From an optimization exercise on the open Yosys and OpenROAD flow, aimed at a short achievable clock period; shortcuts taken in it are not production practice. Where RTL was checked, it was by simulation tests only, not by an equivalence proof against the original. Not every run is shown, and edits may drop behaviour that the tests do not exercise. For run 2, only the layout was checked, not whether the RTL still works. No activity file was given, so power comes from the tool's default toggle rates.

`flow/run.sh`:
```
#!/bin/bash
# synth_recipe.tcl (not shown) runs the flow's synth.tcl, then flattens the netlist and writes it again
# the make line also repeats each setting of config.mk as NAME=value (left out here)
make -C /OpenROAD-flow-scripts/flow DESIGN_CONFIG=/design/flow/config.mk WORK_HOME=/design/flow/orfs CLKGATE_MAP_FILE= SYNTH_SCRIPT=/design/flow/synth_recipe.tcl finish
```
`flow/config.mk`:
```
export PLATFORM = sky130hd
export DESIGN_NAME = qcv_rv32i_core
export DESIGN_NICKNAME = qcv_rv32i_core
export VERILOG_FILES = /design/flow/design.v
export SDC_FILE = /design/flow/constraint.sdc
export NUM_CORES = 8
export LEC_CHECK = 0
export CAP_MARGIN = 20
export CORE_MARGIN = 2
export CORE_UTILIZATION = 40
export SLEW_MARGIN = 20
```
`flow/constraint.sdc`:
```
create_clock -name core_clock -period 13.0 [get_ports {clk_i}]
set_input_delay 2.6000 -clock core_clock [delete_from_list [all_inputs] [get_ports {clk_i}]]
set_output_delay 2.6000 -clock core_clock [all_outputs]
set_load 0.01 [all_outputs]
```
`flow/design.v`:
```
module qcv_alu (
    input  wire [3:0]  operator_i,     
    input  wire [31:0] operand_a_i,    
    input  wire [31:0] operand_b_i,    
    output wire [31:0] adder_result_o,       
    output wire [31:0] result_o,             
    output wire        comparison_result_o,  
    output wire        is_equal_result_o     
);
    localparam ALU_ADD  = 4'b0000;  
    localparam ALU_SUB  = 4'b1000;  
    localparam ALU_SLL  = 4'b0001;  
    localparam ALU_SLT  = 4'b0010;  
    localparam ALU_SLTU = 4'b0011;  
    localparam ALU_XOR  = 4'b0100;  
    localparam ALU_SRL  = 4'b0101;  
    localparam ALU_SRA  = 4'b1101;  
    localparam ALU_OR   = 4'b0110;  
    localparam ALU_AND  = 4'b0111;  
    localparam ALU_LUI  = 4'b1111;  
    wire [31:0] operand_b_neg;     
    wire [32:0] adder_result_ext;  
    wire [31:0] shift_result;      
    wire [31:0] logic_result;      
    wire        op_a_lt_op_b_signed;  
    wire        op_a_lt_op_b_unsigned;  
    assign operand_b_neg = ~operand_b_i;
    assign adder_result_ext = (operator_i == ALU_SUB || operator_i == ALU_SLT || operator_i == ALU_SLTU) ?
                              ({1'b0, operand_a_i} + {1'b0, operand_b_neg} + 33'd1) :  
                              ({1'b0, operand_a_i} + {1'b0, operand_b_i} + 33'd0);    
    assign adder_result_o = adder_result_ext[31:0];
    wire [4:0] shamt = operand_b_i[4:0];
    wire [31:0] sll_result = operand_a_i << shamt;
    wire [31:0] srl_result = operand_a_i >> shamt;
    wire [31:0] sra_result = $signed(operand_a_i) >>> shamt;  
    assign shift_result = (operator_i == ALU_SLL) ? sll_result :
                          (operator_i == ALU_SRL) ? srl_result :
                          (operator_i == ALU_SRA) ? sra_result :
                          32'b0;  
    assign logic_result = (operator_i == ALU_AND) ? (operand_a_i & operand_b_i) :
                          (operator_i == ALU_OR)  ? (operand_a_i | operand_b_i) :
                          (operator_i == ALU_XOR) ? (operand_a_i ^ operand_b_i) :
                          32'b0;  
    assign op_a_lt_op_b_signed = $signed(operand_a_i) < $signed(operand_b_i);
    assign op_a_lt_op_b_unsigned = operand_a_i < operand_b_i;
    assign is_equal_result_o = (adder_result_o == 32'b0) & (operator_i == ALU_SUB);
    assign comparison_result_o = (operator_i == ALU_SLT)  ? op_a_lt_op_b_signed :
                                 (operator_i == ALU_SLTU) ? op_a_lt_op_b_unsigned :
                                 1'b0;  
    assign result_o = (operator_i == ALU_ADD || operator_i == ALU_SUB) ? adder_result_o :  
                      (operator_i == ALU_SLL || operator_i == ALU_SRL || operator_i == ALU_SRA) ? shift_result :  
                      (operator_i == ALU_AND || operator_i == ALU_OR || operator_i == ALU_XOR) ? logic_result :  
                      (operator_i == ALU_SLT || operator_i == ALU_SLTU) ? {31'b0, comparison_result_o} :  
                      (operator_i == ALU_LUI) ? operand_b_i :  
                      32'b0;
endmodule
module qcv_controller (
    input  wire        clk_i,
    input  wire        rst_ni,
    input  wire        illegal_insn_i,
    input  wire        ecall_insn_i,          
    input  wire        mret_insn_i,           
    input  wire        dret_insn_i,           
    input  wire        wfi_insn_i,            
    input  wire        ebrk_insn_i,           
    input  wire        csr_pipe_flush_i,      
    input  wire [1:0]  priv_mode_i,           
    input  wire        instr_valid_i,
    input  wire        instr_fetch_err_i,
    input  wire [31:0] pc_id_i,
    input  wire        load_err_i,
    input  wire        store_err_i,
    input  wire        branch_set_i,          
    input  wire        jump_set_i,            
    input  wire        stall_id_i,            
    output wire        instr_valid_clear_o,   
    output wire        id_in_ready_o,         
    output wire        instr_req_o,           
    output wire        pc_set_o,              
    output wire [1:0]  pc_mux_o,              
    output wire        exc_pc_mux_o,          
    output wire        controller_run_o,      
    output wire        flush_id_o,            
    output wire [6:0]  exc_cause_o,           
    output wire        csr_save_if_o,         
    output wire        csr_save_id_o,         
    output wire        csr_restore_mret_id_o, 
    output wire        csr_restore_dret_id_o, 
    output wire        csr_save_cause_o,      
    output wire [31:0] csr_mtval_o            
);
    localparam EXC_CAUSE_ILLEGAL_INSTRUCTION = 7'd2;
    localparam EXC_CAUSE_LOAD_ACCESS_FAULT   = 7'd5;  
    localparam EXC_CAUSE_STORE_ACCESS_FAULT  = 7'd7;  
    localparam EXC_CAUSE_INSTRUCTION_ACCESS_FAULT = 7'd1;  
    localparam PC_JUMP  = 2'b01;
    localparam PC_EXC   = 2'b10;
    localparam EXC_PC_EXC = 1'b0;
    wire exception_detected;  
    wire exception_in_id;     
    wire exception_in_lsu;    
    wire exception_in_if;     
    wire take_branch;         
    wire take_jump;           
    wire do_flush;            
    wire do_stall;            
    wire [6:0]  exc_cause_comb;
    wire [31:0] csr_mtval_comb;
    assign exception_in_id  = illegal_insn_i;  
    assign exception_in_lsu = load_err_i | store_err_i;  
    assign exception_in_if  = instr_fetch_err_i;  
    assign exception_detected = instr_valid_i & (exception_in_if | exception_in_id | exception_in_lsu);
    assign take_branch = branch_set_i;
    assign take_jump   = jump_set_i;
    assign do_stall = stall_id_i | exception_detected;
    assign do_flush = (take_branch | take_jump | exception_detected) & instr_valid_i;
    assign id_in_ready_o = ~do_stall;
    assign controller_run_o = ~do_stall;
    assign instr_valid_clear_o = do_flush;
    assign flush_id_o = do_flush;
    assign pc_set_o = do_flush;  
    assign pc_mux_o = exception_detected ? PC_EXC : PC_JUMP;  
    assign exc_pc_mux_o = EXC_PC_EXC;  
    assign exc_cause_comb = exception_in_if  ? EXC_CAUSE_INSTRUCTION_ACCESS_FAULT :
                            exception_in_id  ? EXC_CAUSE_ILLEGAL_INSTRUCTION :
                            load_err_i       ? EXC_CAUSE_LOAD_ACCESS_FAULT :
                            store_err_i      ? EXC_CAUSE_STORE_ACCESS_FAULT :
                            7'b0;  
    assign csr_mtval_comb = (exception_in_if | exception_in_id | exception_in_lsu) ? pc_id_i : 32'b0;
    assign exc_cause_o = exception_detected ? exc_cause_comb : 7'b0;
    assign csr_mtval_o = exception_detected ? csr_mtval_comb : 32'b0;
    assign csr_save_cause_o = exception_detected;
    assign csr_save_id_o = exception_detected;
    assign csr_save_if_o = 1'b0;  
    assign instr_req_o = 1'b1;
    assign csr_restore_mret_id_o = 1'b0;
    assign csr_restore_dret_id_o = 1'b0;
endmodule
module qcv_cs_registers (
    input  wire        clk_i,
    input  wire        rst_ni,
    input  wire [31:0] hart_id_i,           
    input  wire        csr_mtvec_init_i,    
    input  wire [31:0] boot_addr_i,         
    input  wire        csr_access_i,        
    input  wire [11:0] csr_addr_i,          
    input  wire [31:0] csr_wdata_i,         
    input  wire [1:0]  csr_op_i,            
    input  wire        csr_op_en_i,         
    input  wire [31:0] pc_if_i,             
    input  wire [31:0] pc_id_i,             
    input  wire        csr_save_if_i,       
    input  wire        csr_save_id_i,       
    input  wire        csr_save_cause_i,    
    input  wire [6:0]  csr_mcause_i,        
    input  wire [31:0] csr_mtval_i,         
    output wire [1:0]  priv_mode_id_o,      
    output wire [1:0]  priv_mode_lsu_o,     
    output wire [31:0] csr_mtvec_o,         
    output wire [31:0] csr_rdata_o,         
    output wire [31:0] csr_mepc_o,          
    output wire        illegal_csr_insn_o   
);
    localparam CSR_MSTATUS  = 12'h300;
    localparam CSR_MISA     = 12'h301;
    localparam CSR_MIE      = 12'h304;  
    localparam CSR_MTVEC    = 12'h305;
    localparam CSR_MSCRATCH = 12'h340;
    localparam CSR_MEPC     = 12'h341;
    localparam CSR_MCAUSE   = 12'h342;
    localparam CSR_MTVAL    = 12'h343;
    localparam CSR_MIP      = 12'h344;  
    localparam CSR_MHARTID  = 12'hF14;  
    localparam CSR_OP_READ  = 2'b00;  
    localparam CSR_OP_WRITE = 2'b01;
    localparam CSR_OP_SET   = 2'b10;
    localparam CSR_OP_CLEAR = 2'b11;
    localparam PRIV_LVL_M = 2'b11;
    localparam MISA_VALUE = 32'h40000100;  
    reg [31:0] mstatus_q;
    reg [31:0] mie_q;      
    reg [31:0] mip_q;      
    reg [31:0] mtvec_q;
    reg [31:0] mscratch_q;
    reg [31:0] mepc_q;
    reg [31:0] mcause_q;
    reg [31:0] mtval_q;
    reg [1:0]  priv_lvl_q;  
    wire [31:0] csr_read_data;     
    wire [31:0] csr_write_data;    
    wire        csr_write_enable;  
    wire        illegal_csr_addr;  
    wire        illegal_csr_write; 
    wire        illegal_csr_priv;  
    assign csr_read_data =
        (csr_addr_i == CSR_MSTATUS)  ? mstatus_q  :
        (csr_addr_i == CSR_MISA)     ? MISA_VALUE :
        (csr_addr_i == CSR_MIE)      ? mie_q      :  
        (csr_addr_i == CSR_MTVEC)    ? mtvec_q    :
        (csr_addr_i == CSR_MSCRATCH) ? mscratch_q :
        (csr_addr_i == CSR_MEPC)     ? mepc_q     :
        (csr_addr_i == CSR_MCAUSE)   ? mcause_q   :
        (csr_addr_i == CSR_MTVAL)    ? mtval_q    :
        (csr_addr_i == CSR_MIP)      ? mip_q      :  
        (csr_addr_i == CSR_MHARTID)  ? hart_id_i  :
        32'b0;  
    assign csr_write_data =
        (csr_op_i == CSR_OP_WRITE) ? csr_wdata_i :
        (csr_op_i == CSR_OP_SET)   ? (csr_read_data | csr_wdata_i) :
        (csr_op_i == CSR_OP_CLEAR) ? (csr_read_data & ~csr_wdata_i) :
        csr_read_data;  
    assign illegal_csr_addr = ~((csr_addr_i == CSR_MSTATUS)  ||
                                (csr_addr_i == CSR_MISA)     ||  
                                (csr_addr_i == CSR_MIE)      ||  
                                (csr_addr_i == CSR_MTVEC)    ||
                                (csr_addr_i == CSR_MSCRATCH) ||
                                (csr_addr_i == CSR_MEPC)     ||
                                (csr_addr_i == CSR_MCAUSE)   ||
                                (csr_addr_i == CSR_MTVAL)    ||
                                (csr_addr_i == CSR_MIP)      ||  
                                (csr_addr_i == CSR_MHARTID));     
    assign illegal_csr_write = (csr_op_i != CSR_OP_READ) &
                               ((csr_addr_i == CSR_MISA) || (csr_addr_i == CSR_MHARTID));
    assign illegal_csr_priv = 1'b0;  
    assign illegal_csr_insn_o = csr_access_i & (illegal_csr_addr | illegal_csr_write | illegal_csr_priv);
    assign csr_write_enable = csr_access_i & csr_op_en_i & (csr_op_i != CSR_OP_READ) & ~illegal_csr_insn_o;
    wire mstatus_en = csr_write_enable & (csr_addr_i == CSR_MSTATUS);
    wire mie_en     = csr_write_enable & (csr_addr_i == CSR_MIE);
    wire mip_en     = csr_write_enable & (csr_addr_i == CSR_MIP);
    wire mtvec_en   = csr_write_enable & (csr_addr_i == CSR_MTVEC);
    wire mscratch_en= csr_write_enable & (csr_addr_i == CSR_MSCRATCH);
    wire mepc_en    = csr_write_enable & (csr_addr_i == CSR_MEPC);
    wire mcause_en  = csr_write_enable & (csr_addr_i == CSR_MCAUSE);
    wire mtval_en   = csr_write_enable & (csr_addr_i == CSR_MTVAL);
    wire save_on_exception = csr_save_cause_i;  
    wire [31:0] pc_to_save = csr_save_id_i ? pc_id_i : pc_if_i;  
    localparam MSTATUS_MIE_BIT = 3;
    localparam MSTATUS_MPIE_BIT = 7;
    localparam MSTATUS_MPP_BIT_HI = 12;
    localparam MSTATUS_MPP_BIT_LO = 11;
    wire mstatus_mie = mstatus_q[MSTATUS_MIE_BIT];
    wire [1:0] mstatus_mpp = mstatus_q[MSTATUS_MPP_BIT_HI:MSTATUS_MPP_BIT_LO];
    wire [31:0] mstatus_next_write = csr_write_data;  
    wire [31:0] mstatus_next_exception;
    assign mstatus_next_exception = {mstatus_q[31:MSTATUS_MPP_BIT_HI+1],
                                     priv_lvl_q,  
                                     mstatus_q[MSTATUS_MPP_BIT_LO-1:MSTATUS_MPIE_BIT+1],
                                     mstatus_mie,  
                                     mstatus_q[MSTATUS_MPIE_BIT-1:MSTATUS_MIE_BIT+1],
                                     1'b0,  
                                     mstatus_q[MSTATUS_MIE_BIT-1:0]};
    always @(posedge clk_i or negedge rst_ni) begin
        if (!rst_ni) begin
            mstatus_q <= 32'b0;  
            priv_lvl_q <= PRIV_LVL_M;  
        end else begin
            if (save_on_exception) begin
                mstatus_q <= mstatus_next_exception;
                priv_lvl_q <= PRIV_LVL_M;  
            end else if (mstatus_en) begin
                mstatus_q <= mstatus_next_write;
            end
        end
    end
    always @(posedge clk_i or negedge rst_ni) begin
        if (!rst_ni) begin
            mie_q <= 32'b0;
        end else if (mie_en) begin
            mie_q <= csr_write_data;  
        end
    end
    always @(posedge clk_i or negedge rst_ni) begin
        if (!rst_ni) begin
            mip_q <= 32'b0;
        end else if (mip_en) begin
            mip_q <= csr_write_data;
        end
    end
    always @(posedge clk_i or negedge rst_ni) begin
        if (!rst_ni) begin
            mtvec_q <= 32'b0;  
        end else if (csr_mtvec_init_i) begin
             mtvec_q <= {boot_addr_i[31:2], 2'b00};  
        end else if (mtvec_en) begin
            mtvec_q <= {csr_write_data[31:2], csr_write_data[1:0] & 2'b01};
        end
    end
    always @(posedge clk_i or negedge rst_ni) begin
        if (!rst_ni) begin
            mscratch_q <= 32'b0;
        end else if (mscratch_en) begin
            mscratch_q <= csr_write_data;
        end
    end
    always @(posedge clk_i or negedge rst_ni) begin
        if (!rst_ni) begin
            mepc_q <= 32'b0;
        end else if (save_on_exception) begin
            mepc_q <= {pc_to_save[31:1], 1'b0};  
        end else if (mepc_en) begin
            mepc_q <= {csr_write_data[31:1], 1'b0};  
        end
    end
    always @(posedge clk_i or negedge rst_ni) begin
        if (!rst_ni) begin
            mcause_q <= 32'b0;
        end else if (save_on_exception) begin
            mcause_q <= {1'b0, 24'b0, csr_mcause_i};
        end else if (mcause_en) begin
            mcause_q <= csr_write_data;
        end
    end
    always @(posedge clk_i or negedge rst_ni) begin
        if (!rst_ni) begin
            mtval_q <= 32'b0;
        end else if (save_on_exception) begin
            mtval_q <= csr_mtval_i;  
        end else if (mtval_en) begin
            mtval_q <= csr_write_data;
        end
    end
    assign priv_mode_id_o  = priv_lvl_q;
    assign priv_mode_lsu_o = priv_lvl_q;
    assign csr_mtvec_o     = mtvec_q;
    assign csr_mepc_o      = mepc_q;
    assign csr_rdata_o     = csr_read_data;
endmodule
module qcv_decoder (
    input  wire [31:0] instr_rdata_i,
    output wire        illegal_insn_o,
    output wire        ebrk_insn_o,           
    output wire        mret_insn_o,           
    output wire        dret_insn_o,           
    output wire        ecall_insn_o,          
    output wire        wfi_insn_o,            
    output wire        jump_set_o,            
    output wire        imm_a_mux_sel_o,       
    output wire [2:0]  imm_b_mux_sel_o,       
    output wire [31:0] imm_i_type_o,
    output wire [31:0] imm_s_type_o,
    output wire [31:0] imm_b_type_o,
    output wire [31:0] imm_u_type_o,
    output wire [31:0] imm_j_type_o,
    output wire [31:0] zimm_rs1_type_o,       
    output wire        rf_wdata_sel_o,        
    output wire        rf_we_o,               
    output wire [4:0]  rf_raddr_a_o,          
    output wire [4:0]  rf_raddr_b_o,          
    output wire [4:0]  rf_waddr_o,            
    output wire        rf_ren_a_o,            
    output wire        rf_ren_b_o,            
    output wire [3:0]  alu_operator_o,        
    output wire [1:0]  alu_op_a_mux_sel_o,    
    output wire        alu_op_b_mux_sel_o,    
    output wire        csr_access_o,          
    output wire [1:0]  csr_op_o,              
    output wire        data_req_o,            
    output wire        data_we_o,             
    output wire [1:0]  data_type_o,           
    output wire        data_sign_extension_o, 
    output wire        jump_in_dec_o,         
    output wire        branch_in_dec_o        
);
    wire [6:0] opcode = instr_rdata_i[6:0];
    wire [4:0] rd     = instr_rdata_i[11:7];
    wire [2:0] funct3 = instr_rdata_i[14:12];
    wire [4:0] rs1    = instr_rdata_i[19:15];
    wire [4:0] rs2    = instr_rdata_i[24:20];
    wire [6:0] funct7 = instr_rdata_i[31:25];
    wire [11:0] imm_i_raw = instr_rdata_i[31:20];
    wire [11:0] imm_s_raw = {instr_rdata_i[31:25], instr_rdata_i[11:7]};
    wire [12:0] imm_b_raw = {instr_rdata_i[31], instr_rdata_i[7], instr_rdata_i[30:25], instr_rdata_i[11:8], 1'b0};
    wire [31:12] imm_u_raw = instr_rdata_i[31:12];
    wire [20:0] imm_j_raw = {instr_rdata_i[31], instr_rdata_i[19:12], instr_rdata_i[20], instr_rdata_i[30:21], 1'b0};
    assign imm_i_type_o = {{20{imm_i_raw[11]}}, imm_i_raw};
    assign imm_s_type_o = {{20{imm_s_raw[11]}}, imm_s_raw};
    assign imm_b_type_o = {{19{imm_b_raw[12]}}, imm_b_raw};
    assign imm_u_type_o = {imm_u_raw, 12'b0};
    assign imm_j_type_o = {{11{imm_j_raw[20]}}, imm_j_raw};
    assign zimm_rs1_type_o = {27'b0, rs1};
    localparam ALU_ADD  = 4'b0000;
    localparam ALU_SUB  = 4'b1000;
    localparam ALU_SLL  = 4'b0001;
    localparam ALU_SLT  = 4'b0010;
    localparam ALU_SLTU = 4'b0011;
    localparam ALU_XOR  = 4'b0100;
    localparam ALU_SRL  = 4'b0101;
    localparam ALU_SRA  = 4'b1101;
    localparam ALU_OR   = 4'b0110;
    localparam ALU_AND  = 4'b0111;
    localparam ALU_LUI  = 4'b1111;  
    localparam CSR_OP_READ  = 2'b00;  
    localparam CSR_OP_WRITE = 2'b01;
    localparam CSR_OP_SET   = 2'b10;
    localparam CSR_OP_CLEAR = 2'b11;
    reg        illegal_insn_int;
    reg        ebrk_insn_int;
    reg        mret_insn_int;
    reg        dret_insn_int;
    reg        ecall_insn_int;
    reg        wfi_insn_int;
    reg        jump_set_int;
    reg        imm_a_mux_sel_int;
    reg [2:0]  imm_b_mux_sel_int;
    reg        rf_wdata_sel_int;
    reg        rf_we_int;
    reg [4:0]  rf_raddr_a_int;
    reg [4:0]  rf_raddr_b_int;
    reg [4:0]  rf_waddr_int;
    reg        rf_ren_a_int;
    reg        rf_ren_b_int;
    reg [3:0]  alu_operator_int;
    reg [1:0]  alu_op_a_mux_sel_int;
    reg        alu_op_b_mux_sel_int;
    reg        csr_access_int;
    reg [1:0]  csr_op_int;
    reg        data_req_int;
    reg        data_we_int;
    reg [1:0]  data_type_int;
    reg        data_sign_extension_int;
    reg        jump_in_dec_int;
    reg        branch_in_dec_int;
    always @(*) begin
        illegal_insn_int        = 1'b0;
        ebrk_insn_int           = 1'b0;
        mret_insn_int           = 1'b0;
        dret_insn_int           = 1'b0;
        ecall_insn_int          = 1'b0;
        wfi_insn_int            = 1'b0;
        jump_set_int            = 1'b0;
        imm_a_mux_sel_int       = 1'b0;  
        imm_b_mux_sel_int       = 3'b000;  
        rf_wdata_sel_int        = 1'b0;  
        rf_we_int               = 1'b0;
        rf_raddr_a_int          = 5'b0;
        rf_raddr_b_int          = 5'b0;
        rf_waddr_int            = 5'b0;
        rf_ren_a_int            = 1'b0;
        rf_ren_b_int            = 1'b0;
        alu_operator_int        = ALU_ADD;  
        alu_op_a_mux_sel_int    = 2'b00;  
        alu_op_b_mux_sel_int    = 1'b0;  
        csr_access_int          = 1'b0;
        csr_op_int              = CSR_OP_READ;  
        data_req_int            = 1'b0;
        data_we_int             = 1'b0;
        data_type_int           = 2'b00;  
        data_sign_extension_int = 1'b0;
        jump_in_dec_int         = 1'b0;
        branch_in_dec_int       = 1'b0;
        case (opcode)
            7'b0110111: begin  
                rf_we_int            = 1'b1;
                rf_waddr_int         = rd;
                alu_operator_int     = ALU_LUI;  
                alu_op_b_mux_sel_int = 1'b1;  
                imm_b_mux_sel_int    = 3'b011;  
            end
            7'b0010111: begin  
                rf_we_int            = 1'b1;
                rf_waddr_int         = rd;
                alu_operator_int     = ALU_ADD;
                alu_op_a_mux_sel_int = 2'b01;  
                alu_op_b_mux_sel_int = 1'b1;  
                imm_b_mux_sel_int    = 3'b011;  
            end
            7'b1101111: begin  
                rf_we_int            = 1'b1;
                rf_waddr_int         = rd;
                alu_operator_int     = ALU_ADD;  
                alu_op_a_mux_sel_int = 2'b01;  
                alu_op_b_mux_sel_int = 1'b1;  
                imm_b_mux_sel_int    = 3'b100;  
                jump_in_dec_int      = 1'b1;
                jump_set_int         = 1'b1;  
            end
            7'b1100111: begin  
                rf_we_int            = 1'b1;
                rf_waddr_int         = rd;
                rf_ren_a_int         = 1'b1;  
                rf_raddr_a_int       = rs1;
                alu_operator_int     = ALU_ADD;  
                alu_op_a_mux_sel_int = 2'b01;  
                alu_op_b_mux_sel_int = 1'b1;  
                imm_b_mux_sel_int    = 3'b000;  
                jump_in_dec_int      = 1'b1;
                jump_set_int         = 1'b1;  
            end
            7'b1100011: begin  
                rf_ren_a_int         = 1'b1;  
                rf_raddr_a_int       = rs1;
                rf_ren_b_int         = 1'b1;  
                rf_raddr_b_int       = rs2;
                alu_operator_int     = ALU_SUB;  
                alu_op_a_mux_sel_int = 2'b00;  
                alu_op_b_mux_sel_int = 1'b0;  
                imm_b_mux_sel_int    = 3'b010;  
                branch_in_dec_int    = 1'b1;
            end
            7'b0000011: begin  
                rf_we_int            = 1'b1;
                rf_waddr_int         = rd;
                rf_ren_a_int         = 1'b1;  
                rf_raddr_a_int       = rs1;
                alu_operator_int     = ALU_ADD;  
                alu_op_a_mux_sel_int = 2'b00;  
                alu_op_b_mux_sel_int = 1'b1;  
                imm_b_mux_sel_int    = 3'b000;  
                data_req_int         = 1'b1;
                data_we_int          = 1'b0;  
                rf_wdata_sel_int     = 1'b1;  
                case (funct3)
                    3'b000: begin  
                        data_type_int           = 2'b01;  
                        data_sign_extension_int = 1'b1;
                    end
                    3'b001: begin  
                        data_type_int           = 2'b10;  
                        data_sign_extension_int = 1'b1;
                    end
                    3'b010: begin  
                        data_type_int           = 2'b11;  
                        data_sign_extension_int = 1'b0;  
                    end
                    3'b100: begin  
                        data_type_int           = 2'b01;  
                        data_sign_extension_int = 1'b0;
                    end
                    3'b101: begin  
                        data_type_int           = 2'b10;  
                        data_sign_extension_int = 1'b0;
                    end
                    default: illegal_insn_int = 1'b1;
                endcase
            end
            7'b0100011: begin  
                rf_ren_a_int         = 1'b1;  
                rf_raddr_a_int       = rs1;
                rf_ren_b_int         = 1'b1;  
                rf_raddr_b_int       = rs2;
                alu_operator_int     = ALU_ADD;  
                alu_op_a_mux_sel_int = 2'b00;  
                alu_op_b_mux_sel_int = 1'b1;  
                imm_b_mux_sel_int    = 3'b001;  
                data_req_int         = 1'b1;
                data_we_int          = 1'b1;  
                case (funct3)
                    3'b000: data_type_int = 2'b01;  
                    3'b001: data_type_int = 2'b10;  
                    3'b010: data_type_int = 2'b11;  
                    default: illegal_insn_int = 1'b1;
                endcase
            end
            7'b0010011: begin  
                rf_we_int            = 1'b1;
                rf_waddr_int         = rd;
                rf_ren_a_int         = 1'b1;  
                rf_raddr_a_int       = rs1;
                alu_op_a_mux_sel_int = 2'b00;  
                alu_op_b_mux_sel_int = 1'b1;  
                imm_b_mux_sel_int    = 3'b000;  
                case (funct3)
                    3'b000: alu_operator_int = ALU_ADD;   
                    3'b010: alu_operator_int = ALU_SLT;   
                    3'b011: alu_operator_int = ALU_SLTU;  
                    3'b100: alu_operator_int = ALU_XOR;   
                    3'b110: alu_operator_int = ALU_OR;    
                    3'b111: alu_operator_int = ALU_AND;   
                    3'b001: begin  
                        alu_operator_int = ALU_SLL;
                        if (funct7 != 7'b0000000) illegal_insn_int = 1'b1;
                    end
                    3'b101: begin  
                        if (funct7 == 7'b0000000) alu_operator_int = ALU_SRL;  
                        else if (funct7 == 7'b0100000) alu_operator_int = ALU_SRA;  
                        else illegal_insn_int = 1'b1;
                    end
                    default: illegal_insn_int = 1'b1;
                endcase
            end
            7'b0110011: begin  
                rf_we_int            = 1'b1;
                rf_waddr_int         = rd;
                rf_ren_a_int         = 1'b1;  
                rf_raddr_a_int       = rs1;
                rf_ren_b_int         = 1'b1;  
                rf_raddr_b_int       = rs2;
                alu_op_a_mux_sel_int = 2'b00;  
                alu_op_b_mux_sel_int = 1'b0;  
                case (funct3)
                    3'b000: begin  
                        if (funct7 == 7'b0000000) alu_operator_int = ALU_ADD;  
                        else if (funct7 == 7'b0100000) alu_operator_int = ALU_SUB;  
                        else illegal_insn_int = 1'b1;
                    end
                    3'b001: begin  
                        alu_operator_int = ALU_SLL;
                        if (funct7 != 7'b0000000) illegal_insn_int = 1'b1;
                    end
                    3'b010: begin  
                        alu_operator_int = ALU_SLT;
                        if (funct7 != 7'b0000000) illegal_insn_int = 1'b1;
                    end
                    3'b011: begin  
                        alu_operator_int = ALU_SLTU;
                        if (funct7 != 7'b0000000) illegal_insn_int = 1'b1;
                    end
                    3'b100: begin  
                        alu_operator_int = ALU_XOR;
                        if (funct7 != 7'b0000000) illegal_insn_int = 1'b1;
                    end
                    3'b101: begin  
                        if (funct7 == 7'b0000000) alu_operator_int = ALU_SRL;  
                        else if (funct7 == 7'b0100000) alu_operator_int = ALU_SRA;  
                        else illegal_insn_int = 1'b1;
                    end
                    3'b110: begin  
                        alu_operator_int = ALU_OR;
                        if (funct7 != 7'b0000000) illegal_insn_int = 1'b1;
                    end
                    3'b111: begin  
                        alu_operator_int = ALU_AND;
                        if (funct7 != 7'b0000000) illegal_insn_int = 1'b1;
                    end
                    default: illegal_insn_int = 1'b1;
                endcase
            end
            7'b0001111: begin  
                jump_in_dec_int = (funct3 == 3'b001);  
                jump_set_int    = (funct3 == 3'b001);  
            end
            7'b1110011: begin  
                csr_access_int = 1'b1;
                case (funct3)
                    3'b000: begin  
                        casex (instr_rdata_i[31:20])
                            12'b000000000000: ecall_insn_int = 1'b1;  
                            12'b000000000001: ebrk_insn_int  = 1'b1;  
                            12'b001100000010: mret_insn_int  = 1'b1;  
                            12'b011110110010: dret_insn_int  = 1'b1;  
                            12'b000100000101: wfi_insn_int   = 1'b1;  
                            default: illegal_insn_int = 1'b1;
                        endcase
                    end
                    3'b001: begin  
                        rf_we_int            = (rd != 5'b0);  
                        rf_waddr_int         = rd;
                        rf_ren_a_int         = 1'b1;  
                        rf_raddr_a_int       = rs1;
                        alu_op_a_mux_sel_int = 2'b00;  
                        csr_op_int           = CSR_OP_WRITE;
                        rf_wdata_sel_int     = 1'b1;  
                    end
                    3'b010: begin  
                        rf_we_int            = (rd != 5'b0);
                        rf_waddr_int         = rd;
                        rf_ren_a_int         = (rs1 != 5'b0);  
                        rf_raddr_a_int       = rs1;
                        alu_op_a_mux_sel_int = 2'b00;  
                        csr_op_int           = (rs1 == 5'b0) ? CSR_OP_READ : CSR_OP_SET;  
                        rf_wdata_sel_int     = 1'b1;  
                    end
                    3'b011: begin  
                        rf_we_int            = (rd != 5'b0);
                        rf_waddr_int         = rd;
                        rf_ren_a_int         = (rs1 != 5'b0);  
                        rf_raddr_a_int       = rs1;
                        alu_op_a_mux_sel_int = 2'b00;  
                        csr_op_int           = (rs1 == 5'b0) ? CSR_OP_READ : CSR_OP_CLEAR;  
                        rf_wdata_sel_int     = 1'b1;  
                    end
                    3'b101: begin  
                        rf_we_int            = (rd != 5'b0);
                        rf_waddr_int         = rd;
                        alu_op_a_mux_sel_int = 2'b10;  
                        imm_a_mux_sel_int    = 1'b1;  
                        csr_op_int           = CSR_OP_WRITE;
                        rf_wdata_sel_int     = 1'b1;  
                    end
                    3'b110: begin  
                        rf_we_int            = (rd != 5'b0);
                        rf_waddr_int         = rd;
                        alu_op_a_mux_sel_int = 2'b10;  
                        imm_a_mux_sel_int    = 1'b1;  
                        csr_op_int           = (rs1 == 5'b0) ? CSR_OP_READ : CSR_OP_SET;  
                        rf_wdata_sel_int     = 1'b1;  
                    end
                    3'b111: begin  
                        rf_we_int            = (rd != 5'b0);
                        rf_waddr_int         = rd;
                        alu_op_a_mux_sel_int = 2'b10;  
                        imm_a_mux_sel_int    = 1'b1;  
                        csr_op_int           = (rs1 == 5'b0) ? CSR_OP_READ : CSR_OP_CLEAR;  
                        rf_wdata_sel_int     = 1'b1;  
                    end
                    default: illegal_insn_int = 1'b1;
                endcase
            end
            default: illegal_insn_int = 1'b1;  
        endcase
        if (rf_waddr_int == 5'b0) begin
            rf_we_int = 1'b0;
        end
    end  
    assign illegal_insn_o        = illegal_insn_int;
    assign ebrk_insn_o           = ebrk_insn_int;
    assign mret_insn_o           = mret_insn_int;
    assign dret_insn_o           = dret_insn_int;
    assign ecall_insn_o          = ecall_insn_int;
    assign wfi_insn_o            = wfi_insn_int;
    assign jump_set_o            = jump_set_int;
    assign imm_a_mux_sel_o       = imm_a_mux_sel_int;
    assign imm_b_mux_sel_o       = imm_b_mux_sel_int;
    assign rf_wdata_sel_o        = rf_wdata_sel_int;
    assign rf_we_o               = rf_we_int;
    assign rf_raddr_a_o          = rf_raddr_a_int;
    assign rf_raddr_b_o          = rf_raddr_b_int;
    assign rf_waddr_o            = rf_waddr_int;
    assign rf_ren_a_o            = rf_ren_a_int;
    assign rf_ren_b_o            = rf_ren_b_int;
    assign alu_operator_o        = alu_operator_int;
    assign alu_op_a_mux_sel_o    = alu_op_a_mux_sel_int;
    assign alu_op_b_mux_sel_o    = alu_op_b_mux_sel_int;
    assign csr_access_o          = csr_access_int;
    assign csr_op_o              = csr_op_int;
    assign data_req_o            = data_req_int;
    assign data_we_o             = data_we_int;
    assign data_type_o           = data_type_int;
    assign data_sign_extension_o = data_sign_extension_int;
    assign jump_in_dec_o         = jump_in_dec_int;
    assign branch_in_dec_o       = branch_in_dec_int;
endmodule
module qcv_ex_block (
    input  wire        clk_i,
    input  wire        rst_ni,
    input  wire [3:0]  alu_operator_i,
    input  wire [31:0] alu_operand_a_i,
    input  wire [31:0] alu_operand_b_i,
    input  wire        alu_instr_first_cycle_i,  
    output wire [31:0] result_ex_o,            
    output wire [31:0] branch_target_o,        
    output wire        branch_decision_o,      
    output wire        ex_valid_o,             
    output wire [31:0] alu_adder_result_ex_o   
);
    wire [31:0] alu_result;
    wire [31:0] alu_adder_result;
    wire        alu_comparison_result;
    wire        alu_is_equal_result;  
    qcv_alu u_alu (
        .operator_i   (alu_operator_i),
        .operand_a_i  (alu_operand_a_i),
        .operand_b_i  (alu_operand_b_i),
        .adder_result_o      (alu_adder_result),
        .result_o            (alu_result),
        .comparison_result_o (alu_comparison_result),
        .is_equal_result_o   (alu_is_equal_result)
    );
    assign result_ex_o = alu_result;
    assign alu_adder_result_ex_o = alu_adder_result;
    assign branch_target_o = alu_adder_result;
    assign branch_decision_o = alu_comparison_result;
    assign ex_valid_o = 1'b1;
endmodule
module qcv_id_stage (
    input  wire        clk_i,
    input  wire        rst_ni,
    input  wire        instr_valid_i,
    input  wire [31:0] instr_rdata_i,
    input  wire        instr_fetch_err_i,
    input  wire [31:0] pc_id_i,
    output wire        instr_req_o,           
    output wire        instr_valid_clear_o,   
    output wire        id_in_ready_o,         
    output wire        pc_set_o,              
    output wire [1:0]  pc_mux_o,              
    output wire        exc_pc_mux_o,          
    input  wire        branch_decision_i,
    input  wire        ex_valid_i,
    input  wire [31:0] result_ex_i,
    output wire [3:0]  alu_operator_ex_o,
    output wire [31:0] alu_operand_a_ex_o,
    output wire [31:0] alu_operand_b_ex_o,
    output wire        instr_first_cycle_id_o,  
    input  wire        lsu_resp_valid_i,
    input  wire        lsu_load_err_i,
    input  wire        lsu_store_err_i,
    output wire        lsu_req_o,
    output wire        lsu_we_o,
    output wire [1:0]  lsu_type_o,
    output wire        lsu_sign_ext_o,
    output wire [31:0] lsu_wdata_o,
    input  wire [31:0] rf_rdata_a_i,
    input  wire [31:0] rf_rdata_b_i,
    output wire [4:0]  rf_raddr_a_o,
    output wire [4:0]  rf_raddr_b_o,
    output wire        rf_ren_a_o,
    output wire        rf_ren_b_o,
    input  wire [1:0]  priv_mode_i,
    input  wire        illegal_csr_insn_i,
    input  wire [31:0] csr_rdata_i,
    output wire        csr_access_o,
    output wire [1:0]  csr_op_o,
    output wire        csr_op_en_o,           
    output wire        csr_save_if_o,         
    output wire        csr_save_id_o,         
    output wire        csr_save_cause_o,      
    output wire [31:0] csr_mtval_o,           
    output wire [6:0]  exc_cause_o,           
    output wire [4:0]  rf_waddr_id_o,
    output wire [31:0] rf_wdata_id_o,
    output wire        rf_we_id_o,
    output wire        en_wb_o,               
    output wire        instr_id_done_o        
);
    wire        illegal_insn_dec;
    wire        ebrk_insn_dec;
    wire        mret_insn_dec;
    wire        dret_insn_dec;
    wire        ecall_insn_dec;
    wire        wfi_insn_dec;
    wire        jump_set_dec;
    wire        imm_a_mux_sel_dec;
    wire [2:0]  imm_b_mux_sel_dec;
    wire [31:0] imm_i_type_dec;
    wire [31:0] imm_s_type_dec;
    wire [31:0] imm_b_type_dec;
    wire [31:0] imm_u_type_dec;
    wire [31:0] imm_j_type_dec;
    wire [31:0] zimm_rs1_type_dec;
    wire        rf_wdata_sel_dec;
    wire        rf_we_dec;
    wire [4:0]  rf_raddr_a_dec;
    wire [4:0]  rf_raddr_b_dec;
    wire [4:0]  rf_waddr_dec;
    wire        rf_ren_a_dec;
    wire        rf_ren_b_dec;
    wire [3:0]  alu_operator_dec;
    wire [1:0]  alu_op_a_mux_sel_dec;
    wire        alu_op_b_mux_sel_dec;
    wire        csr_access_dec;
    wire [1:0]  csr_op_dec;
    wire        data_req_dec;
    wire        data_we_dec;
    wire [1:0]  data_type_dec;
    wire        data_sign_extension_dec;
    wire        jump_in_dec;
    wire        branch_in_dec;
    wire        controller_run;
    wire        flush_id;
    wire [31:0] alu_operand_a;
    wire [31:0] alu_operand_b;
    wire [31:0] immediate;  
    reg         id_fsm_q;  
    wire        id_fsm_next;
    wire        stall_id;  
    wire        branch_set;  
    wire        jump_set;    
    wire        instr_executing;  
    wire        instr_done;       
    wire [31:0] wb_rf_wdata;
    wire        wb_rf_we;
    qcv_decoder u_decoder (
        .instr_rdata_i          (instr_rdata_i),
        .illegal_insn_o         (illegal_insn_dec),
        .ebrk_insn_o            (ebrk_insn_dec),
        .mret_insn_o            (mret_insn_dec),
        .dret_insn_o            (dret_insn_dec),
        .ecall_insn_o           (ecall_insn_dec),
        .wfi_insn_o             (wfi_insn_dec),
        .jump_set_o             (jump_set_dec),
        .imm_a_mux_sel_o        (imm_a_mux_sel_dec),  
        .imm_b_mux_sel_o        (imm_b_mux_sel_dec),
        .imm_i_type_o           (imm_i_type_dec),
        .imm_s_type_o           (imm_s_type_dec),
        .imm_b_type_o           (imm_b_type_dec),
        .imm_u_type_o           (imm_u_type_dec),
        .imm_j_type_o           (imm_j_type_dec),
        .zimm_rs1_type_o        (zimm_rs1_type_dec),
        .rf_wdata_sel_o         (rf_wdata_sel_dec),
        .rf_we_o                (rf_we_dec),
        .rf_raddr_a_o           (rf_raddr_a_dec),
        .rf_raddr_b_o           (rf_raddr_b_dec),
        .rf_waddr_o             (rf_waddr_dec),
        .rf_ren_a_o             (rf_ren_a_dec),
        .rf_ren_b_o             (rf_ren_b_dec),
        .alu_operator_o         (alu_operator_dec),
        .alu_op_a_mux_sel_o     (alu_op_a_mux_sel_dec),
        .alu_op_b_mux_sel_o     (alu_op_b_mux_sel_dec),
        .csr_access_o           (csr_access_dec),
        .csr_op_o               (csr_op_dec),
        .data_req_o             (data_req_dec),
        .data_we_o              (data_we_dec),
        .data_type_o            (data_type_dec),
        .data_sign_extension_o  (data_sign_extension_dec),
        .jump_in_dec_o          (jump_in_dec),
        .branch_in_dec_o        (branch_in_dec)
    );
    qcv_controller u_controller (
        .clk_i                  (clk_i),
        .rst_ni                 (rst_ni),
        .illegal_insn_i         (illegal_insn_dec),
        .ecall_insn_i           (ecall_insn_dec),
        .mret_insn_i            (mret_insn_dec),
        .dret_insn_i            (dret_insn_dec),
        .wfi_insn_i             (wfi_insn_dec),
        .ebrk_insn_i            (ebrk_insn_dec),
        .csr_pipe_flush_i       (1'b0),  
        .priv_mode_i            (priv_mode_i),
        .instr_valid_i          (instr_valid_i),
        .instr_fetch_err_i      (instr_fetch_err_i),
        .pc_id_i                (pc_id_i),
        .load_err_i             (lsu_load_err_i),
        .store_err_i            (lsu_store_err_i),
        .branch_set_i           (branch_set),
        .jump_set_i             (jump_set),
        .stall_id_i             (stall_id),
        .instr_valid_clear_o    (instr_valid_clear_o),
        .id_in_ready_o          (id_in_ready_o),
        .controller_run_o       (controller_run),
        .instr_req_o            (instr_req_o),
        .pc_set_o               (pc_set_o),
        .pc_mux_o               (pc_mux_o),
        .exc_pc_mux_o           (exc_pc_mux_o),
        .exc_cause_o            (exc_cause_o),
        .csr_save_if_o          (csr_save_if_o),
        .csr_save_id_o          (csr_save_id_o),
        .csr_restore_mret_id_o  (),  
        .csr_restore_dret_id_o  (),  
        .csr_save_cause_o       (csr_save_cause_o),
        .csr_mtval_o            (csr_mtval_o),
        .flush_id_o             (flush_id)
    );
    assign immediate = (imm_b_mux_sel_dec == 3'b000) ? imm_i_type_dec :
                       (imm_b_mux_sel_dec == 3'b001) ? imm_s_type_dec :
                       (imm_b_mux_sel_dec == 3'b010) ? imm_b_type_dec :
                       (imm_b_mux_sel_dec == 3'b011) ? imm_u_type_dec :
                       (imm_b_mux_sel_dec == 3'b100) ? imm_j_type_dec :
                       32'b0;  
    assign alu_operand_a = (alu_op_a_mux_sel_dec == 2'b00) ? rf_rdata_a_i :
                           (alu_op_a_mux_sel_dec == 2'b01) ? pc_id_i :
                           (alu_op_a_mux_sel_dec == 2'b10) ? zimm_rs1_type_dec :
                           32'b0;  
    assign alu_operand_b = alu_op_b_mux_sel_dec ? immediate : rf_rdata_b_i;
    assign stall_id = id_fsm_q & ~lsu_resp_valid_i;
    assign id_fsm_next = ~id_fsm_q ? (instr_valid_i & controller_run & data_req_dec) :  
                         id_fsm_q  ? (lsu_resp_valid_i | flush_id) :  
                         1'b0;  
    always @(posedge clk_i or negedge rst_ni) begin
        if (!rst_ni) begin
            id_fsm_q <= 1'b0;
        end else begin
            if (flush_id) begin  
                id_fsm_q <= 1'b0;
            end else begin
                id_fsm_q <= id_fsm_next;
            end
        end
    end
    assign instr_executing = instr_valid_i & controller_run;
    assign instr_done = instr_executing & (~data_req_dec | lsu_resp_valid_i);
    wire [2:0] funct3 = instr_rdata_i[14:12];
    wire branch_cond_met;
    assign branch_cond_met = (branch_in_dec &
                             ((funct3 == 3'b000 & (result_ex_i == 32'b0)) |  
                              (funct3 == 3'b001 & (result_ex_i != 32'b0)) |  
                              (funct3 == 3'b100 & branch_decision_i) |  
                              (funct3 == 3'b101 & ~branch_decision_i)|  
                              (funct3 == 3'b110 & branch_decision_i) |  
                              (funct3 == 3'b111 & ~branch_decision_i)   
                             ));
    assign branch_set = instr_executing & branch_cond_met;
    assign jump_set   = instr_executing & jump_in_dec;  
    assign alu_operator_ex_o    = alu_operator_dec;
    assign alu_operand_a_ex_o   = alu_operand_a;
    assign alu_operand_b_ex_o   = alu_operand_b;
    assign instr_first_cycle_id_o = ~id_fsm_q;  
    assign lsu_req_o      = instr_executing & data_req_dec & ~id_fsm_q;  
    assign lsu_we_o       = data_we_dec;
    assign lsu_type_o     = data_type_dec;
    assign lsu_sign_ext_o = data_sign_extension_dec;
    assign lsu_wdata_o    = rf_rdata_b_i;  
    assign rf_raddr_a_o = rf_raddr_a_dec;
    assign rf_raddr_b_o = rf_raddr_b_dec;
    assign rf_ren_a_o   = instr_valid_i & controller_run & rf_ren_a_dec;  
    assign rf_ren_b_o   = instr_valid_i & controller_run & rf_ren_b_dec;
    assign csr_access_o = instr_executing & csr_access_dec;
    assign csr_op_o     = csr_op_dec;
    assign csr_op_en_o  = instr_executing;  
    assign wb_rf_wdata = rf_wdata_sel_dec ? csr_rdata_i : result_ex_i;
    assign rf_wdata_id_o = wb_rf_wdata;  
    assign rf_waddr_id_o = rf_waddr_dec;
    assign rf_we_id_o    = instr_done & rf_we_dec & ~data_req_dec;
    assign en_wb_o       = instr_done;  
    assign instr_id_done_o = instr_done;
endmodule
module qcv_if_stage (
    input  wire        clk_i,
    input  wire        rst_ni,
    input  wire [31:0] boot_addr_i,
    input  wire        req_i,            
    output wire        instr_req_o,
    output wire [31:0] instr_addr_o,
    input  wire        instr_gnt_i,
    input  wire        instr_rvalid_i,
    input  wire [31:0] instr_rdata_i,
    input  wire        instr_err_i,
    output wire        instr_valid_id_o,
    output wire        instr_new_id_o,      
    output wire [31:0] instr_rdata_id_o,
    output wire        instr_fetch_err_o,
    output wire [31:0] pc_id_o,
    input  wire        instr_valid_clear_i,  
    input  wire        pc_set_i,             
    input  wire [1:0]  pc_mux_i,             
    input  wire [0:0]  exc_pc_mux_i,         
    input  wire [6:0]  exc_cause,            
    input  wire [31:0] branch_target_ex_i,   
    input  wire        id_in_ready_i,        
    input  wire [31:0] csr_mepc_i,           
    input  wire [31:0] csr_depc_i,           
    input  wire [31:0] csr_mtvec_i,          
    output wire        csr_mtvec_init_o,     
    output wire        if_busy_o             
);
    localparam PC_BOOT  = 2'b00;  
    localparam PC_JUMP  = 2'b01;  
    localparam PC_EXC   = 2'b10;  
    localparam EXC_PC_EXC = 1'b0;  
    reg  [31:0] pc_q;              
    wire [31:0] pc_next;           
    wire [31:0] pc_plus4;          
    wire [31:0] exc_pc;            
    wire        pc_set;            
    wire        fetch_valid;
    wire [31:0] fetch_rdata;
    wire [31:0] fetch_addr;
    wire        fetch_err;
    wire        prefetch_busy;
    wire [31:0] fetch_addr_n;      
    reg         instr_valid_id_q;
    reg  [31:0] pc_id_q;
    reg  [31:0] instr_rdata_id_q;
    reg         instr_fetch_err_q;
    wire        if_id_pipe_valid;  
    wire        if_id_pipe_ready;  
    wire        if_id_pipe_flush;  
    assign pc_plus4 = pc_q + 32'd4;
    assign exc_pc = csr_mtvec_i;  
    assign pc_next = pc_set_i ?
                     (pc_mux_i == PC_JUMP ? branch_target_ex_i :
                      pc_mux_i == PC_EXC  ? exc_pc :
                      pc_plus4  
                     ) :
                     pc_plus4;  
    always @(posedge clk_i or negedge rst_ni) begin
        if (!rst_ni) begin
            pc_q <= 32'b0;
        end else begin
             pc_q <= pc_next;
        end
    end
    assign fetch_addr_n = pc_next;  
    qcv_prefetch_buffer u_prefetch_buffer (
        .clk_i            (clk_i),
        .rst_ni           (rst_ni),
        .req_i            (req_i),           
        .branch_i         (pc_set_i),        
        .addr_i           (pc_next),         
        .ready_i          (if_id_pipe_ready), 
        .valid_o          (fetch_valid),
        .rdata_o          (fetch_rdata),
        .addr_o           (fetch_addr),
        .err_o            (fetch_err),
        .instr_req_o      (instr_req_o),
        .instr_gnt_i      (instr_gnt_i),
        .instr_addr_o     (instr_addr_o),
        .instr_rdata_i    (instr_rdata_i),
        .instr_err_i      (instr_err_i),
        .instr_rvalid_i   (instr_rvalid_i),
        .busy_o           (prefetch_busy)
    );
    assign if_busy_o = prefetch_busy;
    assign if_id_pipe_ready = id_in_ready_i;  
    assign if_id_pipe_flush = instr_valid_clear_i | pc_set_i;  
    always @(posedge clk_i or negedge rst_ni) begin
        if (!rst_ni) begin
            instr_valid_id_q  <= 1'b0;
            pc_id_q           <= 32'b0;
            instr_rdata_id_q  <= 32'b0;
            instr_fetch_err_q <= 1'b0;
        end else begin
            if (if_id_pipe_flush) begin  
                instr_valid_id_q <= 1'b0;
                pc_id_q           <= 32'b0;
                instr_rdata_id_q  <= 32'b0;
                instr_fetch_err_q <= 1'b0;
            end else if (if_id_pipe_ready) begin  
                instr_valid_id_q  <= fetch_valid;
                if (fetch_valid) begin
                    pc_id_q           <= fetch_addr;
                    instr_rdata_id_q  <= fetch_rdata;
                    instr_fetch_err_q <= fetch_err;
                end else begin
                    instr_valid_id_q <= 1'b0;
                end
            end
        end
    end
    assign instr_valid_id_o  = instr_valid_id_q;
    assign pc_id_o           = pc_id_q;
    assign instr_rdata_id_o  = instr_rdata_id_q;
    assign instr_fetch_err_o = instr_fetch_err_q;
    assign instr_new_id_o    = instr_valid_id_q;  
    reg rst_req_q;
    always @(posedge clk_i or negedge rst_ni) begin
        if (!rst_ni) begin
            rst_req_q <= 1'b1;
        end else begin
            rst_req_q <= 1'b0;
        end
    end
    assign csr_mtvec_init_o = rst_req_q;
endmodule
module qcv_load_store_unit (
    input  wire        clk_i,
    input  wire        rst_ni,
    output wire        data_req_o,
    input  wire        data_gnt_i,
    input  wire        data_rvalid_i,
    input  wire        data_err_i,
    output wire [31:0] data_addr_o,
    output wire        data_we_o,
    output wire [3:0]  data_be_o,
    output wire [31:0] data_wdata_o,
    input  wire [31:0] data_rdata_i,
    input  wire        lsu_we_i,              
    input  wire [1:0]  lsu_type_i,            
    input  wire [31:0] lsu_wdata_i,           
    input  wire        lsu_sign_ext_i,        
    input  wire        lsu_req_i,             
    input  wire [31:0] adder_result_ex_i,     
    output wire [31:0] lsu_rdata_o,           
    output wire        lsu_rdata_valid_o,     
    output wire        addr_incr_req_o,       
    output wire [31:0] addr_last_o,           
    output wire        lsu_resp_valid_o,      
    output wire        load_err_o,            
    output wire        store_err_o,           
    output wire        busy_o                 
);
    localparam [1:0] FSM_IDLE      = 2'b00;
    localparam [1:0] FSM_WAIT_GNT  = 2'b01;
    localparam [1:0] FSM_WAIT_RVALID = 2'b10;
    reg [1:0]  ls_fsm_cs;  
    reg [1:0]  ls_fsm_ns;  
    reg [31:0] data_addr_q;       
    reg [3:0]  data_be_q;         
    reg [31:0] data_wdata_q;      
    reg        data_we_q;         
    reg        data_req_q;        
    reg [1:0]  data_type_q;       
    reg        data_sign_ext_q;   
    reg [1:0]  rdata_offset_q;    
    reg [31:0] lsu_rdata_q;       
    reg        lsu_rdata_valid_int;  
    reg        lsu_err_q;         
    reg [31:0] addr_last_q;       
    wire [1:0] addr_offset;       
    wire [31:0] data_addr_w_aligned;  
    wire [3:0]  data_be_calc;      
    wire [31:0] data_wdata_aligned;  
    wire        is_load;
    wire        is_store;
    wire        req_valid_and_ready;  
    assign addr_offset = adder_result_ex_i[1:0];
    assign data_addr_w_aligned = {adder_result_ex_i[31:2], 2'b00};
    assign data_be_calc = (lsu_type_i == 2'b01) ? (4'b1 << addr_offset) :  
                          (lsu_type_i == 2'b10) ? (4'b11 << addr_offset) :  
                          (lsu_type_i == 2'b11) ? 4'b1111 :  
                          4'b0000;  
    assign data_wdata_aligned = lsu_wdata_i << (addr_offset * 8);
    assign req_valid_and_ready = lsu_req_i & (ls_fsm_cs == FSM_IDLE);
    assign is_load = req_valid_and_ready & ~lsu_we_i;
    assign is_store = req_valid_and_ready & lsu_we_i;
    always @(*) begin
        ls_fsm_ns = ls_fsm_cs;  
        lsu_rdata_valid_int = 1'b0;  
        lsu_err_q = 1'b0;          
        case (ls_fsm_cs)
            FSM_IDLE: begin
                if (lsu_req_i) begin
                    ls_fsm_ns = FSM_WAIT_GNT;
                end
            end
            FSM_WAIT_GNT: begin
                if (data_gnt_i) begin
                    if (data_we_q) begin  
                        ls_fsm_ns = FSM_IDLE;  
                        lsu_err_q = data_err_i;  
                    end else begin  
                        ls_fsm_ns = FSM_WAIT_RVALID;
                    end
                end
            end
            FSM_WAIT_RVALID: begin  
                if (data_rvalid_i) begin
                    ls_fsm_ns = FSM_IDLE;
                    lsu_rdata_valid_int = 1'b1;  
                    lsu_err_q = data_err_i;    
                end
            end
            default: ls_fsm_ns = FSM_IDLE;
        endcase
    end
    always @(posedge clk_i or negedge rst_ni) begin
        if (!rst_ni) begin
            ls_fsm_cs <= FSM_IDLE;
        end else begin
            ls_fsm_cs <= ls_fsm_ns;
        end
    end
    always @(posedge clk_i or negedge rst_ni) begin
        if (!rst_ni) begin
            data_req_q <= 1'b0;
            data_addr_q <= 32'b0;
            data_be_q <= 4'b0;
            data_wdata_q <= 32'b0;
            data_we_q <= 1'b0;
            addr_last_q <= 32'b0;
        end else begin
            if (req_valid_and_ready) begin
                data_req_q <= 1'b1;  
                data_addr_q <= data_addr_w_aligned;
                data_be_q <= data_be_calc;
                data_wdata_q <= data_wdata_aligned;
                data_we_q <= lsu_we_i;
                addr_last_q <= adder_result_ex_i;  
            end else if (ls_fsm_cs == FSM_WAIT_GNT && data_gnt_i) begin
                data_req_q <= 1'b0;
            end else if (ls_fsm_cs == FSM_IDLE) begin
                 data_req_q <= 1'b0;  
            end
        end
    end
    assign data_req_o   = data_req_q;
    assign data_addr_o  = data_addr_q;
    assign data_be_o    = data_be_q;
    assign data_wdata_o = data_wdata_q;
    assign data_we_o    = data_we_q;
    always @(posedge clk_i or negedge rst_ni) begin
        if (!rst_ni) begin
            data_type_q <= 2'b0;
            data_sign_ext_q <= 1'b0;
            rdata_offset_q <= 2'b0;
        end else begin
            if (req_valid_and_ready) begin
                data_type_q <= lsu_type_i;
                data_sign_ext_q <= lsu_sign_ext_i;
                rdata_offset_q <= addr_offset;
            end
        end
    end
    wire [31:0] rdata_shifted = data_rdata_i >> (rdata_offset_q * 8);
    wire [15:0] rdata_half = rdata_shifted[15:0];
    wire [7:0]  rdata_byte = rdata_shifted[7:0];
    reg [31:0]  lsu_rdata_comb;  
    always @(*) begin
        case (data_type_q)
            2'b01: begin  
                lsu_rdata_comb = data_sign_ext_q ? {{24{rdata_byte[7]}}, rdata_byte} : {24'b0, rdata_byte};
            end
            2'b10: begin  
                lsu_rdata_comb = data_sign_ext_q ? {{16{rdata_half[15]}}, rdata_half} : {16'b0, rdata_half};
            end
            2'b11: begin  
                lsu_rdata_comb = data_rdata_i;
            end
            default: lsu_rdata_comb = 32'b0;  
        endcase
    end
    always @(posedge clk_i or negedge rst_ni) begin
        if (!rst_ni) begin
            lsu_rdata_q <= 32'b0;
        end else begin
            if (lsu_rdata_valid_int) begin
                lsu_rdata_q <= lsu_rdata_comb;
            end
        end
    end
    assign lsu_rdata_o = lsu_rdata_q;
    assign lsu_rdata_valid_o = lsu_rdata_valid_int;  
    assign lsu_resp_valid_o = lsu_rdata_valid_int | (ls_fsm_cs == FSM_WAIT_GNT && data_gnt_i && data_we_q);
    assign load_err_o  = lsu_err_q & lsu_rdata_valid_int;  
    assign store_err_o = lsu_err_q & (ls_fsm_cs == FSM_WAIT_GNT && data_gnt_i && data_we_q);   
    assign busy_o = (ls_fsm_cs != FSM_IDLE);
    assign addr_last_o = addr_last_q;
    assign addr_incr_req_o = 1'b0;  
endmodule
module qcv_prefetch_buffer (
    input  wire        clk_i,
    input  wire        rst_ni,
    input  wire        req_i,        
    input  wire        branch_i,     
    input  wire [31:0] addr_i,       
    input  wire        ready_i,      
    output wire        valid_o,      
    output wire [31:0] rdata_o,      
    output wire [31:0] addr_o,       
    output wire        err_o,        
    output wire        instr_req_o,    
    input  wire        instr_gnt_i,    
    output wire [31:0] instr_addr_o,   
    input  wire [31:0] instr_rdata_i,  
    input  wire        instr_err_i,    
    input  wire        instr_rvalid_i, 
    output wire        busy_o        
);
    localparam NUM_REQS = 2;  
    reg [31:0] fifo_rdata_q [NUM_REQS-1:0];
    reg [31:0] fifo_addr_q  [NUM_REQS-1:0];
    reg [NUM_REQS-1:0]       fifo_err_q   ;
    reg [NUM_REQS-1:0]       fifo_valid_q ;
    reg [0:0] fifo_wptr_q;  
    reg [0:0] fifo_rptr_q;  
    reg [1:0]  fifo_cnt_q;  
    reg [31:0] fetch_addr_q;         
    reg [31:0] stored_addr_q [NUM_REQS-1:0];  
    reg [NUM_REQS-1:0]       rdata_outstanding_q;  
    reg [NUM_REQS-1:0]       branch_discard_q;     
    wire fifo_full;
    wire fifo_empty;
    wire fifo_push;
    wire fifo_pop;
    wire [0:0] fifo_wptr_next;  
    wire [0:0] fifo_rptr_next;  
    reg  [1:0] fifo_cnt_next;
    wire [31:0] fetch_addr_next;
    wire        do_fetch;
    wire        mem_req_ok;
    wire        accept_branch;
    wire        clear_outstanding;
    wire [31:0] fifo_rdata_out;
    wire [31:0] fifo_addr_out;
    wire        fifo_err_out;
    assign fifo_empty = (fifo_cnt_q == 2'b00);
    assign fifo_full  = (fifo_cnt_q == NUM_REQS);  
    assign fifo_pop = ~fifo_empty & ready_i;
    assign fifo_push = instr_rvalid_i & ~branch_discard_q[0];  
    assign fifo_wptr_next = fifo_push ? ~fifo_wptr_q : fifo_wptr_q;
    assign fifo_rptr_next = fifo_pop  ? ~fifo_rptr_q : fifo_rptr_q;
    always @(*) begin
        case ({fifo_push, fifo_pop})
            2'b00: fifo_cnt_next = fifo_cnt_q;
            2'b01: fifo_cnt_next = fifo_cnt_q - 1;  
            2'b10: fifo_cnt_next = fifo_cnt_q + 1;  
            2'b11: fifo_cnt_next = fifo_cnt_q;      
            default: fifo_cnt_next = fifo_cnt_q;
        endcase
    end
    always @(posedge clk_i or negedge rst_ni) begin
        if (!rst_ni) begin
            fifo_valid_q[0] <= 1'b0;
            fifo_valid_q[1] <= 1'b0;
            fifo_wptr_q <= 1'b0;
            fifo_rptr_q <= 1'b0;
            fifo_cnt_q  <= 2'b00;
        end else begin
            fifo_wptr_q <= fifo_wptr_next;
            fifo_rptr_q <= fifo_rptr_next;
            fifo_cnt_q  <= fifo_cnt_next;
            if (fifo_push) begin
                fifo_rdata_q[fifo_wptr_q] <= instr_rdata_i;
                fifo_addr_q[fifo_wptr_q]  <= stored_addr_q[0];  
                fifo_err_q[fifo_wptr_q]   <= instr_err_i;
                fifo_valid_q[fifo_wptr_q] <= 1'b1;
            end
            if (fifo_pop) begin
                fifo_valid_q[fifo_rptr_q] <= 1'b0;
            end
            if (branch_i) begin
                fifo_valid_q[0] <= 1'b0;
                fifo_valid_q[1] <= 1'b0;
                fifo_wptr_q <= 1'b0;
                fifo_rptr_q <= 1'b0;
                fifo_cnt_q  <= 2'b00;
            end
        end
    end
    assign fifo_rdata_out = fifo_rdata_q[fifo_rptr_q];
    assign fifo_addr_out  = fifo_addr_q[fifo_rptr_q];
    assign fifo_err_out   = fifo_err_q[fifo_rptr_q];
    assign valid_o        = fifo_valid_q[fifo_rptr_q] & ~fifo_empty;  
    assign rdata_o        = fifo_rdata_out;
    assign addr_o         = fifo_addr_out;
    assign err_o          = fifo_err_out;
    assign fetch_addr_next = branch_i ? addr_i : fetch_addr_q + 32'd4;
    always @(posedge clk_i or negedge rst_ni) begin
        if (!rst_ni) begin
            fetch_addr_q <= 32'b0;  
        end else begin
            if (do_fetch || branch_i) begin
                 fetch_addr_q <= fetch_addr_next;
            end
        end
    end
    assign mem_req_ok = req_i & ~fifo_full & (rdata_outstanding_q[NUM_REQS-1] == 1'b0);  
    assign do_fetch = mem_req_ok & instr_gnt_i;  
    assign instr_req_o = mem_req_ok;
    assign instr_addr_o = fetch_addr_q;  
    assign accept_branch = branch_i;
    assign clear_outstanding = ~rst_ni | accept_branch;
    always @(posedge clk_i or negedge rst_ni) begin
        if (!rst_ni) begin
            rdata_outstanding_q[0] <= 1'b0;
            rdata_outstanding_q[1] <= 1'b0;
            branch_discard_q[0]    <= 1'b0;
            branch_discard_q[1]    <= 1'b0;
            stored_addr_q[0]       <= 32'b0;
            stored_addr_q[1]       <= 32'b0;
        end else begin
            if (instr_rvalid_i) begin  
                rdata_outstanding_q[0] <= rdata_outstanding_q[1];
                branch_discard_q[0]    <= branch_discard_q[1];
                stored_addr_q[0]       <= stored_addr_q[1];
            end else begin  
                if (do_fetch) begin  
                     rdata_outstanding_q[0] <= rdata_outstanding_q[1];
                     branch_discard_q[0]    <= branch_discard_q[1];
                     stored_addr_q[0]       <= stored_addr_q[1];
                end
            end
            if (do_fetch) begin
                rdata_outstanding_q[1] <= 1'b1;  
                branch_discard_q[1]    <= accept_branch;  
                stored_addr_q[1]       <= fetch_addr_q;  
            end else begin
                 if (~instr_rvalid_i) begin  
                     rdata_outstanding_q[1] <= rdata_outstanding_q[0] ? rdata_outstanding_q[1] : 1'b0;  
                 end else begin  
                     rdata_outstanding_q[1] <= 1'b0;
                 end
            end
            if (accept_branch) begin
                rdata_outstanding_q[0] <= 1'b0;  
                rdata_outstanding_q[1] <= 1'b0;
                branch_discard_q[0]    <= 1'b1;  
                branch_discard_q[1]    <= 1'b1;
            end
        end
    end
    assign busy_o = |rdata_outstanding_q | instr_req_o;  
endmodule
module qcv_register_file_ff (
    input  wire        clk_i,
    input  wire        rst_ni,
    input  wire [4:0]  raddr_a_i,
    output wire [31:0] rdata_a_o,
    input  wire [4:0]  raddr_b_i,
    output wire [31:0] rdata_b_o,
    input  wire [4:0]  waddr_a_i,
    input  wire [31:0] wdata_a_i,
    input  wire        we_a_i
);
    reg [31:0] rf_reg_q [31:1];
    integer i;
    always @(posedge clk_i or negedge rst_ni) begin
        if (!rst_ni) begin
            for (i = 1; i <= 31; i = i + 1) begin
                rf_reg_q[i] <= 32'b0;
            end
        end else begin
            if (we_a_i && (waddr_a_i != 5'b0)) begin
                rf_reg_q[waddr_a_i] <= wdata_a_i;
            end
        end
    end
    assign rdata_a_o = (raddr_a_i == 5'b0) ? 32'b0 : rf_reg_q[raddr_a_i];
    assign rdata_b_o = (raddr_b_i == 5'b0) ? 32'b0 : rf_reg_q[raddr_b_i];
endmodule
module qcv_wb (
    input  wire        clk_i,               
    input  wire        rst_ni,              
    input  wire        en_wb_i,             
    input  wire [4:0]  rf_waddr_id_i,       
    input  wire [31:0] rf_wdata_id_i,       
    input  wire        rf_we_id_i,          
    input  wire [31:0] rf_wdata_lsu_i,      
    input  wire        rf_we_lsu_i,         
    input  wire        lsu_resp_valid_i,    
    input  wire        lsu_resp_err_i,      
    output wire [4:0]  rf_waddr_wb_o,       
    output wire [31:0] rf_wdata_wb_o,       
    output wire        rf_we_wb_o           
);
    assign rf_waddr_wb_o = rf_waddr_id_i;
    assign rf_wdata_wb_o = rf_we_lsu_i ? rf_wdata_lsu_i : rf_wdata_id_i;
    assign rf_we_wb_o = rf_we_id_i | rf_we_lsu_i;
endmodule
module qcv_rv32i_core (
    input  wire        clk_i,
    input  wire        rst_ni,
    input  wire [31:0] hart_id_i,
    input  wire [31:0] boot_addr_i,
    output wire        instr_req_o,
    input  wire        instr_gnt_i,
    input  wire        instr_rvalid_i,
    output wire [31:0] instr_addr_o,
    input  wire [31:0] instr_rdata_i,
    input  wire        instr_err_i,
    output wire        data_req_o,
    input  wire        data_gnt_i,
    input  wire        data_rvalid_i,
    output wire        data_we_o,
    output wire [3:0]  data_be_o,
    output wire [31:0] data_addr_o,
    output wire [31:0] data_wdata_o,
    input  wire [31:0] data_rdata_i,
    input  wire        data_err_i,
    output wire        irq_pending_o,
    output wire        core_busy_o
);
    wire        if_instr_valid_id;
    wire        if_instr_new_id;
    wire [31:0] if_instr_rdata_id;
    wire        if_instr_fetch_err;
    wire [31:0] if_pc_id;
    wire        id_instr_req;           
    wire        id_instr_valid_clear;   
    wire        id_ready_if;            
    wire        id_pc_set;              
    wire [1:0]  id_pc_mux;              
    wire        id_exc_pc_mux;          
    wire [3:0]  id_alu_operator_ex;
    wire [31:0] id_alu_operand_a_ex;
    wire [31:0] id_alu_operand_b_ex;
    wire        id_instr_first_cycle;
    wire        ex_branch_decision;
    wire        ex_valid;
    wire [31:0] ex_result;
    wire [31:0] ex_branch_target;       
    wire        id_lsu_req;
    wire        id_lsu_we;
    wire [1:0]  id_lsu_type;
    wire        id_lsu_sign_ext;
    wire [31:0] id_lsu_wdata;
    wire        lsu_resp_valid;
    wire        lsu_load_err;
    wire        lsu_store_err;
    wire [31:0] lsu_rdata;              
    wire        lsu_rdata_valid;        
    wire        lsu_addr_incr_req;      
    wire [31:0] lsu_addr_last;          
    wire        lsu_busy;
    wire [31:0] ex_alu_adder_result;    
    wire [4:0]  id_rf_raddr_a;
    wire [4:0]  id_rf_raddr_b;
    wire        id_rf_ren_a;
    wire        id_rf_ren_b;
    wire [31:0] rf_rdata_a;
    wire [31:0] rf_rdata_b;
    wire [4:0]  id_rf_waddr;
    wire [31:0] id_rf_wdata;            
    wire        id_rf_we;               
    wire        id_en_wb;
    wire        id_instr_done;
    wire [4:0]  wb_rf_waddr;
    wire [31:0] wb_rf_wdata;
    wire        wb_rf_we;
    wire        id_csr_access;
    wire [1:0]  id_csr_op;
    wire        id_csr_op_en;
    wire        id_csr_save_if;
    wire        id_csr_save_id;
    wire        id_csr_save_cause;
    wire [31:0] id_csr_mtval;
    wire [6:0]  id_exc_cause;
    wire [1:0]  csr_priv_mode_id;
    wire        csr_illegal_insn;
    wire [31:0] csr_rdata;
    wire [31:0] csr_mepc;
    wire [31:0] csr_mtvec;
    wire        if_csr_mtvec_init;
    wire [1:0]  csr_priv_mode_lsu;  
    wire        if_busy;
    qcv_if_stage u_if_stage (
        .clk_i                (clk_i),
        .rst_ni               (rst_ni),
        .boot_addr_i          (boot_addr_i),
        .req_i                (1'b1),  
        .instr_req_o          (instr_req_o),
        .instr_addr_o         (instr_addr_o),
        .instr_gnt_i          (instr_gnt_i),
        .instr_rvalid_i       (instr_rvalid_i),
        .instr_rdata_i        (instr_rdata_i),
        .instr_err_i          (instr_err_i),
        .instr_valid_id_o     (if_instr_valid_id),
        .instr_new_id_o       (if_instr_new_id),  
        .instr_rdata_id_o     (if_instr_rdata_id),
        .instr_fetch_err_o    (if_instr_fetch_err),
        .pc_id_o              (if_pc_id),
        .instr_valid_clear_i  (id_instr_valid_clear),
        .pc_set_i             (id_pc_set),
        .pc_mux_i             (id_pc_mux),
        .exc_pc_mux_i         (id_exc_pc_mux),
        .exc_cause            (),  
        .branch_target_ex_i   (ex_branch_target),  
        .id_in_ready_i        (id_ready_if),
        .csr_mepc_i           (csr_mepc),
        .csr_depc_i           (32'b0),  
        .csr_mtvec_i          (csr_mtvec),
        .csr_mtvec_init_o     (if_csr_mtvec_init),
        .if_busy_o            (if_busy)
    );
    qcv_id_stage u_id_stage (
        .clk_i                (clk_i),
        .rst_ni               (rst_ni),
        .instr_valid_i        (if_instr_valid_id),
        .instr_rdata_i        (if_instr_rdata_id),
        .instr_fetch_err_i    (if_instr_fetch_err),
        .pc_id_i              (if_pc_id),
        .instr_req_o          (id_instr_req),
        .instr_valid_clear_o  (id_instr_valid_clear),
        .id_in_ready_o        (id_ready_if),
        .pc_set_o             (id_pc_set),
        .pc_mux_o             (id_pc_mux),
        .exc_pc_mux_o         (id_exc_pc_mux),
        .branch_decision_i    (ex_branch_decision),
        .ex_valid_i           (ex_valid),
        .result_ex_i          (ex_result),
        .alu_operator_ex_o    (id_alu_operator_ex),
        .alu_operand_a_ex_o   (id_alu_operand_a_ex),
        .alu_operand_b_ex_o   (id_alu_operand_b_ex),
        .instr_first_cycle_id_o(id_instr_first_cycle),
        .lsu_resp_valid_i     (lsu_resp_valid),
        .lsu_load_err_i       (lsu_load_err),
        .lsu_store_err_i      (lsu_store_err),
        .lsu_req_o            (id_lsu_req),
        .lsu_we_o             (id_lsu_we),
        .lsu_type_o           (id_lsu_type),
        .lsu_sign_ext_o       (id_lsu_sign_ext),
        .lsu_wdata_o          (id_lsu_wdata),
        .rf_rdata_a_i         (rf_rdata_a),
        .rf_rdata_b_i         (rf_rdata_b),
        .rf_raddr_a_o         (id_rf_raddr_a),
        .rf_raddr_b_o         (id_rf_raddr_b),
        .rf_ren_a_o           (id_rf_ren_a),
        .rf_ren_b_o           (id_rf_ren_b),
        .priv_mode_i          (csr_priv_mode_id),
        .illegal_csr_insn_i   (csr_illegal_insn),
        .csr_rdata_i          (csr_rdata),
        .csr_access_o         (id_csr_access),
        .csr_op_o             (id_csr_op),
        .csr_op_en_o          (id_csr_op_en),
        .csr_save_if_o        (id_csr_save_if),
        .csr_save_id_o        (id_csr_save_id),
        .csr_save_cause_o     (id_csr_save_cause),
        .csr_mtval_o          (id_csr_mtval),  
        .exc_cause_o          (id_exc_cause),  
        .rf_waddr_id_o        (id_rf_waddr),
        .rf_wdata_id_o        (id_rf_wdata),
        .rf_we_id_o           (id_rf_we),
        .en_wb_o              (id_en_wb),
        .instr_id_done_o      (id_instr_done)
    );
    qcv_ex_block u_ex_block (
        .clk_i                  (clk_i),
        .rst_ni                 (rst_ni),
        .alu_operator_i         (id_alu_operator_ex),
        .alu_operand_a_i        (id_alu_operand_a_ex),
        .alu_operand_b_i        (id_alu_operand_b_ex),
        .alu_instr_first_cycle_i(id_instr_first_cycle),
        .result_ex_o            (ex_result),
        .branch_target_o        (ex_branch_target),
        .branch_decision_o      (ex_branch_decision),
        .ex_valid_o             (ex_valid),
        .alu_adder_result_ex_o  (ex_alu_adder_result)
    );
    qcv_load_store_unit u_lsu (
        .clk_i                (clk_i),
        .rst_ni               (rst_ni),
        .data_req_o           (data_req_o),
        .data_gnt_i           (data_gnt_i),
        .data_rvalid_i        (data_rvalid_i),
        .data_err_i           (data_err_i),
        .data_addr_o          (data_addr_o),
        .data_we_o            (data_we_o),
        .data_be_o            (data_be_o),
        .data_wdata_o         (data_wdata_o),
        .data_rdata_i         (data_rdata_i),
        .lsu_we_i             (id_lsu_we),
        .lsu_type_i           (id_lsu_type),
        .lsu_wdata_i          (rf_rdata_b),  
        .lsu_sign_ext_i       (id_lsu_sign_ext),
        .lsu_req_i            (id_lsu_req),
        .adder_result_ex_i    (ex_alu_adder_result),  
        .lsu_rdata_o          (lsu_rdata),
        .lsu_rdata_valid_o    (lsu_rdata_valid),
        .addr_incr_req_o      (lsu_addr_incr_req),  
        .addr_last_o          (lsu_addr_last),      
        .lsu_resp_valid_o     (lsu_resp_valid),
        .load_err_o           (lsu_load_err),
        .store_err_o          (lsu_store_err),
        .busy_o               (lsu_busy)
    );
    qcv_wb u_wb_stage (
        .clk_i              (clk_i),  
        .rst_ni             (rst_ni),  
        .en_wb_i            (id_en_wb),
        .rf_waddr_id_i      (id_rf_waddr),
        .rf_wdata_id_i      (id_rf_wdata),  
        .rf_we_id_i         (id_rf_we),     
        .rf_wdata_lsu_i     (lsu_rdata),
        .rf_we_lsu_i        (lsu_rdata_valid & ~lsu_load_err),  
        .lsu_resp_valid_i   (lsu_resp_valid),  
        .lsu_resp_err_i     (lsu_load_err | lsu_store_err),  
        .rf_waddr_wb_o      (wb_rf_waddr),
        .rf_wdata_wb_o      (wb_rf_wdata),
        .rf_we_wb_o         (wb_rf_we)
    );
    qcv_register_file_ff u_register_file (
        .clk_i        (clk_i),
        .rst_ni       (rst_ni),
        .raddr_a_i    (id_rf_raddr_a),
        .rdata_a_o    (rf_rdata_a),
        .raddr_b_i    (id_rf_raddr_b),
        .rdata_b_o    (rf_rdata_b),
        .waddr_a_i    (wb_rf_waddr),
        .wdata_a_i    (wb_rf_wdata),
        .we_a_i       (wb_rf_we)
    );
    qcv_cs_registers u_cs_registers (
        .clk_i                (clk_i),
        .rst_ni               (rst_ni),
        .hart_id_i            (hart_id_i),
        .csr_mtvec_init_i     (if_csr_mtvec_init),
        .boot_addr_i          (boot_addr_i),
        .csr_access_i         (id_csr_access),
        .csr_addr_i           (if_instr_rdata_id[31:20]),  
        .csr_wdata_i          (id_alu_operand_a_ex),  
        .csr_op_i             (id_csr_op),
        .csr_op_en_i          (id_csr_op_en),
        .pc_if_i              (if_pc_id),  
        .pc_id_i              (if_pc_id),
        .csr_save_if_i        (id_csr_save_if),
        .csr_save_id_i        (id_csr_save_id),
        .csr_save_cause_i     (id_csr_save_cause),
        .csr_mcause_i         (id_exc_cause),  
        .csr_mtval_i          (id_csr_mtval),  
        .priv_mode_id_o       (csr_priv_mode_id),
        .priv_mode_lsu_o      (csr_priv_mode_lsu),  
        .csr_rdata_o          (csr_rdata),
        .illegal_csr_insn_o   (csr_illegal_insn),
        .csr_mtvec_o          (csr_mtvec),
        .csr_mepc_o           (csr_mepc)
    );
    assign core_busy_o = if_busy | lsu_busy;
    assign irq_pending_o = 1'b0;  
endmodule
```
### Wiring by layer, run 1

Two of the layers only.
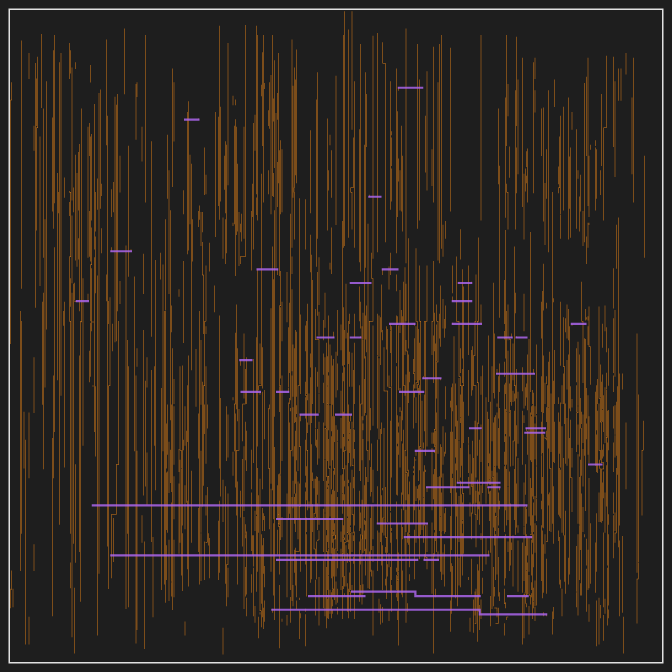
purple -> metal 5  # wire length 1720 um
orange -> metal 4  # wire length 61.3 mm
final wirelength: 627000 um
GRT Resource Usage Total: 0.511
DR WL/cell: 44.3 um
DR vias: 103000

### Supply network, run 1

Pins as bars on the die edge. Tap cells in grey.
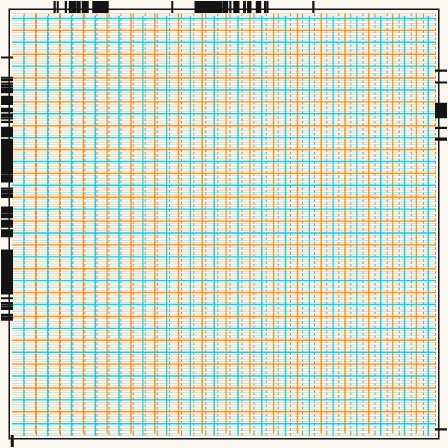
orange -> VDD
cyan -> VSS
tap cells = 3132
met4 straps = 35
Placeable Area: 233000 sq um
die extent in x: 488 um
VDD IR max: 171 uV
Die Ht: 488 um

### Register map, names as in the netlist, run 1

Bar = 100 um. Other sequential cells in the stronger grey, the rest of the logic in the fainter grey.
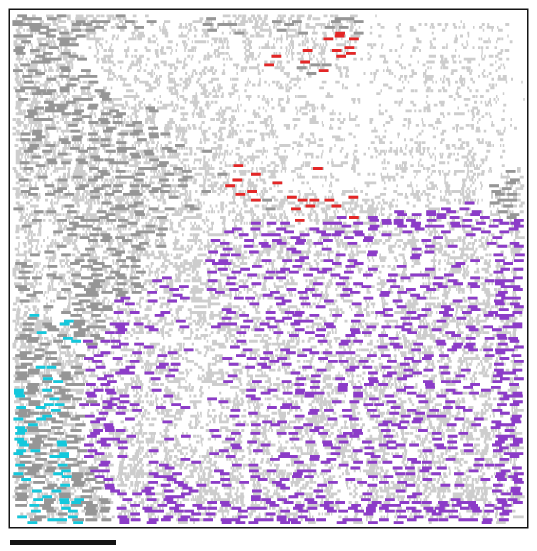
red -> `u_lsu.lsu_rdata_q`  # flops 32
cyan -> `u_if_stage.u_prefetch_buffer.stored_addr_q`  # flops 64, where south-west
purple -> `u_register_file.rf_reg_q`  # flops 992
sequential cell area share: 0.386
FF/Latch Area: 42100 sq um
fin util: 0.468
seq pwr: 6.59 mW

### Clock wiring as the flow saved it, run 1

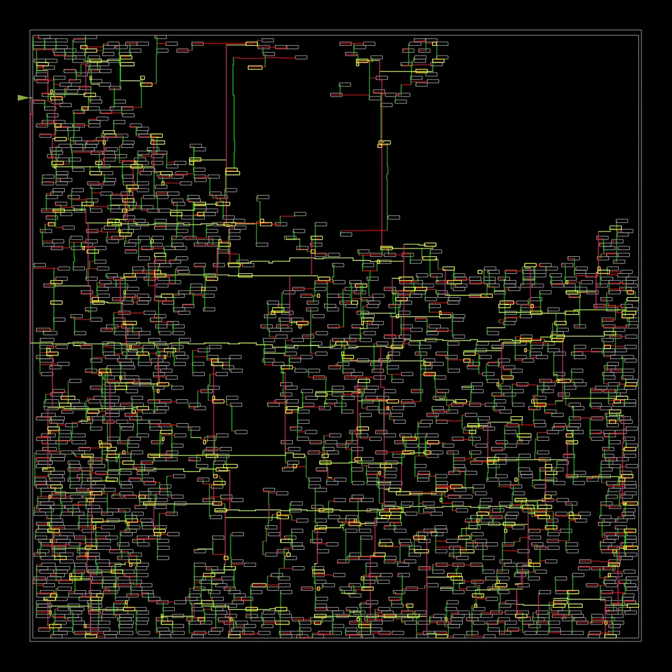
Clk. pwr: 5.75 mW
Num CTS Buffers: 185
flip-flop and latch count: 1657
clk_buf instances: 256

-- run 1: final cells by class --
class | count | share of cell area
diodes | 111 | 0.00255
inverters | 146 | 0.00503
multi-input cells | 7939 | 0.443
flip-flops and latches | 1657 | 0.386
repair buffers | 818 | 0.0668
well taps | 3132 | 0.0359
clock buffers | 256 | 0.0484
clock inverters | 91 | 0.0119
-- run 1: per-layer routing --
layer / vias up / share of wire / track usage
met1: 50400 / 0.37 / 0.630
met3: 2855 / 0.16 / 0.260
li1: 39700 / - / -
met5: - / 0.0027 / 0.0484
met2: 9647 / 0.38 / 0.660
met4: 88 / 0.098 / 0.395
-- run 1: critical path: cells and delay by family, from the launching register on --
family	cells	cell delay, ns
adders and majority gates	1	0.48
and+or+nand+nor	16	5.19
xor gates and xnor gates	1	0.28
DFF	1	0.79
AOI/OAI and AO/OA	9	3.40
buffers and inverters	6	1.50
==> impl_results.md, run 1 <==
- FP Rows: 177
- Status: finished clean
- Root Buffer: clkbuf_16
- Post-synthesis compound-gate area fraction: 0.262
- Initial core utilization: 0.403
- PD cells: 184 nW/um^2
- PostCTS Resize Cnt: 0
- Crit path max fanout: 24
- Initial antenna violation count: around 110
- Drt drc: 0
- Slowest library cell on the worst path: dfrtp_1
- Final Hold Vio Count: 0
- Number of flip-flops in the largest register: 992
- Worst setup startpoint: u_if_stage.instr_rdata_id_q[3]$_DFFE_PN0P_
- Post-synthesis sequential area ratio: 0.449
- Post-route cell area: 109000 sq um
- Dpl cells: 13700
- Critical path's most frequent cell: buf_4
- Post-DP Area: 102000 sq um
- RSZ-0062 raised after global routing: no
- Mux cell area share after synthesis: 0.0582
- Largest area contributor in the netlist: dfrtp_1
- Synth top area share: 0.407
- EDFF count, synth: 130
- Final min period: about 12 ns
- CTS Sinks: 1657
- Vias in the first global route: 93100
- Internal: roughly 11 mW
- Setup slack, reg-to-reg: about 1.1 ns
- Mapped Avg Cell Area: roughly 8.7 sq um
- # fillers: around 23000
- Netlist cell types: around 110
- Hold Path Sink: u_if_stage.u_prefetch_buffer.fifo_addr_q[0][8]$_DFFE_PP_
- Fin cells: about 14000
- Power share of the sequential group: 0.328
- Worst-skew pair later-pin latency: 0.92 ns
- Top-Level Pins: approximately 240
- Slew margin rel.: 0.101
- Hold Crit Class: reg2reg
- Number of cells on the worst reg-to-reg path: 33
- Cts hold-fix bufs: 0
- Post-route ant nets: 0
- PnR Total Power: roughly 20 mW
- Clock share of power: 0.286
- Cell area after synthesis: around 94000 sq um
- Total grt overflow: 0
- Comb pwr: 7.76 mW
- RePlAce Congestion: 1.12
- Final Slew Violations: 0
- Setup bufs post-CTS: 0
- Combinational power share: 0.386
- # nets final: around 11000
- Clk slew on worst S/H paths: roughly 0.060 ns
- First DRT Iteration DRCs: ~20000
- Commonest register cell after synthesis: dfrtp_1
- Type of the worst setup path: reg2reg
- Final period utilization: 0.916
- Area growth from synthesis to layout: 16.3%
- Top power group: combinational logic
- Final hold slack: approximately 0.46 ns
- TritonCTS clock tree: built
- DR pass1 iterations: 13
- Synth warn: 11
- Fmax: 0.0840 GHz
- Die Area: 239000 sq um
- Simple logic cell fraction of the synthesized area: 0.164
- Most common cell in the netlist: dfrtp_1
- Commonest cells in the netlist: dfrtp_1 (1526), nand2_1 (1477), o21ai_0 (1103)
- Reg2reg end: u_if_stage.u_prefetch_buffer.fetch_addr_q[3]$_DFFE_PN0P_
- RR Startpoint: u_if_stage.instr_rdata_id_q[3]$_DFFE_PN0P_
- Max Cap Viol: 0
- Area occupied by multi-input gates: just under 50000 sq um
- Largest register by flop count: u_register_file.rf_reg_q
- TNS Setup: 0 ns
- Worst Setup EP: u_if_stage.u_prefetch_buffer.fetch_addr_q[3]$_DFFE_PN0P_
- CP Capture Type: flip-flop
- Leakage: 44.6 nW
- Worst hold start: u_if_stage.u_prefetch_buffer.stored_addr_q[0][8]$_DFFE_PN0P_
- Switching part of the total power: 0.459
- Most frequent cells in the layout: dfrtp_1 (1515), nand2_1 (1454), o21ai_0 (1088)
- Synth top area cells: dfrtp_1 (41%), nand2_1 (5.9%), o21ai_0 (5.9%), a21oi_1 (5.2%), edfxtp_1 (4.2%)
- Slowest cell delay on critical path: between 0.7 and 0.8 ns
- Synth Area in Adders: 0.0146
- XOR/XNOR Fraction of Synth Area: 0.00355
- Cells after synthesis: ~11000
- CP startpoint kind: flip-flop
- P_sw: a little over 9 mW
- Largest net degree at the start of global routing: approximately 160
- Hold Crit Depth: 0
- Share of cells above drive strength 1: 0.125
- H-tree Lvls: 4
- Dpl ws: approximately 2 ns
### Clock wires, drivers and flops, run 1

Bar = 100 um.
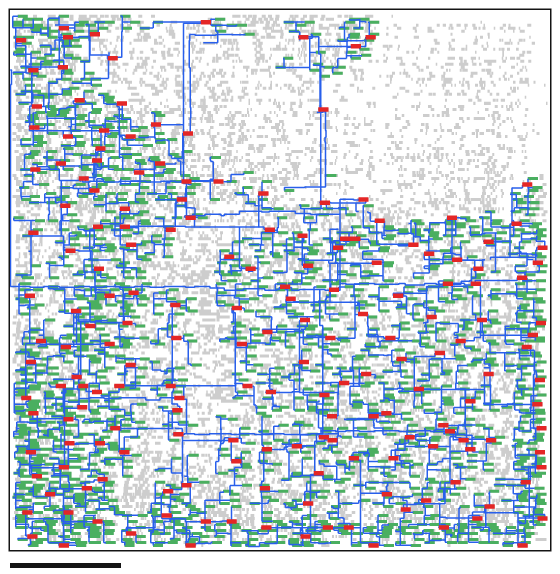

## Run 2: large edit since run 1, in outline
flow/design.v: 1759 -> 1247 lines; modules unchanged: 1
  qcv_alu: edited, 56 -> 28 lines
  qcv_eq: new, 7 lines
  qcv_lsel: new, 16 lines
  qcv_ctl: new, 153 lines
  qcv_mux2: new, 10 lines
  qcv_inc4: new, 6 lines
  qcv_predec: new, 148 lines
  qcv_rfrd: new, 23 lines
  qcv_dec5: new, 11 lines
  qcv_rv32i_core: edited, 260 -> 440 lines
  removed: qcv_controller, qcv_cs_registers, qcv_ex_block, qcv_id_stage, qcv_if_stage, qcv_load_store_unit, qcv_prefetch_buffer, qcv_register_file_ff, qcv_wb
==> module qcv_predec as of run 2 <==
module qcv_predec (
    input  wire [31:0] instr_i,
    output wire        ill_o,
    output wire        dreq_o,
    output wire        dwe_o,
    output wire [1:0]  dtype_o,
    output wire        dsext_o,
    output wire        rfwe_o,        
    output wire        wsel_o,        
    output wire        jmp_o,
    output wire        br_eq_o,
    output wire        br_ne_o,
    output wire        br_al_o,
    output wire [10:0] op_o,          
    output wire [1:0]  csr_op_o,
    output wire [9:0]  csel_o,
    output wire [7:0]  cwr_o,
    output wire [4:0]  wa_o,
    output wire [31:1] wa_oh_o,
    output wire [4:0]  ra_o,          
    output wire [4:0]  rb_o,          
    output wire        rena_o,        
    output wire        renb_o,        
    output wire        a_rf_o,        
    output wire        a_pc_o,        
    output wire [4:0]  a_const_o,     
    output wire        b_imm_o,       
    output wire [31:0] imm_o
);
    localparam [3:0] ALU_ADD  = 4'b0000;
    localparam [3:0] ALU_SUB  = 4'b1000;
    localparam [3:0] ALU_SLL  = 4'b0001;
    localparam [3:0] ALU_SLT  = 4'b0010;
    localparam [3:0] ALU_SLTU = 4'b0011;
    localparam [3:0] ALU_XOR  = 4'b0100;
    localparam [3:0] ALU_SRL  = 4'b0101;
    localparam [3:0] ALU_SRA  = 4'b1101;
    localparam [3:0] ALU_OR   = 4'b0110;
    localparam [3:0] ALU_AND  = 4'b0111;
    localparam [3:0] ALU_LUI  = 4'b1111;
    wire        d_ill, d_imm_a;
    wire [2:0]  d_imm_b_sel;
    wire [31:0] d_imm_i, d_imm_s, d_imm_b, d_imm_u, d_imm_j, d_zimm;
    wire        d_wsel, d_rfwe;
    wire [4:0]  d_ra, d_rb, d_wa;
    wire [3:0]  d_aluop;
    wire [1:0]  d_sel_a;
    wire        d_sel_b;
    wire        d_csr_acc;
    wire [1:0]  d_csr_op;
    wire        d_dreq, d_dwe, d_dsext;
    wire [1:0]  d_dtype;
    wire        d_jump, d_branch;
    qcv_decoder u_decoder (
        .instr_rdata_i          (instr_i),
        .illegal_insn_o         (d_ill),
        .ebrk_insn_o            (),
        .mret_insn_o            (),
        .dret_insn_o            (),
        .ecall_insn_o           (),
        .wfi_insn_o             (),
        .jump_set_o             (),
        .imm_a_mux_sel_o        (d_imm_a),
        .imm_b_mux_sel_o        (d_imm_b_sel),
        .imm_i_type_o           (d_imm_i),
        .imm_s_type_o           (d_imm_s),
        .imm_b_type_o           (d_imm_b),
        .imm_u_type_o           (d_imm_u),
        .imm_j_type_o           (d_imm_j),
        .zimm_rs1_type_o        (d_zimm),
        .rf_wdata_sel_o         (d_wsel),
        .rf_we_o                (d_rfwe),
        .rf_raddr_a_o           (d_ra),
        .rf_raddr_b_o           (d_rb),
        .rf_waddr_o             (d_wa),
        .rf_ren_a_o             (),
        .rf_ren_b_o             (),
        .alu_operator_o         (d_aluop),
        .alu_op_a_mux_sel_o     (d_sel_a),
        .alu_op_b_mux_sel_o     (d_sel_b),
        .csr_access_o           (d_csr_acc),
        .csr_op_o               (d_csr_op),
        .data_req_o             (d_dreq),
        .data_we_o              (d_dwe),
        .data_type_o            (d_dtype),
        .data_sign_extension_o  (d_dsext),
        .jump_in_dec_o          (d_jump),
        .branch_in_dec_o        (d_branch)
    );
    wire [2:0] f3 = instr_i[14:12];
    assign ill_o   = d_ill;
    assign dreq_o  = d_dreq;
    assign dwe_o   = d_dwe;
    assign dtype_o = d_dtype;
    assign dsext_o = d_dsext;
    assign rfwe_o  = d_rfwe & ~d_dreq;
    assign wsel_o  = d_wsel;
    assign jmp_o   = d_jump;
    assign br_eq_o = d_branch & (f3 == 3'b000);
    assign br_ne_o = d_branch & (f3 == 3'b001);
    assign br_al_o = d_branch & ((f3 == 3'b101) | (f3 == 3'b111));
    assign op_o[0]  = (d_aluop == ALU_ADD) | (d_aluop == ALU_SUB);
    assign op_o[1]  = (d_aluop == ALU_SUB) | (d_aluop == ALU_SLT) | (d_aluop == ALU_SLTU);
    assign op_o[2]  = (d_aluop == ALU_SLL);
    assign op_o[3]  = (d_aluop == ALU_SRL);
    assign op_o[4]  = (d_aluop == ALU_SRA);
    assign op_o[5]  = (d_aluop == ALU_AND);
    assign op_o[6]  = (d_aluop == ALU_OR);
    assign op_o[7]  = (d_aluop == ALU_XOR);
    assign op_o[8]  = (d_aluop == ALU_SLT);
    assign op_o[9]  = (d_aluop == ALU_SLTU);
    assign op_o[10] = (d_aluop == ALU_LUI);
    assign csr_op_o = d_csr_op;
    wire [11:0] caddr = instr_i[31:20];
    assign csel_o[0] = (caddr == 12'h300);
    assign csel_o[1] = (caddr == 12'h301);
    assign csel_o[2] = (caddr == 12'h304);
    assign csel_o[3] = (caddr == 12'h305);
    assign csel_o[4] = (caddr == 12'h340);
    assign csel_o[5] = (caddr == 12'h341);
    assign csel_o[6] = (caddr == 12'h342);
    assign csel_o[7] = (caddr == 12'h343);
    assign csel_o[8] = (caddr == 12'h344);
    assign csel_o[9] = (caddr == 12'hF14);
    wire cwr_any = d_csr_acc & (d_csr_op != 2'b00);
    assign cwr_o = {8{cwr_any}} & {csel_o[8], csel_o[7], csel_o[6], csel_o[5],
                                   csel_o[4], csel_o[3], csel_o[2], csel_o[0]};
    assign wa_o = d_wa;
    genvar gi;
    generate
        for (gi = 1; gi < 32; gi = gi + 1) begin : g_oh
            assign wa_oh_o[gi] = (d_wa == gi);
        end
    endgenerate
    assign ra_o   = instr_i[19:15];
    assign rb_o   = instr_i[24:20];
    assign rena_o = (d_ra != 5'd0);
    assign renb_o = (d_rb != 5'd0);
    assign a_rf_o    = (d_sel_a == 2'b00);
    assign a_pc_o    = (d_sel_a == 2'b01);
    assign a_const_o = (d_sel_a == 2'b10) ? d_zimm[4:0] : 5'b0;
    assign b_imm_o   = d_sel_b;
    assign imm_o     = (d_imm_b_sel == 3'b000) ? d_imm_i :
                       (d_imm_b_sel == 3'b001) ? d_imm_s :
                       (d_imm_b_sel == 3'b010) ? d_imm_b :
                       (d_imm_b_sel == 3'b011) ? d_imm_u :
                       (d_imm_b_sel == 3'b100) ? d_imm_j : 32'b0;
endmodule
==> module qcv_inc4 as of run 2 <==
module qcv_inc4 (
    input  wire [31:0] a_i,
    output wire [31:0] y_o
);
    assign y_o = a_i + 32'd4;
endmodule
==> module qcv_mux2 as of run 2 <==
module qcv_mux2 #(
    parameter W = 32
) (
    input  wire         s_i,
    input  wire [W-1:0] a_i,         
    input  wire [W-1:0] b_i,         
    output wire [W-1:0] y_o
);
    assign y_o = s_i ? b_i : a_i;
endmodule
==> module qcv_eq as of run 2 <==
module qcv_eq (
    input  wire [31:0] a_i,
    input  wire [31:0] b_i,
    output wire        eq_o
);
    assign eq_o = (a_i == b_i);
endmodule
==> module qcv_dec5 as of run 2 <==
module qcv_dec5 (
    input  wire [4:0]  a_i,
    output wire [31:1] oh_o
);
    genvar gi;
    generate
        for (gi = 1; gi < 32; gi = gi + 1) begin : g_oh
            assign oh_o[gi] = (a_i == gi);
        end
    endgenerate
endmodule
==> module qcv_rfrd as of run 2 <==
module qcv_rfrd (
    input  wire [31:1]  oh_i,        
    input  wire         en_i,        
    input  wire [991:0] rf_i,        
    input  wire [31:1]  rfv_i,
    input  wire [31:1]  pwo_i,       
    input  wire [31:0]  pd_i,        
    input  wire [31:1]  wa_oh_i,     
    output wire [31:0]  val_o,       
    output wire         chit_o       
);
    wire [31:1] sel = oh_i & rfv_i;
    reg  [31:0] arr;
    integer ri;
    always @(*) begin
        arr = 32'b0;
        for (ri = 1; ri < 32; ri = ri + 1)
            arr = arr | ({32{sel[ri]}} & rf_i[ri*32-32 +: 32]);
    end
    wire phit = |(pwo_i & oh_i);
    assign val_o  = {32{en_i}} & (phit ? pd_i : arr);
    assign chit_o = en_i & |(wa_oh_i & oh_i);
endmodule
==> module qcv_lsel as of run 2 <==
module qcv_lsel #(
    parameter W = 1
) (
    input  wire         ls_wr_i,       
    input  wire         ls_wgwe_i,     
    input  wire         data_gnt_i,
    input  wire         data_rvalid_i,
    input  wire         data_err_i,
    input  wire [W-1:0] x0_i,          
    input  wire [W-1:0] x10_i,         
    input  wire [W-1:0] x11_i,         
    output wire [W-1:0] y_o
);
    wire resp = ls_wr_i ? data_rvalid_i : (ls_wgwe_i & data_gnt_i);
    assign y_o = resp ? (data_err_i ? x11_i : x10_i) : x0_i;
endmodule
==> module qcv_alu as of run 2 <==
module qcv_alu (
    input  wire [10:0] op_i,         
    input  wire [31:0] a_i,
    input  wire [31:0] b_i,
    output wire [31:0] add_o,        
    output wire [31:0] res_o         
);
    wire op_add = op_i[0], op_sub = op_i[1], op_sll = op_i[2], op_srl = op_i[3];
    wire op_sra = op_i[4], op_and = op_i[5], op_or = op_i[6], op_xor = op_i[7];
    wire op_slt = op_i[8], op_sltu = op_i[9], op_lui = op_i[10];
    wire [31:0] bx  = b_i ^ {32{op_sub}};
    wire [31:0] add = a_i + bx + {31'b0, op_sub};
    wire [31:0] sll_r = a_i << b_i[4:0];
    wire [31:0] srl_r = a_i >> b_i[4:0];
    wire [31:0] sra_r = $signed(a_i) >>> b_i[4:0];
    wire        lt_s  = $signed(a_i) < $signed(b_i);
    wire        lt_u  = a_i < b_i;
    assign add_o = add;
    assign res_o = ({32{op_add}} & add) |
                   ({32{op_sll}} & sll_r) |
                   ({32{op_srl}} & srl_r) |
                   ({32{op_sra}} & sra_r) |
                   ({32{op_and}} & (a_i & b_i)) |
                   ({32{op_or}}  & (a_i | b_i)) |
                   ({32{op_xor}} & (a_i ^ b_i)) |
                   {31'b0, (op_slt & lt_s) | (op_sltu & lt_u)} |
                   ({32{op_lui}} & b_i);
endmodule
==> flow/flow/run.sh (new file) <==
#!/bin/bash
# Layout flow: the standard ORFS flow (standard.sh: its synthesis,
# floorplan, placement, CTS and routing, all at the design's SDC), with
#  - the resizer's repair_timing asked to keep extra setup margin, so that it
#    keeps working on timing after the design meets the design's period;
#  - the port buffers inserted as plain buffers (buf_4) instead of delay cells.
# The full make output goes to flow_make.log in this folder.
set -euo pipefail
bash standard.sh SETUP_SLACK_MARGIN=9.5 "BUFFER_PORTS_ARGS=-buffer_cell sky130_fd_sc_hd__buf_4" finish > flow_make.log 2>&1
==> flow/standard.sh (new file) <==
#!/bin/bash
# synth_recipe.tcl (not shown) runs the flow's synth.tcl, then flattens the netlist and writes it again
# the make line also repeats each setting of config.mk as NAME=value (left out here)
make -C /OpenROAD-flow-scripts/flow DESIGN_CONFIG=/design/flow/config.mk WORK_HOME=/design/flow/orfs CLKGATE_MAP_FILE= SYNTH_SCRIPT=/design/flow/synth_recipe.tcl "${@:-finish}"
--- a/flow/config.mk
+++ b/flow/config.mk
@@ -6,6 +6,9 @@
 export NUM_CORES = 8
 export LEC_CHECK = 0
+export ABC_CLOCK_PERIOD_IN_PS = 3000
 export CAP_MARGIN = 20
 export CORE_MARGIN = 2
 export CORE_UTILIZATION = 40
 export SLEW_MARGIN = 20
+export SYNTH_HIERARCHICAL = 1
+export SYNTH_MINIMUM_KEEP_SIZE = 0
removed: flow/run.sh
### Clock wires, drivers and flops, run 2

Bar = 200 um.
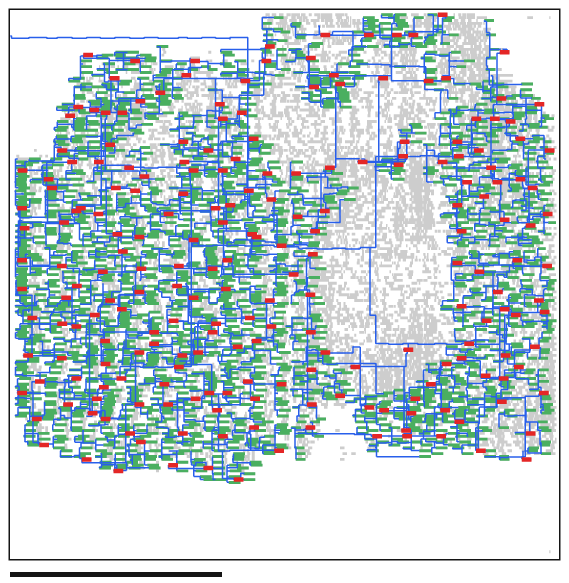
green -> flip-flops  # count 2063
blue -> clock wires  # length 25.7 mm
red -> clock drivers  # count 217
routed clock nets = 218
worst-skew pair later-pin latency: 0.95 ns
Clk. pwr: 6.20 mW

### Wiring by layer, run 2

Two of the layers only.
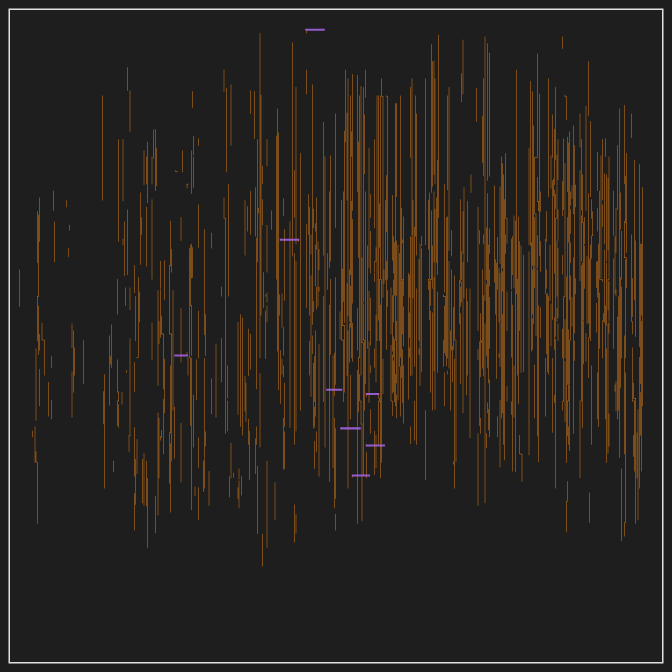
final wirelength: 448000 um
GRT Resource Usage Total: 0.319

==> run 2 against run 1 <==
  * Die area rose by 12%
  * Sequential power grew 59%
  * Total power rose by 58%
  * Worst hold slack got worse by 0.044 ns
  * Global-route usage shrank 19 points
  * Critical path type unchanged
  * Critical path depth fell by 17
  * Clock skew grew 0.0061 ns
  * Synthesized cell count fell by 18%
  * Area after synthesis rose by 12%
  * Still clean on timing, DRC and antenna
  * Count of clock-buffer cells in the layout grew 41
==> impl_results.md, run 2 <==
- DR vias: about 84000
- Comb pwr: approximately 15 mW
- FF/Latch Area: ~60000 sq um
- Met1 Wirelength: approximately 160000 um
- DR pass1 iterations: 8
- Clk slew on worst S/H paths: roughly 0.06 ns
- Internal: roughly 18 mW
- PD cells: about 250 nW/um^2
- Die Area: about 270000 sq um
- Dpl ws: between 6 and 7 ns
- Via-per-instance ratio: ~6.6
- Most frequent cells in the layout: edfxtp_1 (1740), a22oi_1 (934), nand2_1 (562)
- Clock-cell share: 0.0551
- Signal buffers: about 900
- Reg2reg end: opb_q[13]$_DFFE_PP_
- RR Startpoint: op_q[1]$_DFFE_PP_
- Mapped Avg Cell Area: about 12 sq um
- Root Buffer: clkbuf_16
- Met3 wire length: between 50000 and 60000 um
- FP Rows: ~190
- Cell area after synthesis: ~110000 sq um
- Sequential cell area share: 0.479
- Drt drc: 0
- Slowest cell delay on critical path: ~0.54 ns
- Synth warn: 11
- Final hold slack: approximately 0.42 ns
- Num CTS Buffers: 217
- Top-Level Pins: about 240
- Type of the worst setup path: reg2reg
- PostCTS Resize Cnt: 636
- Non-clock inverters: a little under 200
- Dominant kind of cell: sequential cells
- Fraction of area in multi-input gates: 0.346
- Post-route ant nets: 0
- Max Cap Viol: 0
- Critical path, cell by cell: buf_6 -> buf_12 -> xor2_4 -> ha_4 -> a2111o_1 -> a31o_4 -> buf_4 -> a31oi_2 -> o21ai_0 -> xor2_2 -> nand2_1 -> o211ai_1 -> o21bai_1 -> a41oi_2 -> a21oi_4 -> mux2i_1
- Crit path max fanout: 7
- Die Ht: approximately 520 um
- Taps Inserted: ~3500
- CP Capture Type: flip-flop
- Final Worst Setup Slack: 8.37 ns
- Status: finished clean
- Setup bufs post-CTS: ~310
- Top power group: combinational logic
- WP buf/inv: 3
- Area growth from synthesis to layout: 18.8%
- Hold Crit Class: reg2reg
- Hold Path Sink: sa0_q[26]$_DFFE_PP_
- Clock share of power: 0.195
- Multi-input logic cell count: approximately 5600
- # fillers: 23000
- CTS Sinks: slightly above 2000
- Area occupied by multi-input gates: between 40000 and 50000 sq um
- Cts hold-fix bufs: 0
- Largest register by flop count: rf_q
- Initial antenna violation count: 36
- RePlAce Congestion: 0.999
- Top Layer Used: met5
- TNS Setup: 0 ns
- Power share of the sequential group: 0.330
- Share of cells above drive strength 1: 0.261
- Vias in the first global route: ~78000
- Final Slew Violations: 0
- Initial core utilization: 0.402
- Die extent in x: approximately 520 um
- # nets final: 9267
- Fmax: ~0.22 GHz
- Seq pwr: about 11 mW
- Met2 WL: slightly below 200000 um
- Worst hold start: sa1_q[26]$_DFFE_PP_
- Placeable Area: between 200000 and 300000 sq um
- CP startpoint kind: flip-flop
- TritonCTS clock tree: built
- Final period utilization: 0.356
- First DRT Iteration DRCs: roughly 15000
- Met2 usage: 0.483
- Top delay family on crit path: compound AO/OA/AOI/OAI gates
- Leakage: ~46 nW
- Most crowded layer after global routing: met2
- Combinational power share: 0.476
- Final Hold Vio Count: 0
- DR WL/cell: around 35 um
- P_sw: around 14 mW
- Cells after synthesis: between 8000 and 9000
- RSZ-0062 raised after global routing: yes
- Slowest library cell on the worst path: a41oi_2
- GR Util met3: 0.0920
- Number of flip-flops in the largest register: a little under 1000
- H-tree Lvls: 4
- VDD IR max: 172 uV
- Final min period: between 4 and 5 ns
- NonClk Buf Share: 0.0785
- Total grt overflow: 0
- Largest net degree at the start of global routing: roughly 130
- Fin util: 0.478
### Clock wiring as the flow saved it, run 2

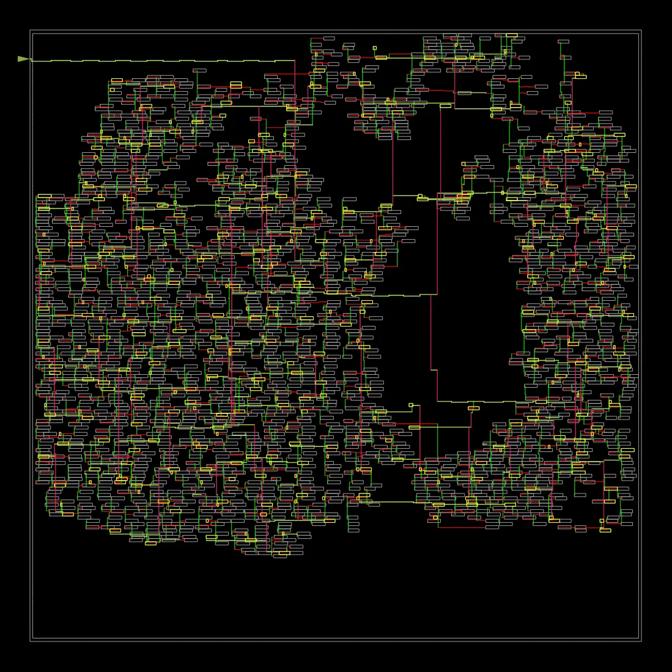
clk_buf instances: 297
Clock Skew: 0.102 ns
flip-flop and latch count: 2063

## run 2: changes by cell type in the layout (fill, tap and decap cells not counted), moves of 483 or more
cell / delta
nand2_1: -892
o21ai_0: -916
nor2_1: -483
a22oi_1: +626
dfrtp_1: -1352
edfxtp_1: +1610
a21oi_1: -707
## run 2: worst max path at each step
stage / start / to / slack (ns) / cells past startpoint
detailed placement: data_gnt_i / pc_q[28]$_DFFE_PP_ / 6.83 / 7
finish: op_q[1]$_DFFE_PP_ / opb_q[13]$_DFFE_PP_ / 8.37 / 16
floorplan: instr_rvalid_i / fad0_q[0]$_DFFE_PP_ / 7.68 / 5
global route: op_q[1]$_DFFE_PP_ / opb_q[31]$_DFFE_PP_ / 8.33 / 18
global placement: data_gnt_i / pc_q[28]$_DFFE_PP_ / 6.86 / 7
CTS: op_q[1]$_DFFE_PP_ / opb_q[31]$_DFFE_PP_ / 8.50 / 18
## run 2: per-stage QoR
stage               area (sq um)  total power [mW]  cells
finish                    125000              31.8  12700
global route              125000              32.5  12700
CTS                       123000              30.3  12600
detailed placement        108000              22.1  11800
global placement          108000              21.9  11800
floorplan                 107000              17.3   8799
### Register map, names as in the netlist, run 2

Bar = 200 um. Other sequential cells in the stronger grey, the rest of the logic in the fainter grey.
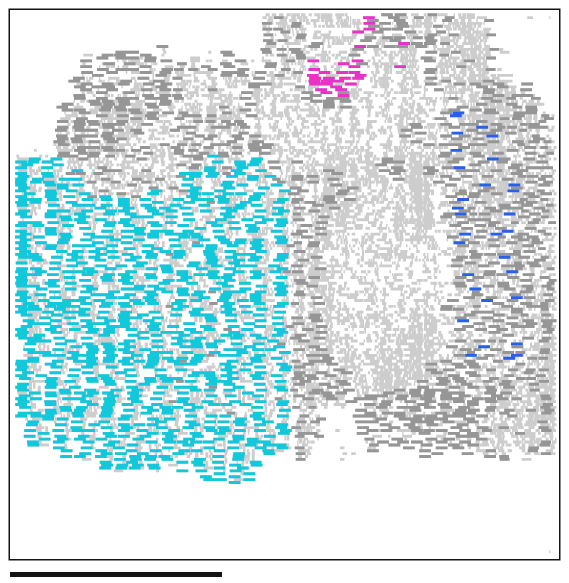

==> run 3: changes to the inputs <==
--- a/flow/design.v
+++ b/flow/design.v
@@ -3,21 +3,21 @@
     input  wire [31:0] a_i,
     input  wire [31:0] b_i,
     output wire [31:0] add_o,        
-    output wire [31:0] res_o         
+    output wire [31:0] oth_o         
 );
     wire op_add = op_i[0], op_sub = op_i[1], op_sll = op_i[2], op_srl = op_i[3];
     wire op_sra = op_i[4], op_and = op_i[5], op_or = op_i[6], op_xor = op_i[7];
     wire op_slt = op_i[8], op_sltu = op_i[9], op_lui = op_i[10];
-    wire [31:0] bx  = b_i ^ {32{op_sub}};
-    wire [31:0] add = a_i + bx + {31'b0, op_sub};
+    wire [31:0] bx    = b_i ^ {32{op_sub}};
+    wire [32:0] sum33 = {a_i, 1'b1} + {bx, op_sub};
+    wire [31:0] add   = sum33[32:1];
     wire [31:0] sll_r = a_i << b_i[4:0];
     wire [31:0] srl_r = a_i >> b_i[4:0];
     wire [31:0] sra_r = $signed(a_i) >>> b_i[4:0];
     wire        lt_s  = $signed(a_i) < $signed(b_i);
     wire        lt_u  = a_i < b_i;
     assign add_o = add;
-    assign res_o = ({32{op_add}} & add) |
-                   ({32{op_sll}} & sll_r) |
+    assign oth_o = ({32{op_sll}} & sll_r) |
                    ({32{op_srl}} & srl_r) |
                    ({32{op_sra}} & sra_r) |
                    ({32{op_and}} & (a_i & b_i)) |
@@ -33,6 +33,33 @@
 );
     assign eq_o = (a_i == b_i);
 endmodule
+module qcv_wsel (
+    input  wire [31:0] add_i,        
+    input  wire [31:0] oth_i,        
+    input  wire [31:0] csr_i,        
+    input  wire [31:0] lrd_i,        
+    input  wire [3:0]  mcd_i,        
+    input  wire [4:0]  ma_i,         
+    input  wire [4:0]  mb_i,
+    input  wire [4:0]  mr_i,
+    input  wire [31:0] opa_e_i, opb_e_i, rfb_e_i,
+    output wire [31:0] cd_o,
+    output wire [31:0] opa_o, opb_o, rfb_o
+);
+    function [31:0] sel;
+        input [4:0]  m;
+        input [31:0] e;
+        begin
+            sel = ({32{m[0]}} & add_i) | ({32{m[1]}} & oth_i) |
+                  ({32{m[2]}} & csr_i) | ({32{m[3]}} & lrd_i) |
+                  ({32{m[4]}} & e);
+        end
+    endfunction
+    assign cd_o  = sel({1'b0, mcd_i}, 32'b0);
+    assign opa_o = sel(ma_i, opa_e_i);
+    assign opb_o = sel(mb_i, opb_e_i);
+    assign rfb_o = sel(mr_i, rfb_e_i);
+endmodule
 module qcv_lsel #(
     parameter W = 1
 ) (
@@ -75,6 +102,8 @@
     input  wire       fa_i,          
     input  wire       fb_i,          
     input  wire       fr_i,          
+    input  wire       op_add_i,      
+    input  wire       wsel_i,        
     input  wire       data_gnt_i,
     input  wire       data_rvalid_i,
     input  wire       data_err_i,
@@ -86,9 +115,10 @@
     output wire       flush_o,       
     output wire       we_lsu_o,      
     output wire       cw_o,          
-    output wire       fsa_o,         
-    output wire       fsb_o,
-    output wire       fsr_o,
+    output wire [3:0] mcd_o,         
+    output wire [4:0] ma_o,          
+    output wire [4:0] mb_o,
+    output wire [4:0] mr_o,
     output wire       lrv_o,         
     output wire       push_o,
     output wire       dofetch_o,
@@ -113,7 +143,7 @@
     output wire       ls_wgld_n_o,
     output wire       ls_wr_n_o
 );
-    localparam N = 26;
+    localparam N = 42;
     wire vok   = v_i & ~vexc0_i;
     wire empty = (cnt_i == 2'd0);
     wire push    = instr_rvalid_i & ~dis0_i;
@@ -128,6 +158,8 @@
     function [N-1:0] cof;
         input [1:0] c;
         reg run, ex, exc, flush, we_lsu, cw, pop, idf_n, v_n, vexc0_n, wa_clr, wa_ld;
+        reg [3:0] mcd;
+        reg fa, fb, fr;
         reg [1:0] cnt_n;
         reg os0_n, os1_n, ireq_n, busy_n, wp_n, rp_n, fva0_n, fva1_n, dis0_n, dis1_n;
         begin
@@ -181,7 +213,12 @@
             os0_n  = ~flush & (shift ? os1_i : os0_i);
             ireq_n = ~(cnt_n == 2'd2) & ~os1_n;
             busy_n = os0_n | os1_n | ireq_n | ls_busy_n;
-            cof = {run, ex, exc, flush, we_lsu, cw, cw & fa_i, cw & fb_i, cw & fr_i,
+            mcd = {we_lsu, ~we_lsu & wsel_i, ~we_lsu & ~wsel_i, ~we_lsu & ~wsel_i & op_add_i};
+            fa = cw & fa_i;
+            fb = cw & fb_i;
+            fr = cw & fr_i;
+            cof = {run, ex, exc, flush, we_lsu, cw, mcd,
+                   ~fa, {4{fa}} & mcd, ~fb, {4{fb}} & mcd, ~fr, {4{fr}} & mcd,
                    v_n, vexc0_n, wa_clr, wa_ld, idf_n, cnt_n, wp_n, rp_n, fva0_n, fva1_n,
                    os0_n, os1_n, dis0_n, dis1_n, ireq_n, busy_n};
         end
@@ -191,7 +228,7 @@
         .ls_wr_i(ls_wr_i), .ls_wgwe_i(ls_wgwe_i),
         .data_gnt_i(data_gnt_i), .data_rvalid_i(data_rvalid_i), .data_err_i(data_err_i),
         .x0_i(cof(2'd0)), .x10_i(cof(2'd1)), .x11_i(cof(2'd2)), .y_o(y));
-    assign {run_o, ex_o, exc_o, flush_o, we_lsu_o, cw_o, fsa_o, fsb_o, fsr_o,
+    assign {run_o, ex_o, exc_o, flush_o, we_lsu_o, cw_o, mcd_o, ma_o, mb_o, mr_o,
             v_n_o, vexc0_n_o, wa_clr_o, wa_ld_o, idf_n_o, cnt_n_o, wp_n_o, rp_n_o, fva0_n_o, fva1_n_o,
             os0_n_o, os1_n_o, dis0_n_o, dis1_n_o, ireq_n_o, busy_n_o} = y;
     assign lrv_o       = ls_wr_i & data_rvalid_i;
@@ -929,12 +966,14 @@
     wire [9:0]  h_csel = rp_q ? p1_csel : p0_csel;
     wire [7:0]  h_cwr  = rp_q ? p1_cwr  : p0_cwr;
     wire [31:1] h_waoh = rp_q ? p1_waoh : p0_waoh;
-    wire [31:0] add, alu_res;
+    wire [31:0] add, alu_oth;
     wire        eq;
-    qcv_alu u_alu (.op_i(op_q), .a_i(opa_q), .b_i(opb_q), .add_o(add), .res_o(alu_res));
+    qcv_alu u_alu (.op_i(op_q), .a_i(opa_q), .b_i(opb_q), .add_o(add), .oth_o(alu_oth));
     qcv_eq  u_eq  (.a_i(opa_q), .b_i(opb_q), .eq_o(eq));
     wire        taken = jmp_q | br_al_q | (br_eq_q & eq) | (br_ne_q & ~eq);
-    wire        run, ex, exc, flush, we_lsu, cw, fsa, fsb, fsr, lrv, push, dofetch, shift;
+    wire        run, ex, exc, flush, we_lsu, cw, lrv, push, dofetch, shift;
+    wire [3:0]  mcd;
+    wire [4:0]  ma, mb, mr;
     wire        v_n, vexc0_n, wa_clr, wa_ld, idf_n, wp_n, rp_n, fva0_n, fva1_n;
     wire        os0_n, os1_n, dis0_n, dis1_n, ireq_n, busy_n, ls_wgwe_n, ls_wgld_n, ls_wr_n;
     wire [1:0]  cnt_n;
@@ -946,11 +985,11 @@
         .ireq_i(~ireqn_q), .cnt_i(cnt_q), .wp_i(wp_q), .rp_i(rp_q), .fva0_i(fva0_q), .fva1_i(fva1_q),
         .os0_i(os0_q), .os1_i(os1_q), .dis0_i(dis0_q), .dis1_i(dis1_q),
         .f_va_i(f_va), .f_exc_i(f_va & (f_er | h_ill)), .taken_i(taken),
-        .fa_i(h_fa), .fb_i(h_fb), .fr_i(h_fr),
+        .fa_i(h_fa), .fb_i(h_fb), .fr_i(h_fr), .op_add_i(op_q[0]), .wsel_i(wsel_q),
         .data_gnt_i(data_gnt_i), .data_rvalid_i(data_rvalid_i), .data_err_i(data_err_i),
         .instr_gnt_i(instr_gnt_i), .instr_rvalid_i(instr_rvalid_i),
         .run_o(run), .ex_o(ex), .exc_o(exc), .flush_o(flush), .we_lsu_o(we_lsu), .cw_o(cw),
-        .fsa_o(fsa), .fsb_o(fsb), .fsr_o(fsr), .lrv_o(lrv), .push_o(push), .dofetch_o(dofetch),
+        .mcd_o(mcd), .ma_o(ma), .mb_o(mb), .mr_o(mr), .lrv_o(lrv), .push_o(push), .dofetch_o(dofetch),
         .shift_o(shift),
         .v_n_o(v_n), .vexc0_n_o(vexc0_n), .wa_clr_o(wa_clr), .wa_ld_o(wa_ld), .idf_n_o(idf_n),
         .cnt_n_o(cnt_n), .wp_n_o(wp_n), .rp_n_o(rp_n), .fva0_n_o(fva0_n), .fva1_n_o(fva1_n),
@@ -978,8 +1017,7 @@
                          (csr_op_q == 2'b10) ? (csr_rdata | opa_q) :
                          (csr_op_q == 2'b11) ? (csr_rdata & ~opa_q) : csr_rdata;
     wire [31:0] lrd_v  = {32{lrdv_q}} & lrd_q;
-    wire [31:0] id_wd  = wsel_q ? csr_rdata : alu_res;
-    wire [31:0] cd     = we_lsu ? lrd_v : id_wd;
+    wire [31:0] cd, opa_n, opb_n, rfb_n;
     wire [991:0] rf_flat;
     genvar gj;
     generate
@@ -1008,9 +1046,11 @@
     assign h_fa = h_arf & ca;
     assign h_fb = ~h_bimm & cb;
     assign h_fr = cb;
-    wire [31:0] opa_n  = fsa ? cd : opa_e;
-    wire [31:0] opb_n  = fsb ? cd : opb_e;
-    wire [31:0] rfb_n  = fsr ? cd : rfb_e;
+    qcv_wsel u_wsel (
+        .add_i(add), .oth_i(alu_oth), .csr_i(csr_rdata), .lrd_i(lrd_v),
+        .mcd_i(mcd), .ma_i(ma), .mb_i(mb), .mr_i(mr),
+        .opa_e_i(opa_e), .opb_e_i(opb_e), .rfb_e_i(rfb_e),
+        .cd_o(cd), .opa_o(opa_n), .opb_o(opb_n), .rfb_o(rfb_n));
     always @(posedge clk_i or negedge rst_ni) begin
         if (!rst_ni) begin
             v_q     <= 1'b0;
### Register map, names as in the netlist, run 3

Bar = 200 um. Other sequential cells in the stronger grey, the rest of the logic in the fainter grey.
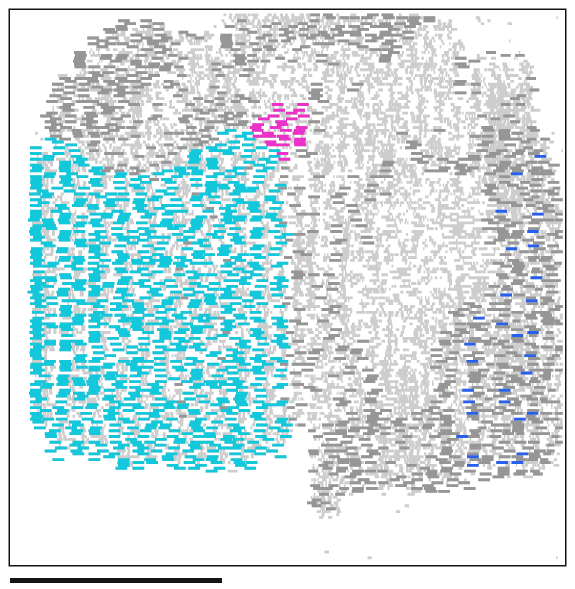
blue -> `mepc_q`  # flops 31
magenta -> `lrd_q`  # flops 32, where north
cyan -> `rf_q`  # flops 992
sequential cell area share: 0.472
FF/Latch Area: 60000 sq um
fin util: 0.474

### Supply network, run 3

Pins as bars on the die edge. Tap cells in grey.
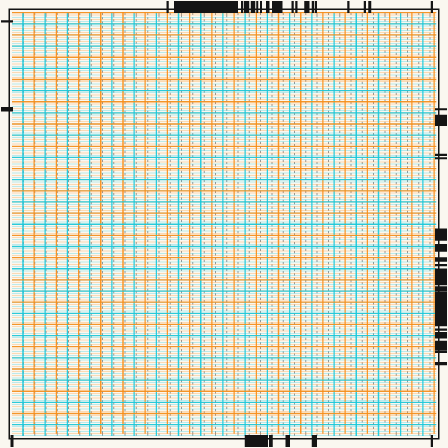
orange -> VDD
cyan -> VSS
signal pins = 241
tap cells = 3552
VDD IR max: 171 uV
Placeable Area: 268000 sq um
die extent in x: 523 um
Die Ht: 523 um

==> run 3 against run 2 <==
  * Global-route usage rose by 1.2 points
  * Still clean
  * Die area is 2.2% higher
  * Critical path depth up 2
  * Register-to-register slack better by 0.26 ns
  * Non-clock buffer count fell by 28
  * Cell area is 1.5% higher
  * Wire length is 6.0% higher
  * Area after synthesis increased by 2.2%
  * Cell count grew 1.6%
  * Largest power group unchanged
  * Sequential power barely moved
  * Via count is 3.2% higher
  * Clock power rose by 2%
==> impl_results.md, run 3 <==
- Status: finished clean
- CP Capture Type: flip-flop
- Fmax: 0.229 GHz
- P_sw: 16.6 mW
- Cells after synthesis: 8941
- Combinational power share: 0.528
- DR WL/cell: 36.8 um
- Comb pwr: 19.1 mW
- Slew margin rel.: 0.155
- Clock-cell share: 0.0558
- Final wirelength: 475000 um
- Final period utilization: 0.336
- Clock Skew: 0.113 ns
- RSZ-0062 raised after global routing: yes
- Top-Level Pins: around 240
- Power share of the sequential group: 0.297
- Die Area: approximately 270000 sq um
- RR Startpoint: rp_q$_DFF_PN0_
- GRT Resource Usage Total: 0.331
- Post-route ant nets: 0
- CTS Sinks: 2063
- Dominant kind of cell: sequential cells
- Leakage: 46.3 nW
- Final Slew Violations: 0
- Dpl cells: between 10000 and 15000
- Most frequent cells in the layout: edfxtp_1 (1740), a22oi_1 (1033), nand2_1 (688)
- Num CTS Buffers: around 220
- Slowest library cell on the worst path: dfrtp_4
- Initial antenna violation count: 34
- WP buf/inv: 5
- Fraction of area in multi-input gates: 0.356
- Internal: between 15 and 20 mW
- Mapped Avg Cell Area: about 12 sq um
- Area growth from synthesis to layout: 18.0%
- RePlAce Congestion: approximately 0.99
- Worst hold start: sa1_q[14]$_DFFE_PP_
- Type of the worst setup path: reg2reg
- Multi-input logic cell count: ~5800
- Post-DP Area: 111000 sq um
- Signal buffers: slightly below 900
### Clock wires, drivers and flops, run 3

Bar = 200 um.
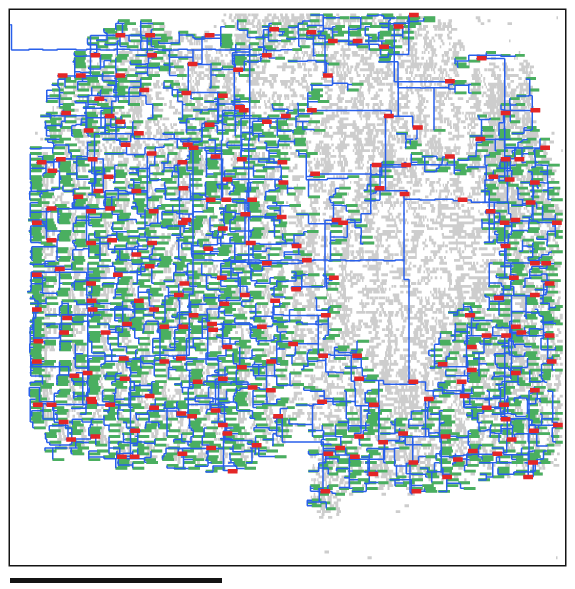
clock share of power: 0.175
Clk. pwr: 6.31 mW

[run 3: what timing repair did]
item                                    4_1_cts  5_1_grt
endpoints found under the setup margin     1130      992
gates resized for setup                     594      312
buffers inserted                            249       88
hold buffers                                  0        0
cloned                                       90       31
pin swaps                                    96      122
[run 3: how the worst max path moves through the flow]
stage | cells after the start | from | slack, ns | to
after CTS | 17 | rp_q$_DFF_PN0_ | 8.76 | opa_q[0]$_DFFE_PP_
after detailed placement | 11 | rp_q$_DFF_PN0_ | 7.22 | opa_q[24]$_DFFE_PP_
after global routing | 17 | rp_q$_DFF_PN0_ | 8.54 | opa_q[21]$_DFFE_PP_
after global placement | 11 | rp_q$_DFF_PN0_ | 7.27 | opa_q[24]$_DFFE_PP_
final | 18 | rp_q$_DFF_PN0_ | 8.63 | opa_q[1]$_DFFE_PP_
after floorplan | 3 | instr_rvalid_i | 7.91 | fad0_q[0]$_DFFE_PP_
[run 3: routing by layer]
layer / vias to the layer above / track usage / share of wire
li1: 35000 / - / -
met1: 43100 / 0.403 / 0.35
met2: 6643 / 0.508 / 0.44
met3: 1683 / 0.0955 / 0.13
met4: 32 / 0.225 / 0.083
met5: - / 0.000866 / 0.00056

==> separate check: timing with driven ports <==
The results above use ideal ports. As a check the final layouts listed here were re-extracted and re-timed, cells and wires unchanged.
Step 1 sets driving cells, clkbuf_16 on the clock port and buf_2 on the other inputs (assumed; they add their load-dependent delay and slew).
Step 2, shift: input delay + t, output delay - t, t = (earliest + latest rising clock arrival at the registers) / 2. This alone moves slack from input paths to output paths.
Three values: no drivers, after step 1, after step 2; two values: the first two.
run | t, ns | setup slack, ns | cell pins on the clock port's net
run 1 | 0.982 | 1.094 / 1.094 / 1.094 | 1
run 2 | 0.986 | 8.368 / 8.368 / 7.911 | 1
run 3 | 0.998 | 8.627 / 8.627 / 8.093 | 1
After both steps every run listed still meets setup and hold. For run 3, which loses most, drivers alone change the setup slack by 0.000 ns; drivers and shift together by -0.534 ns.
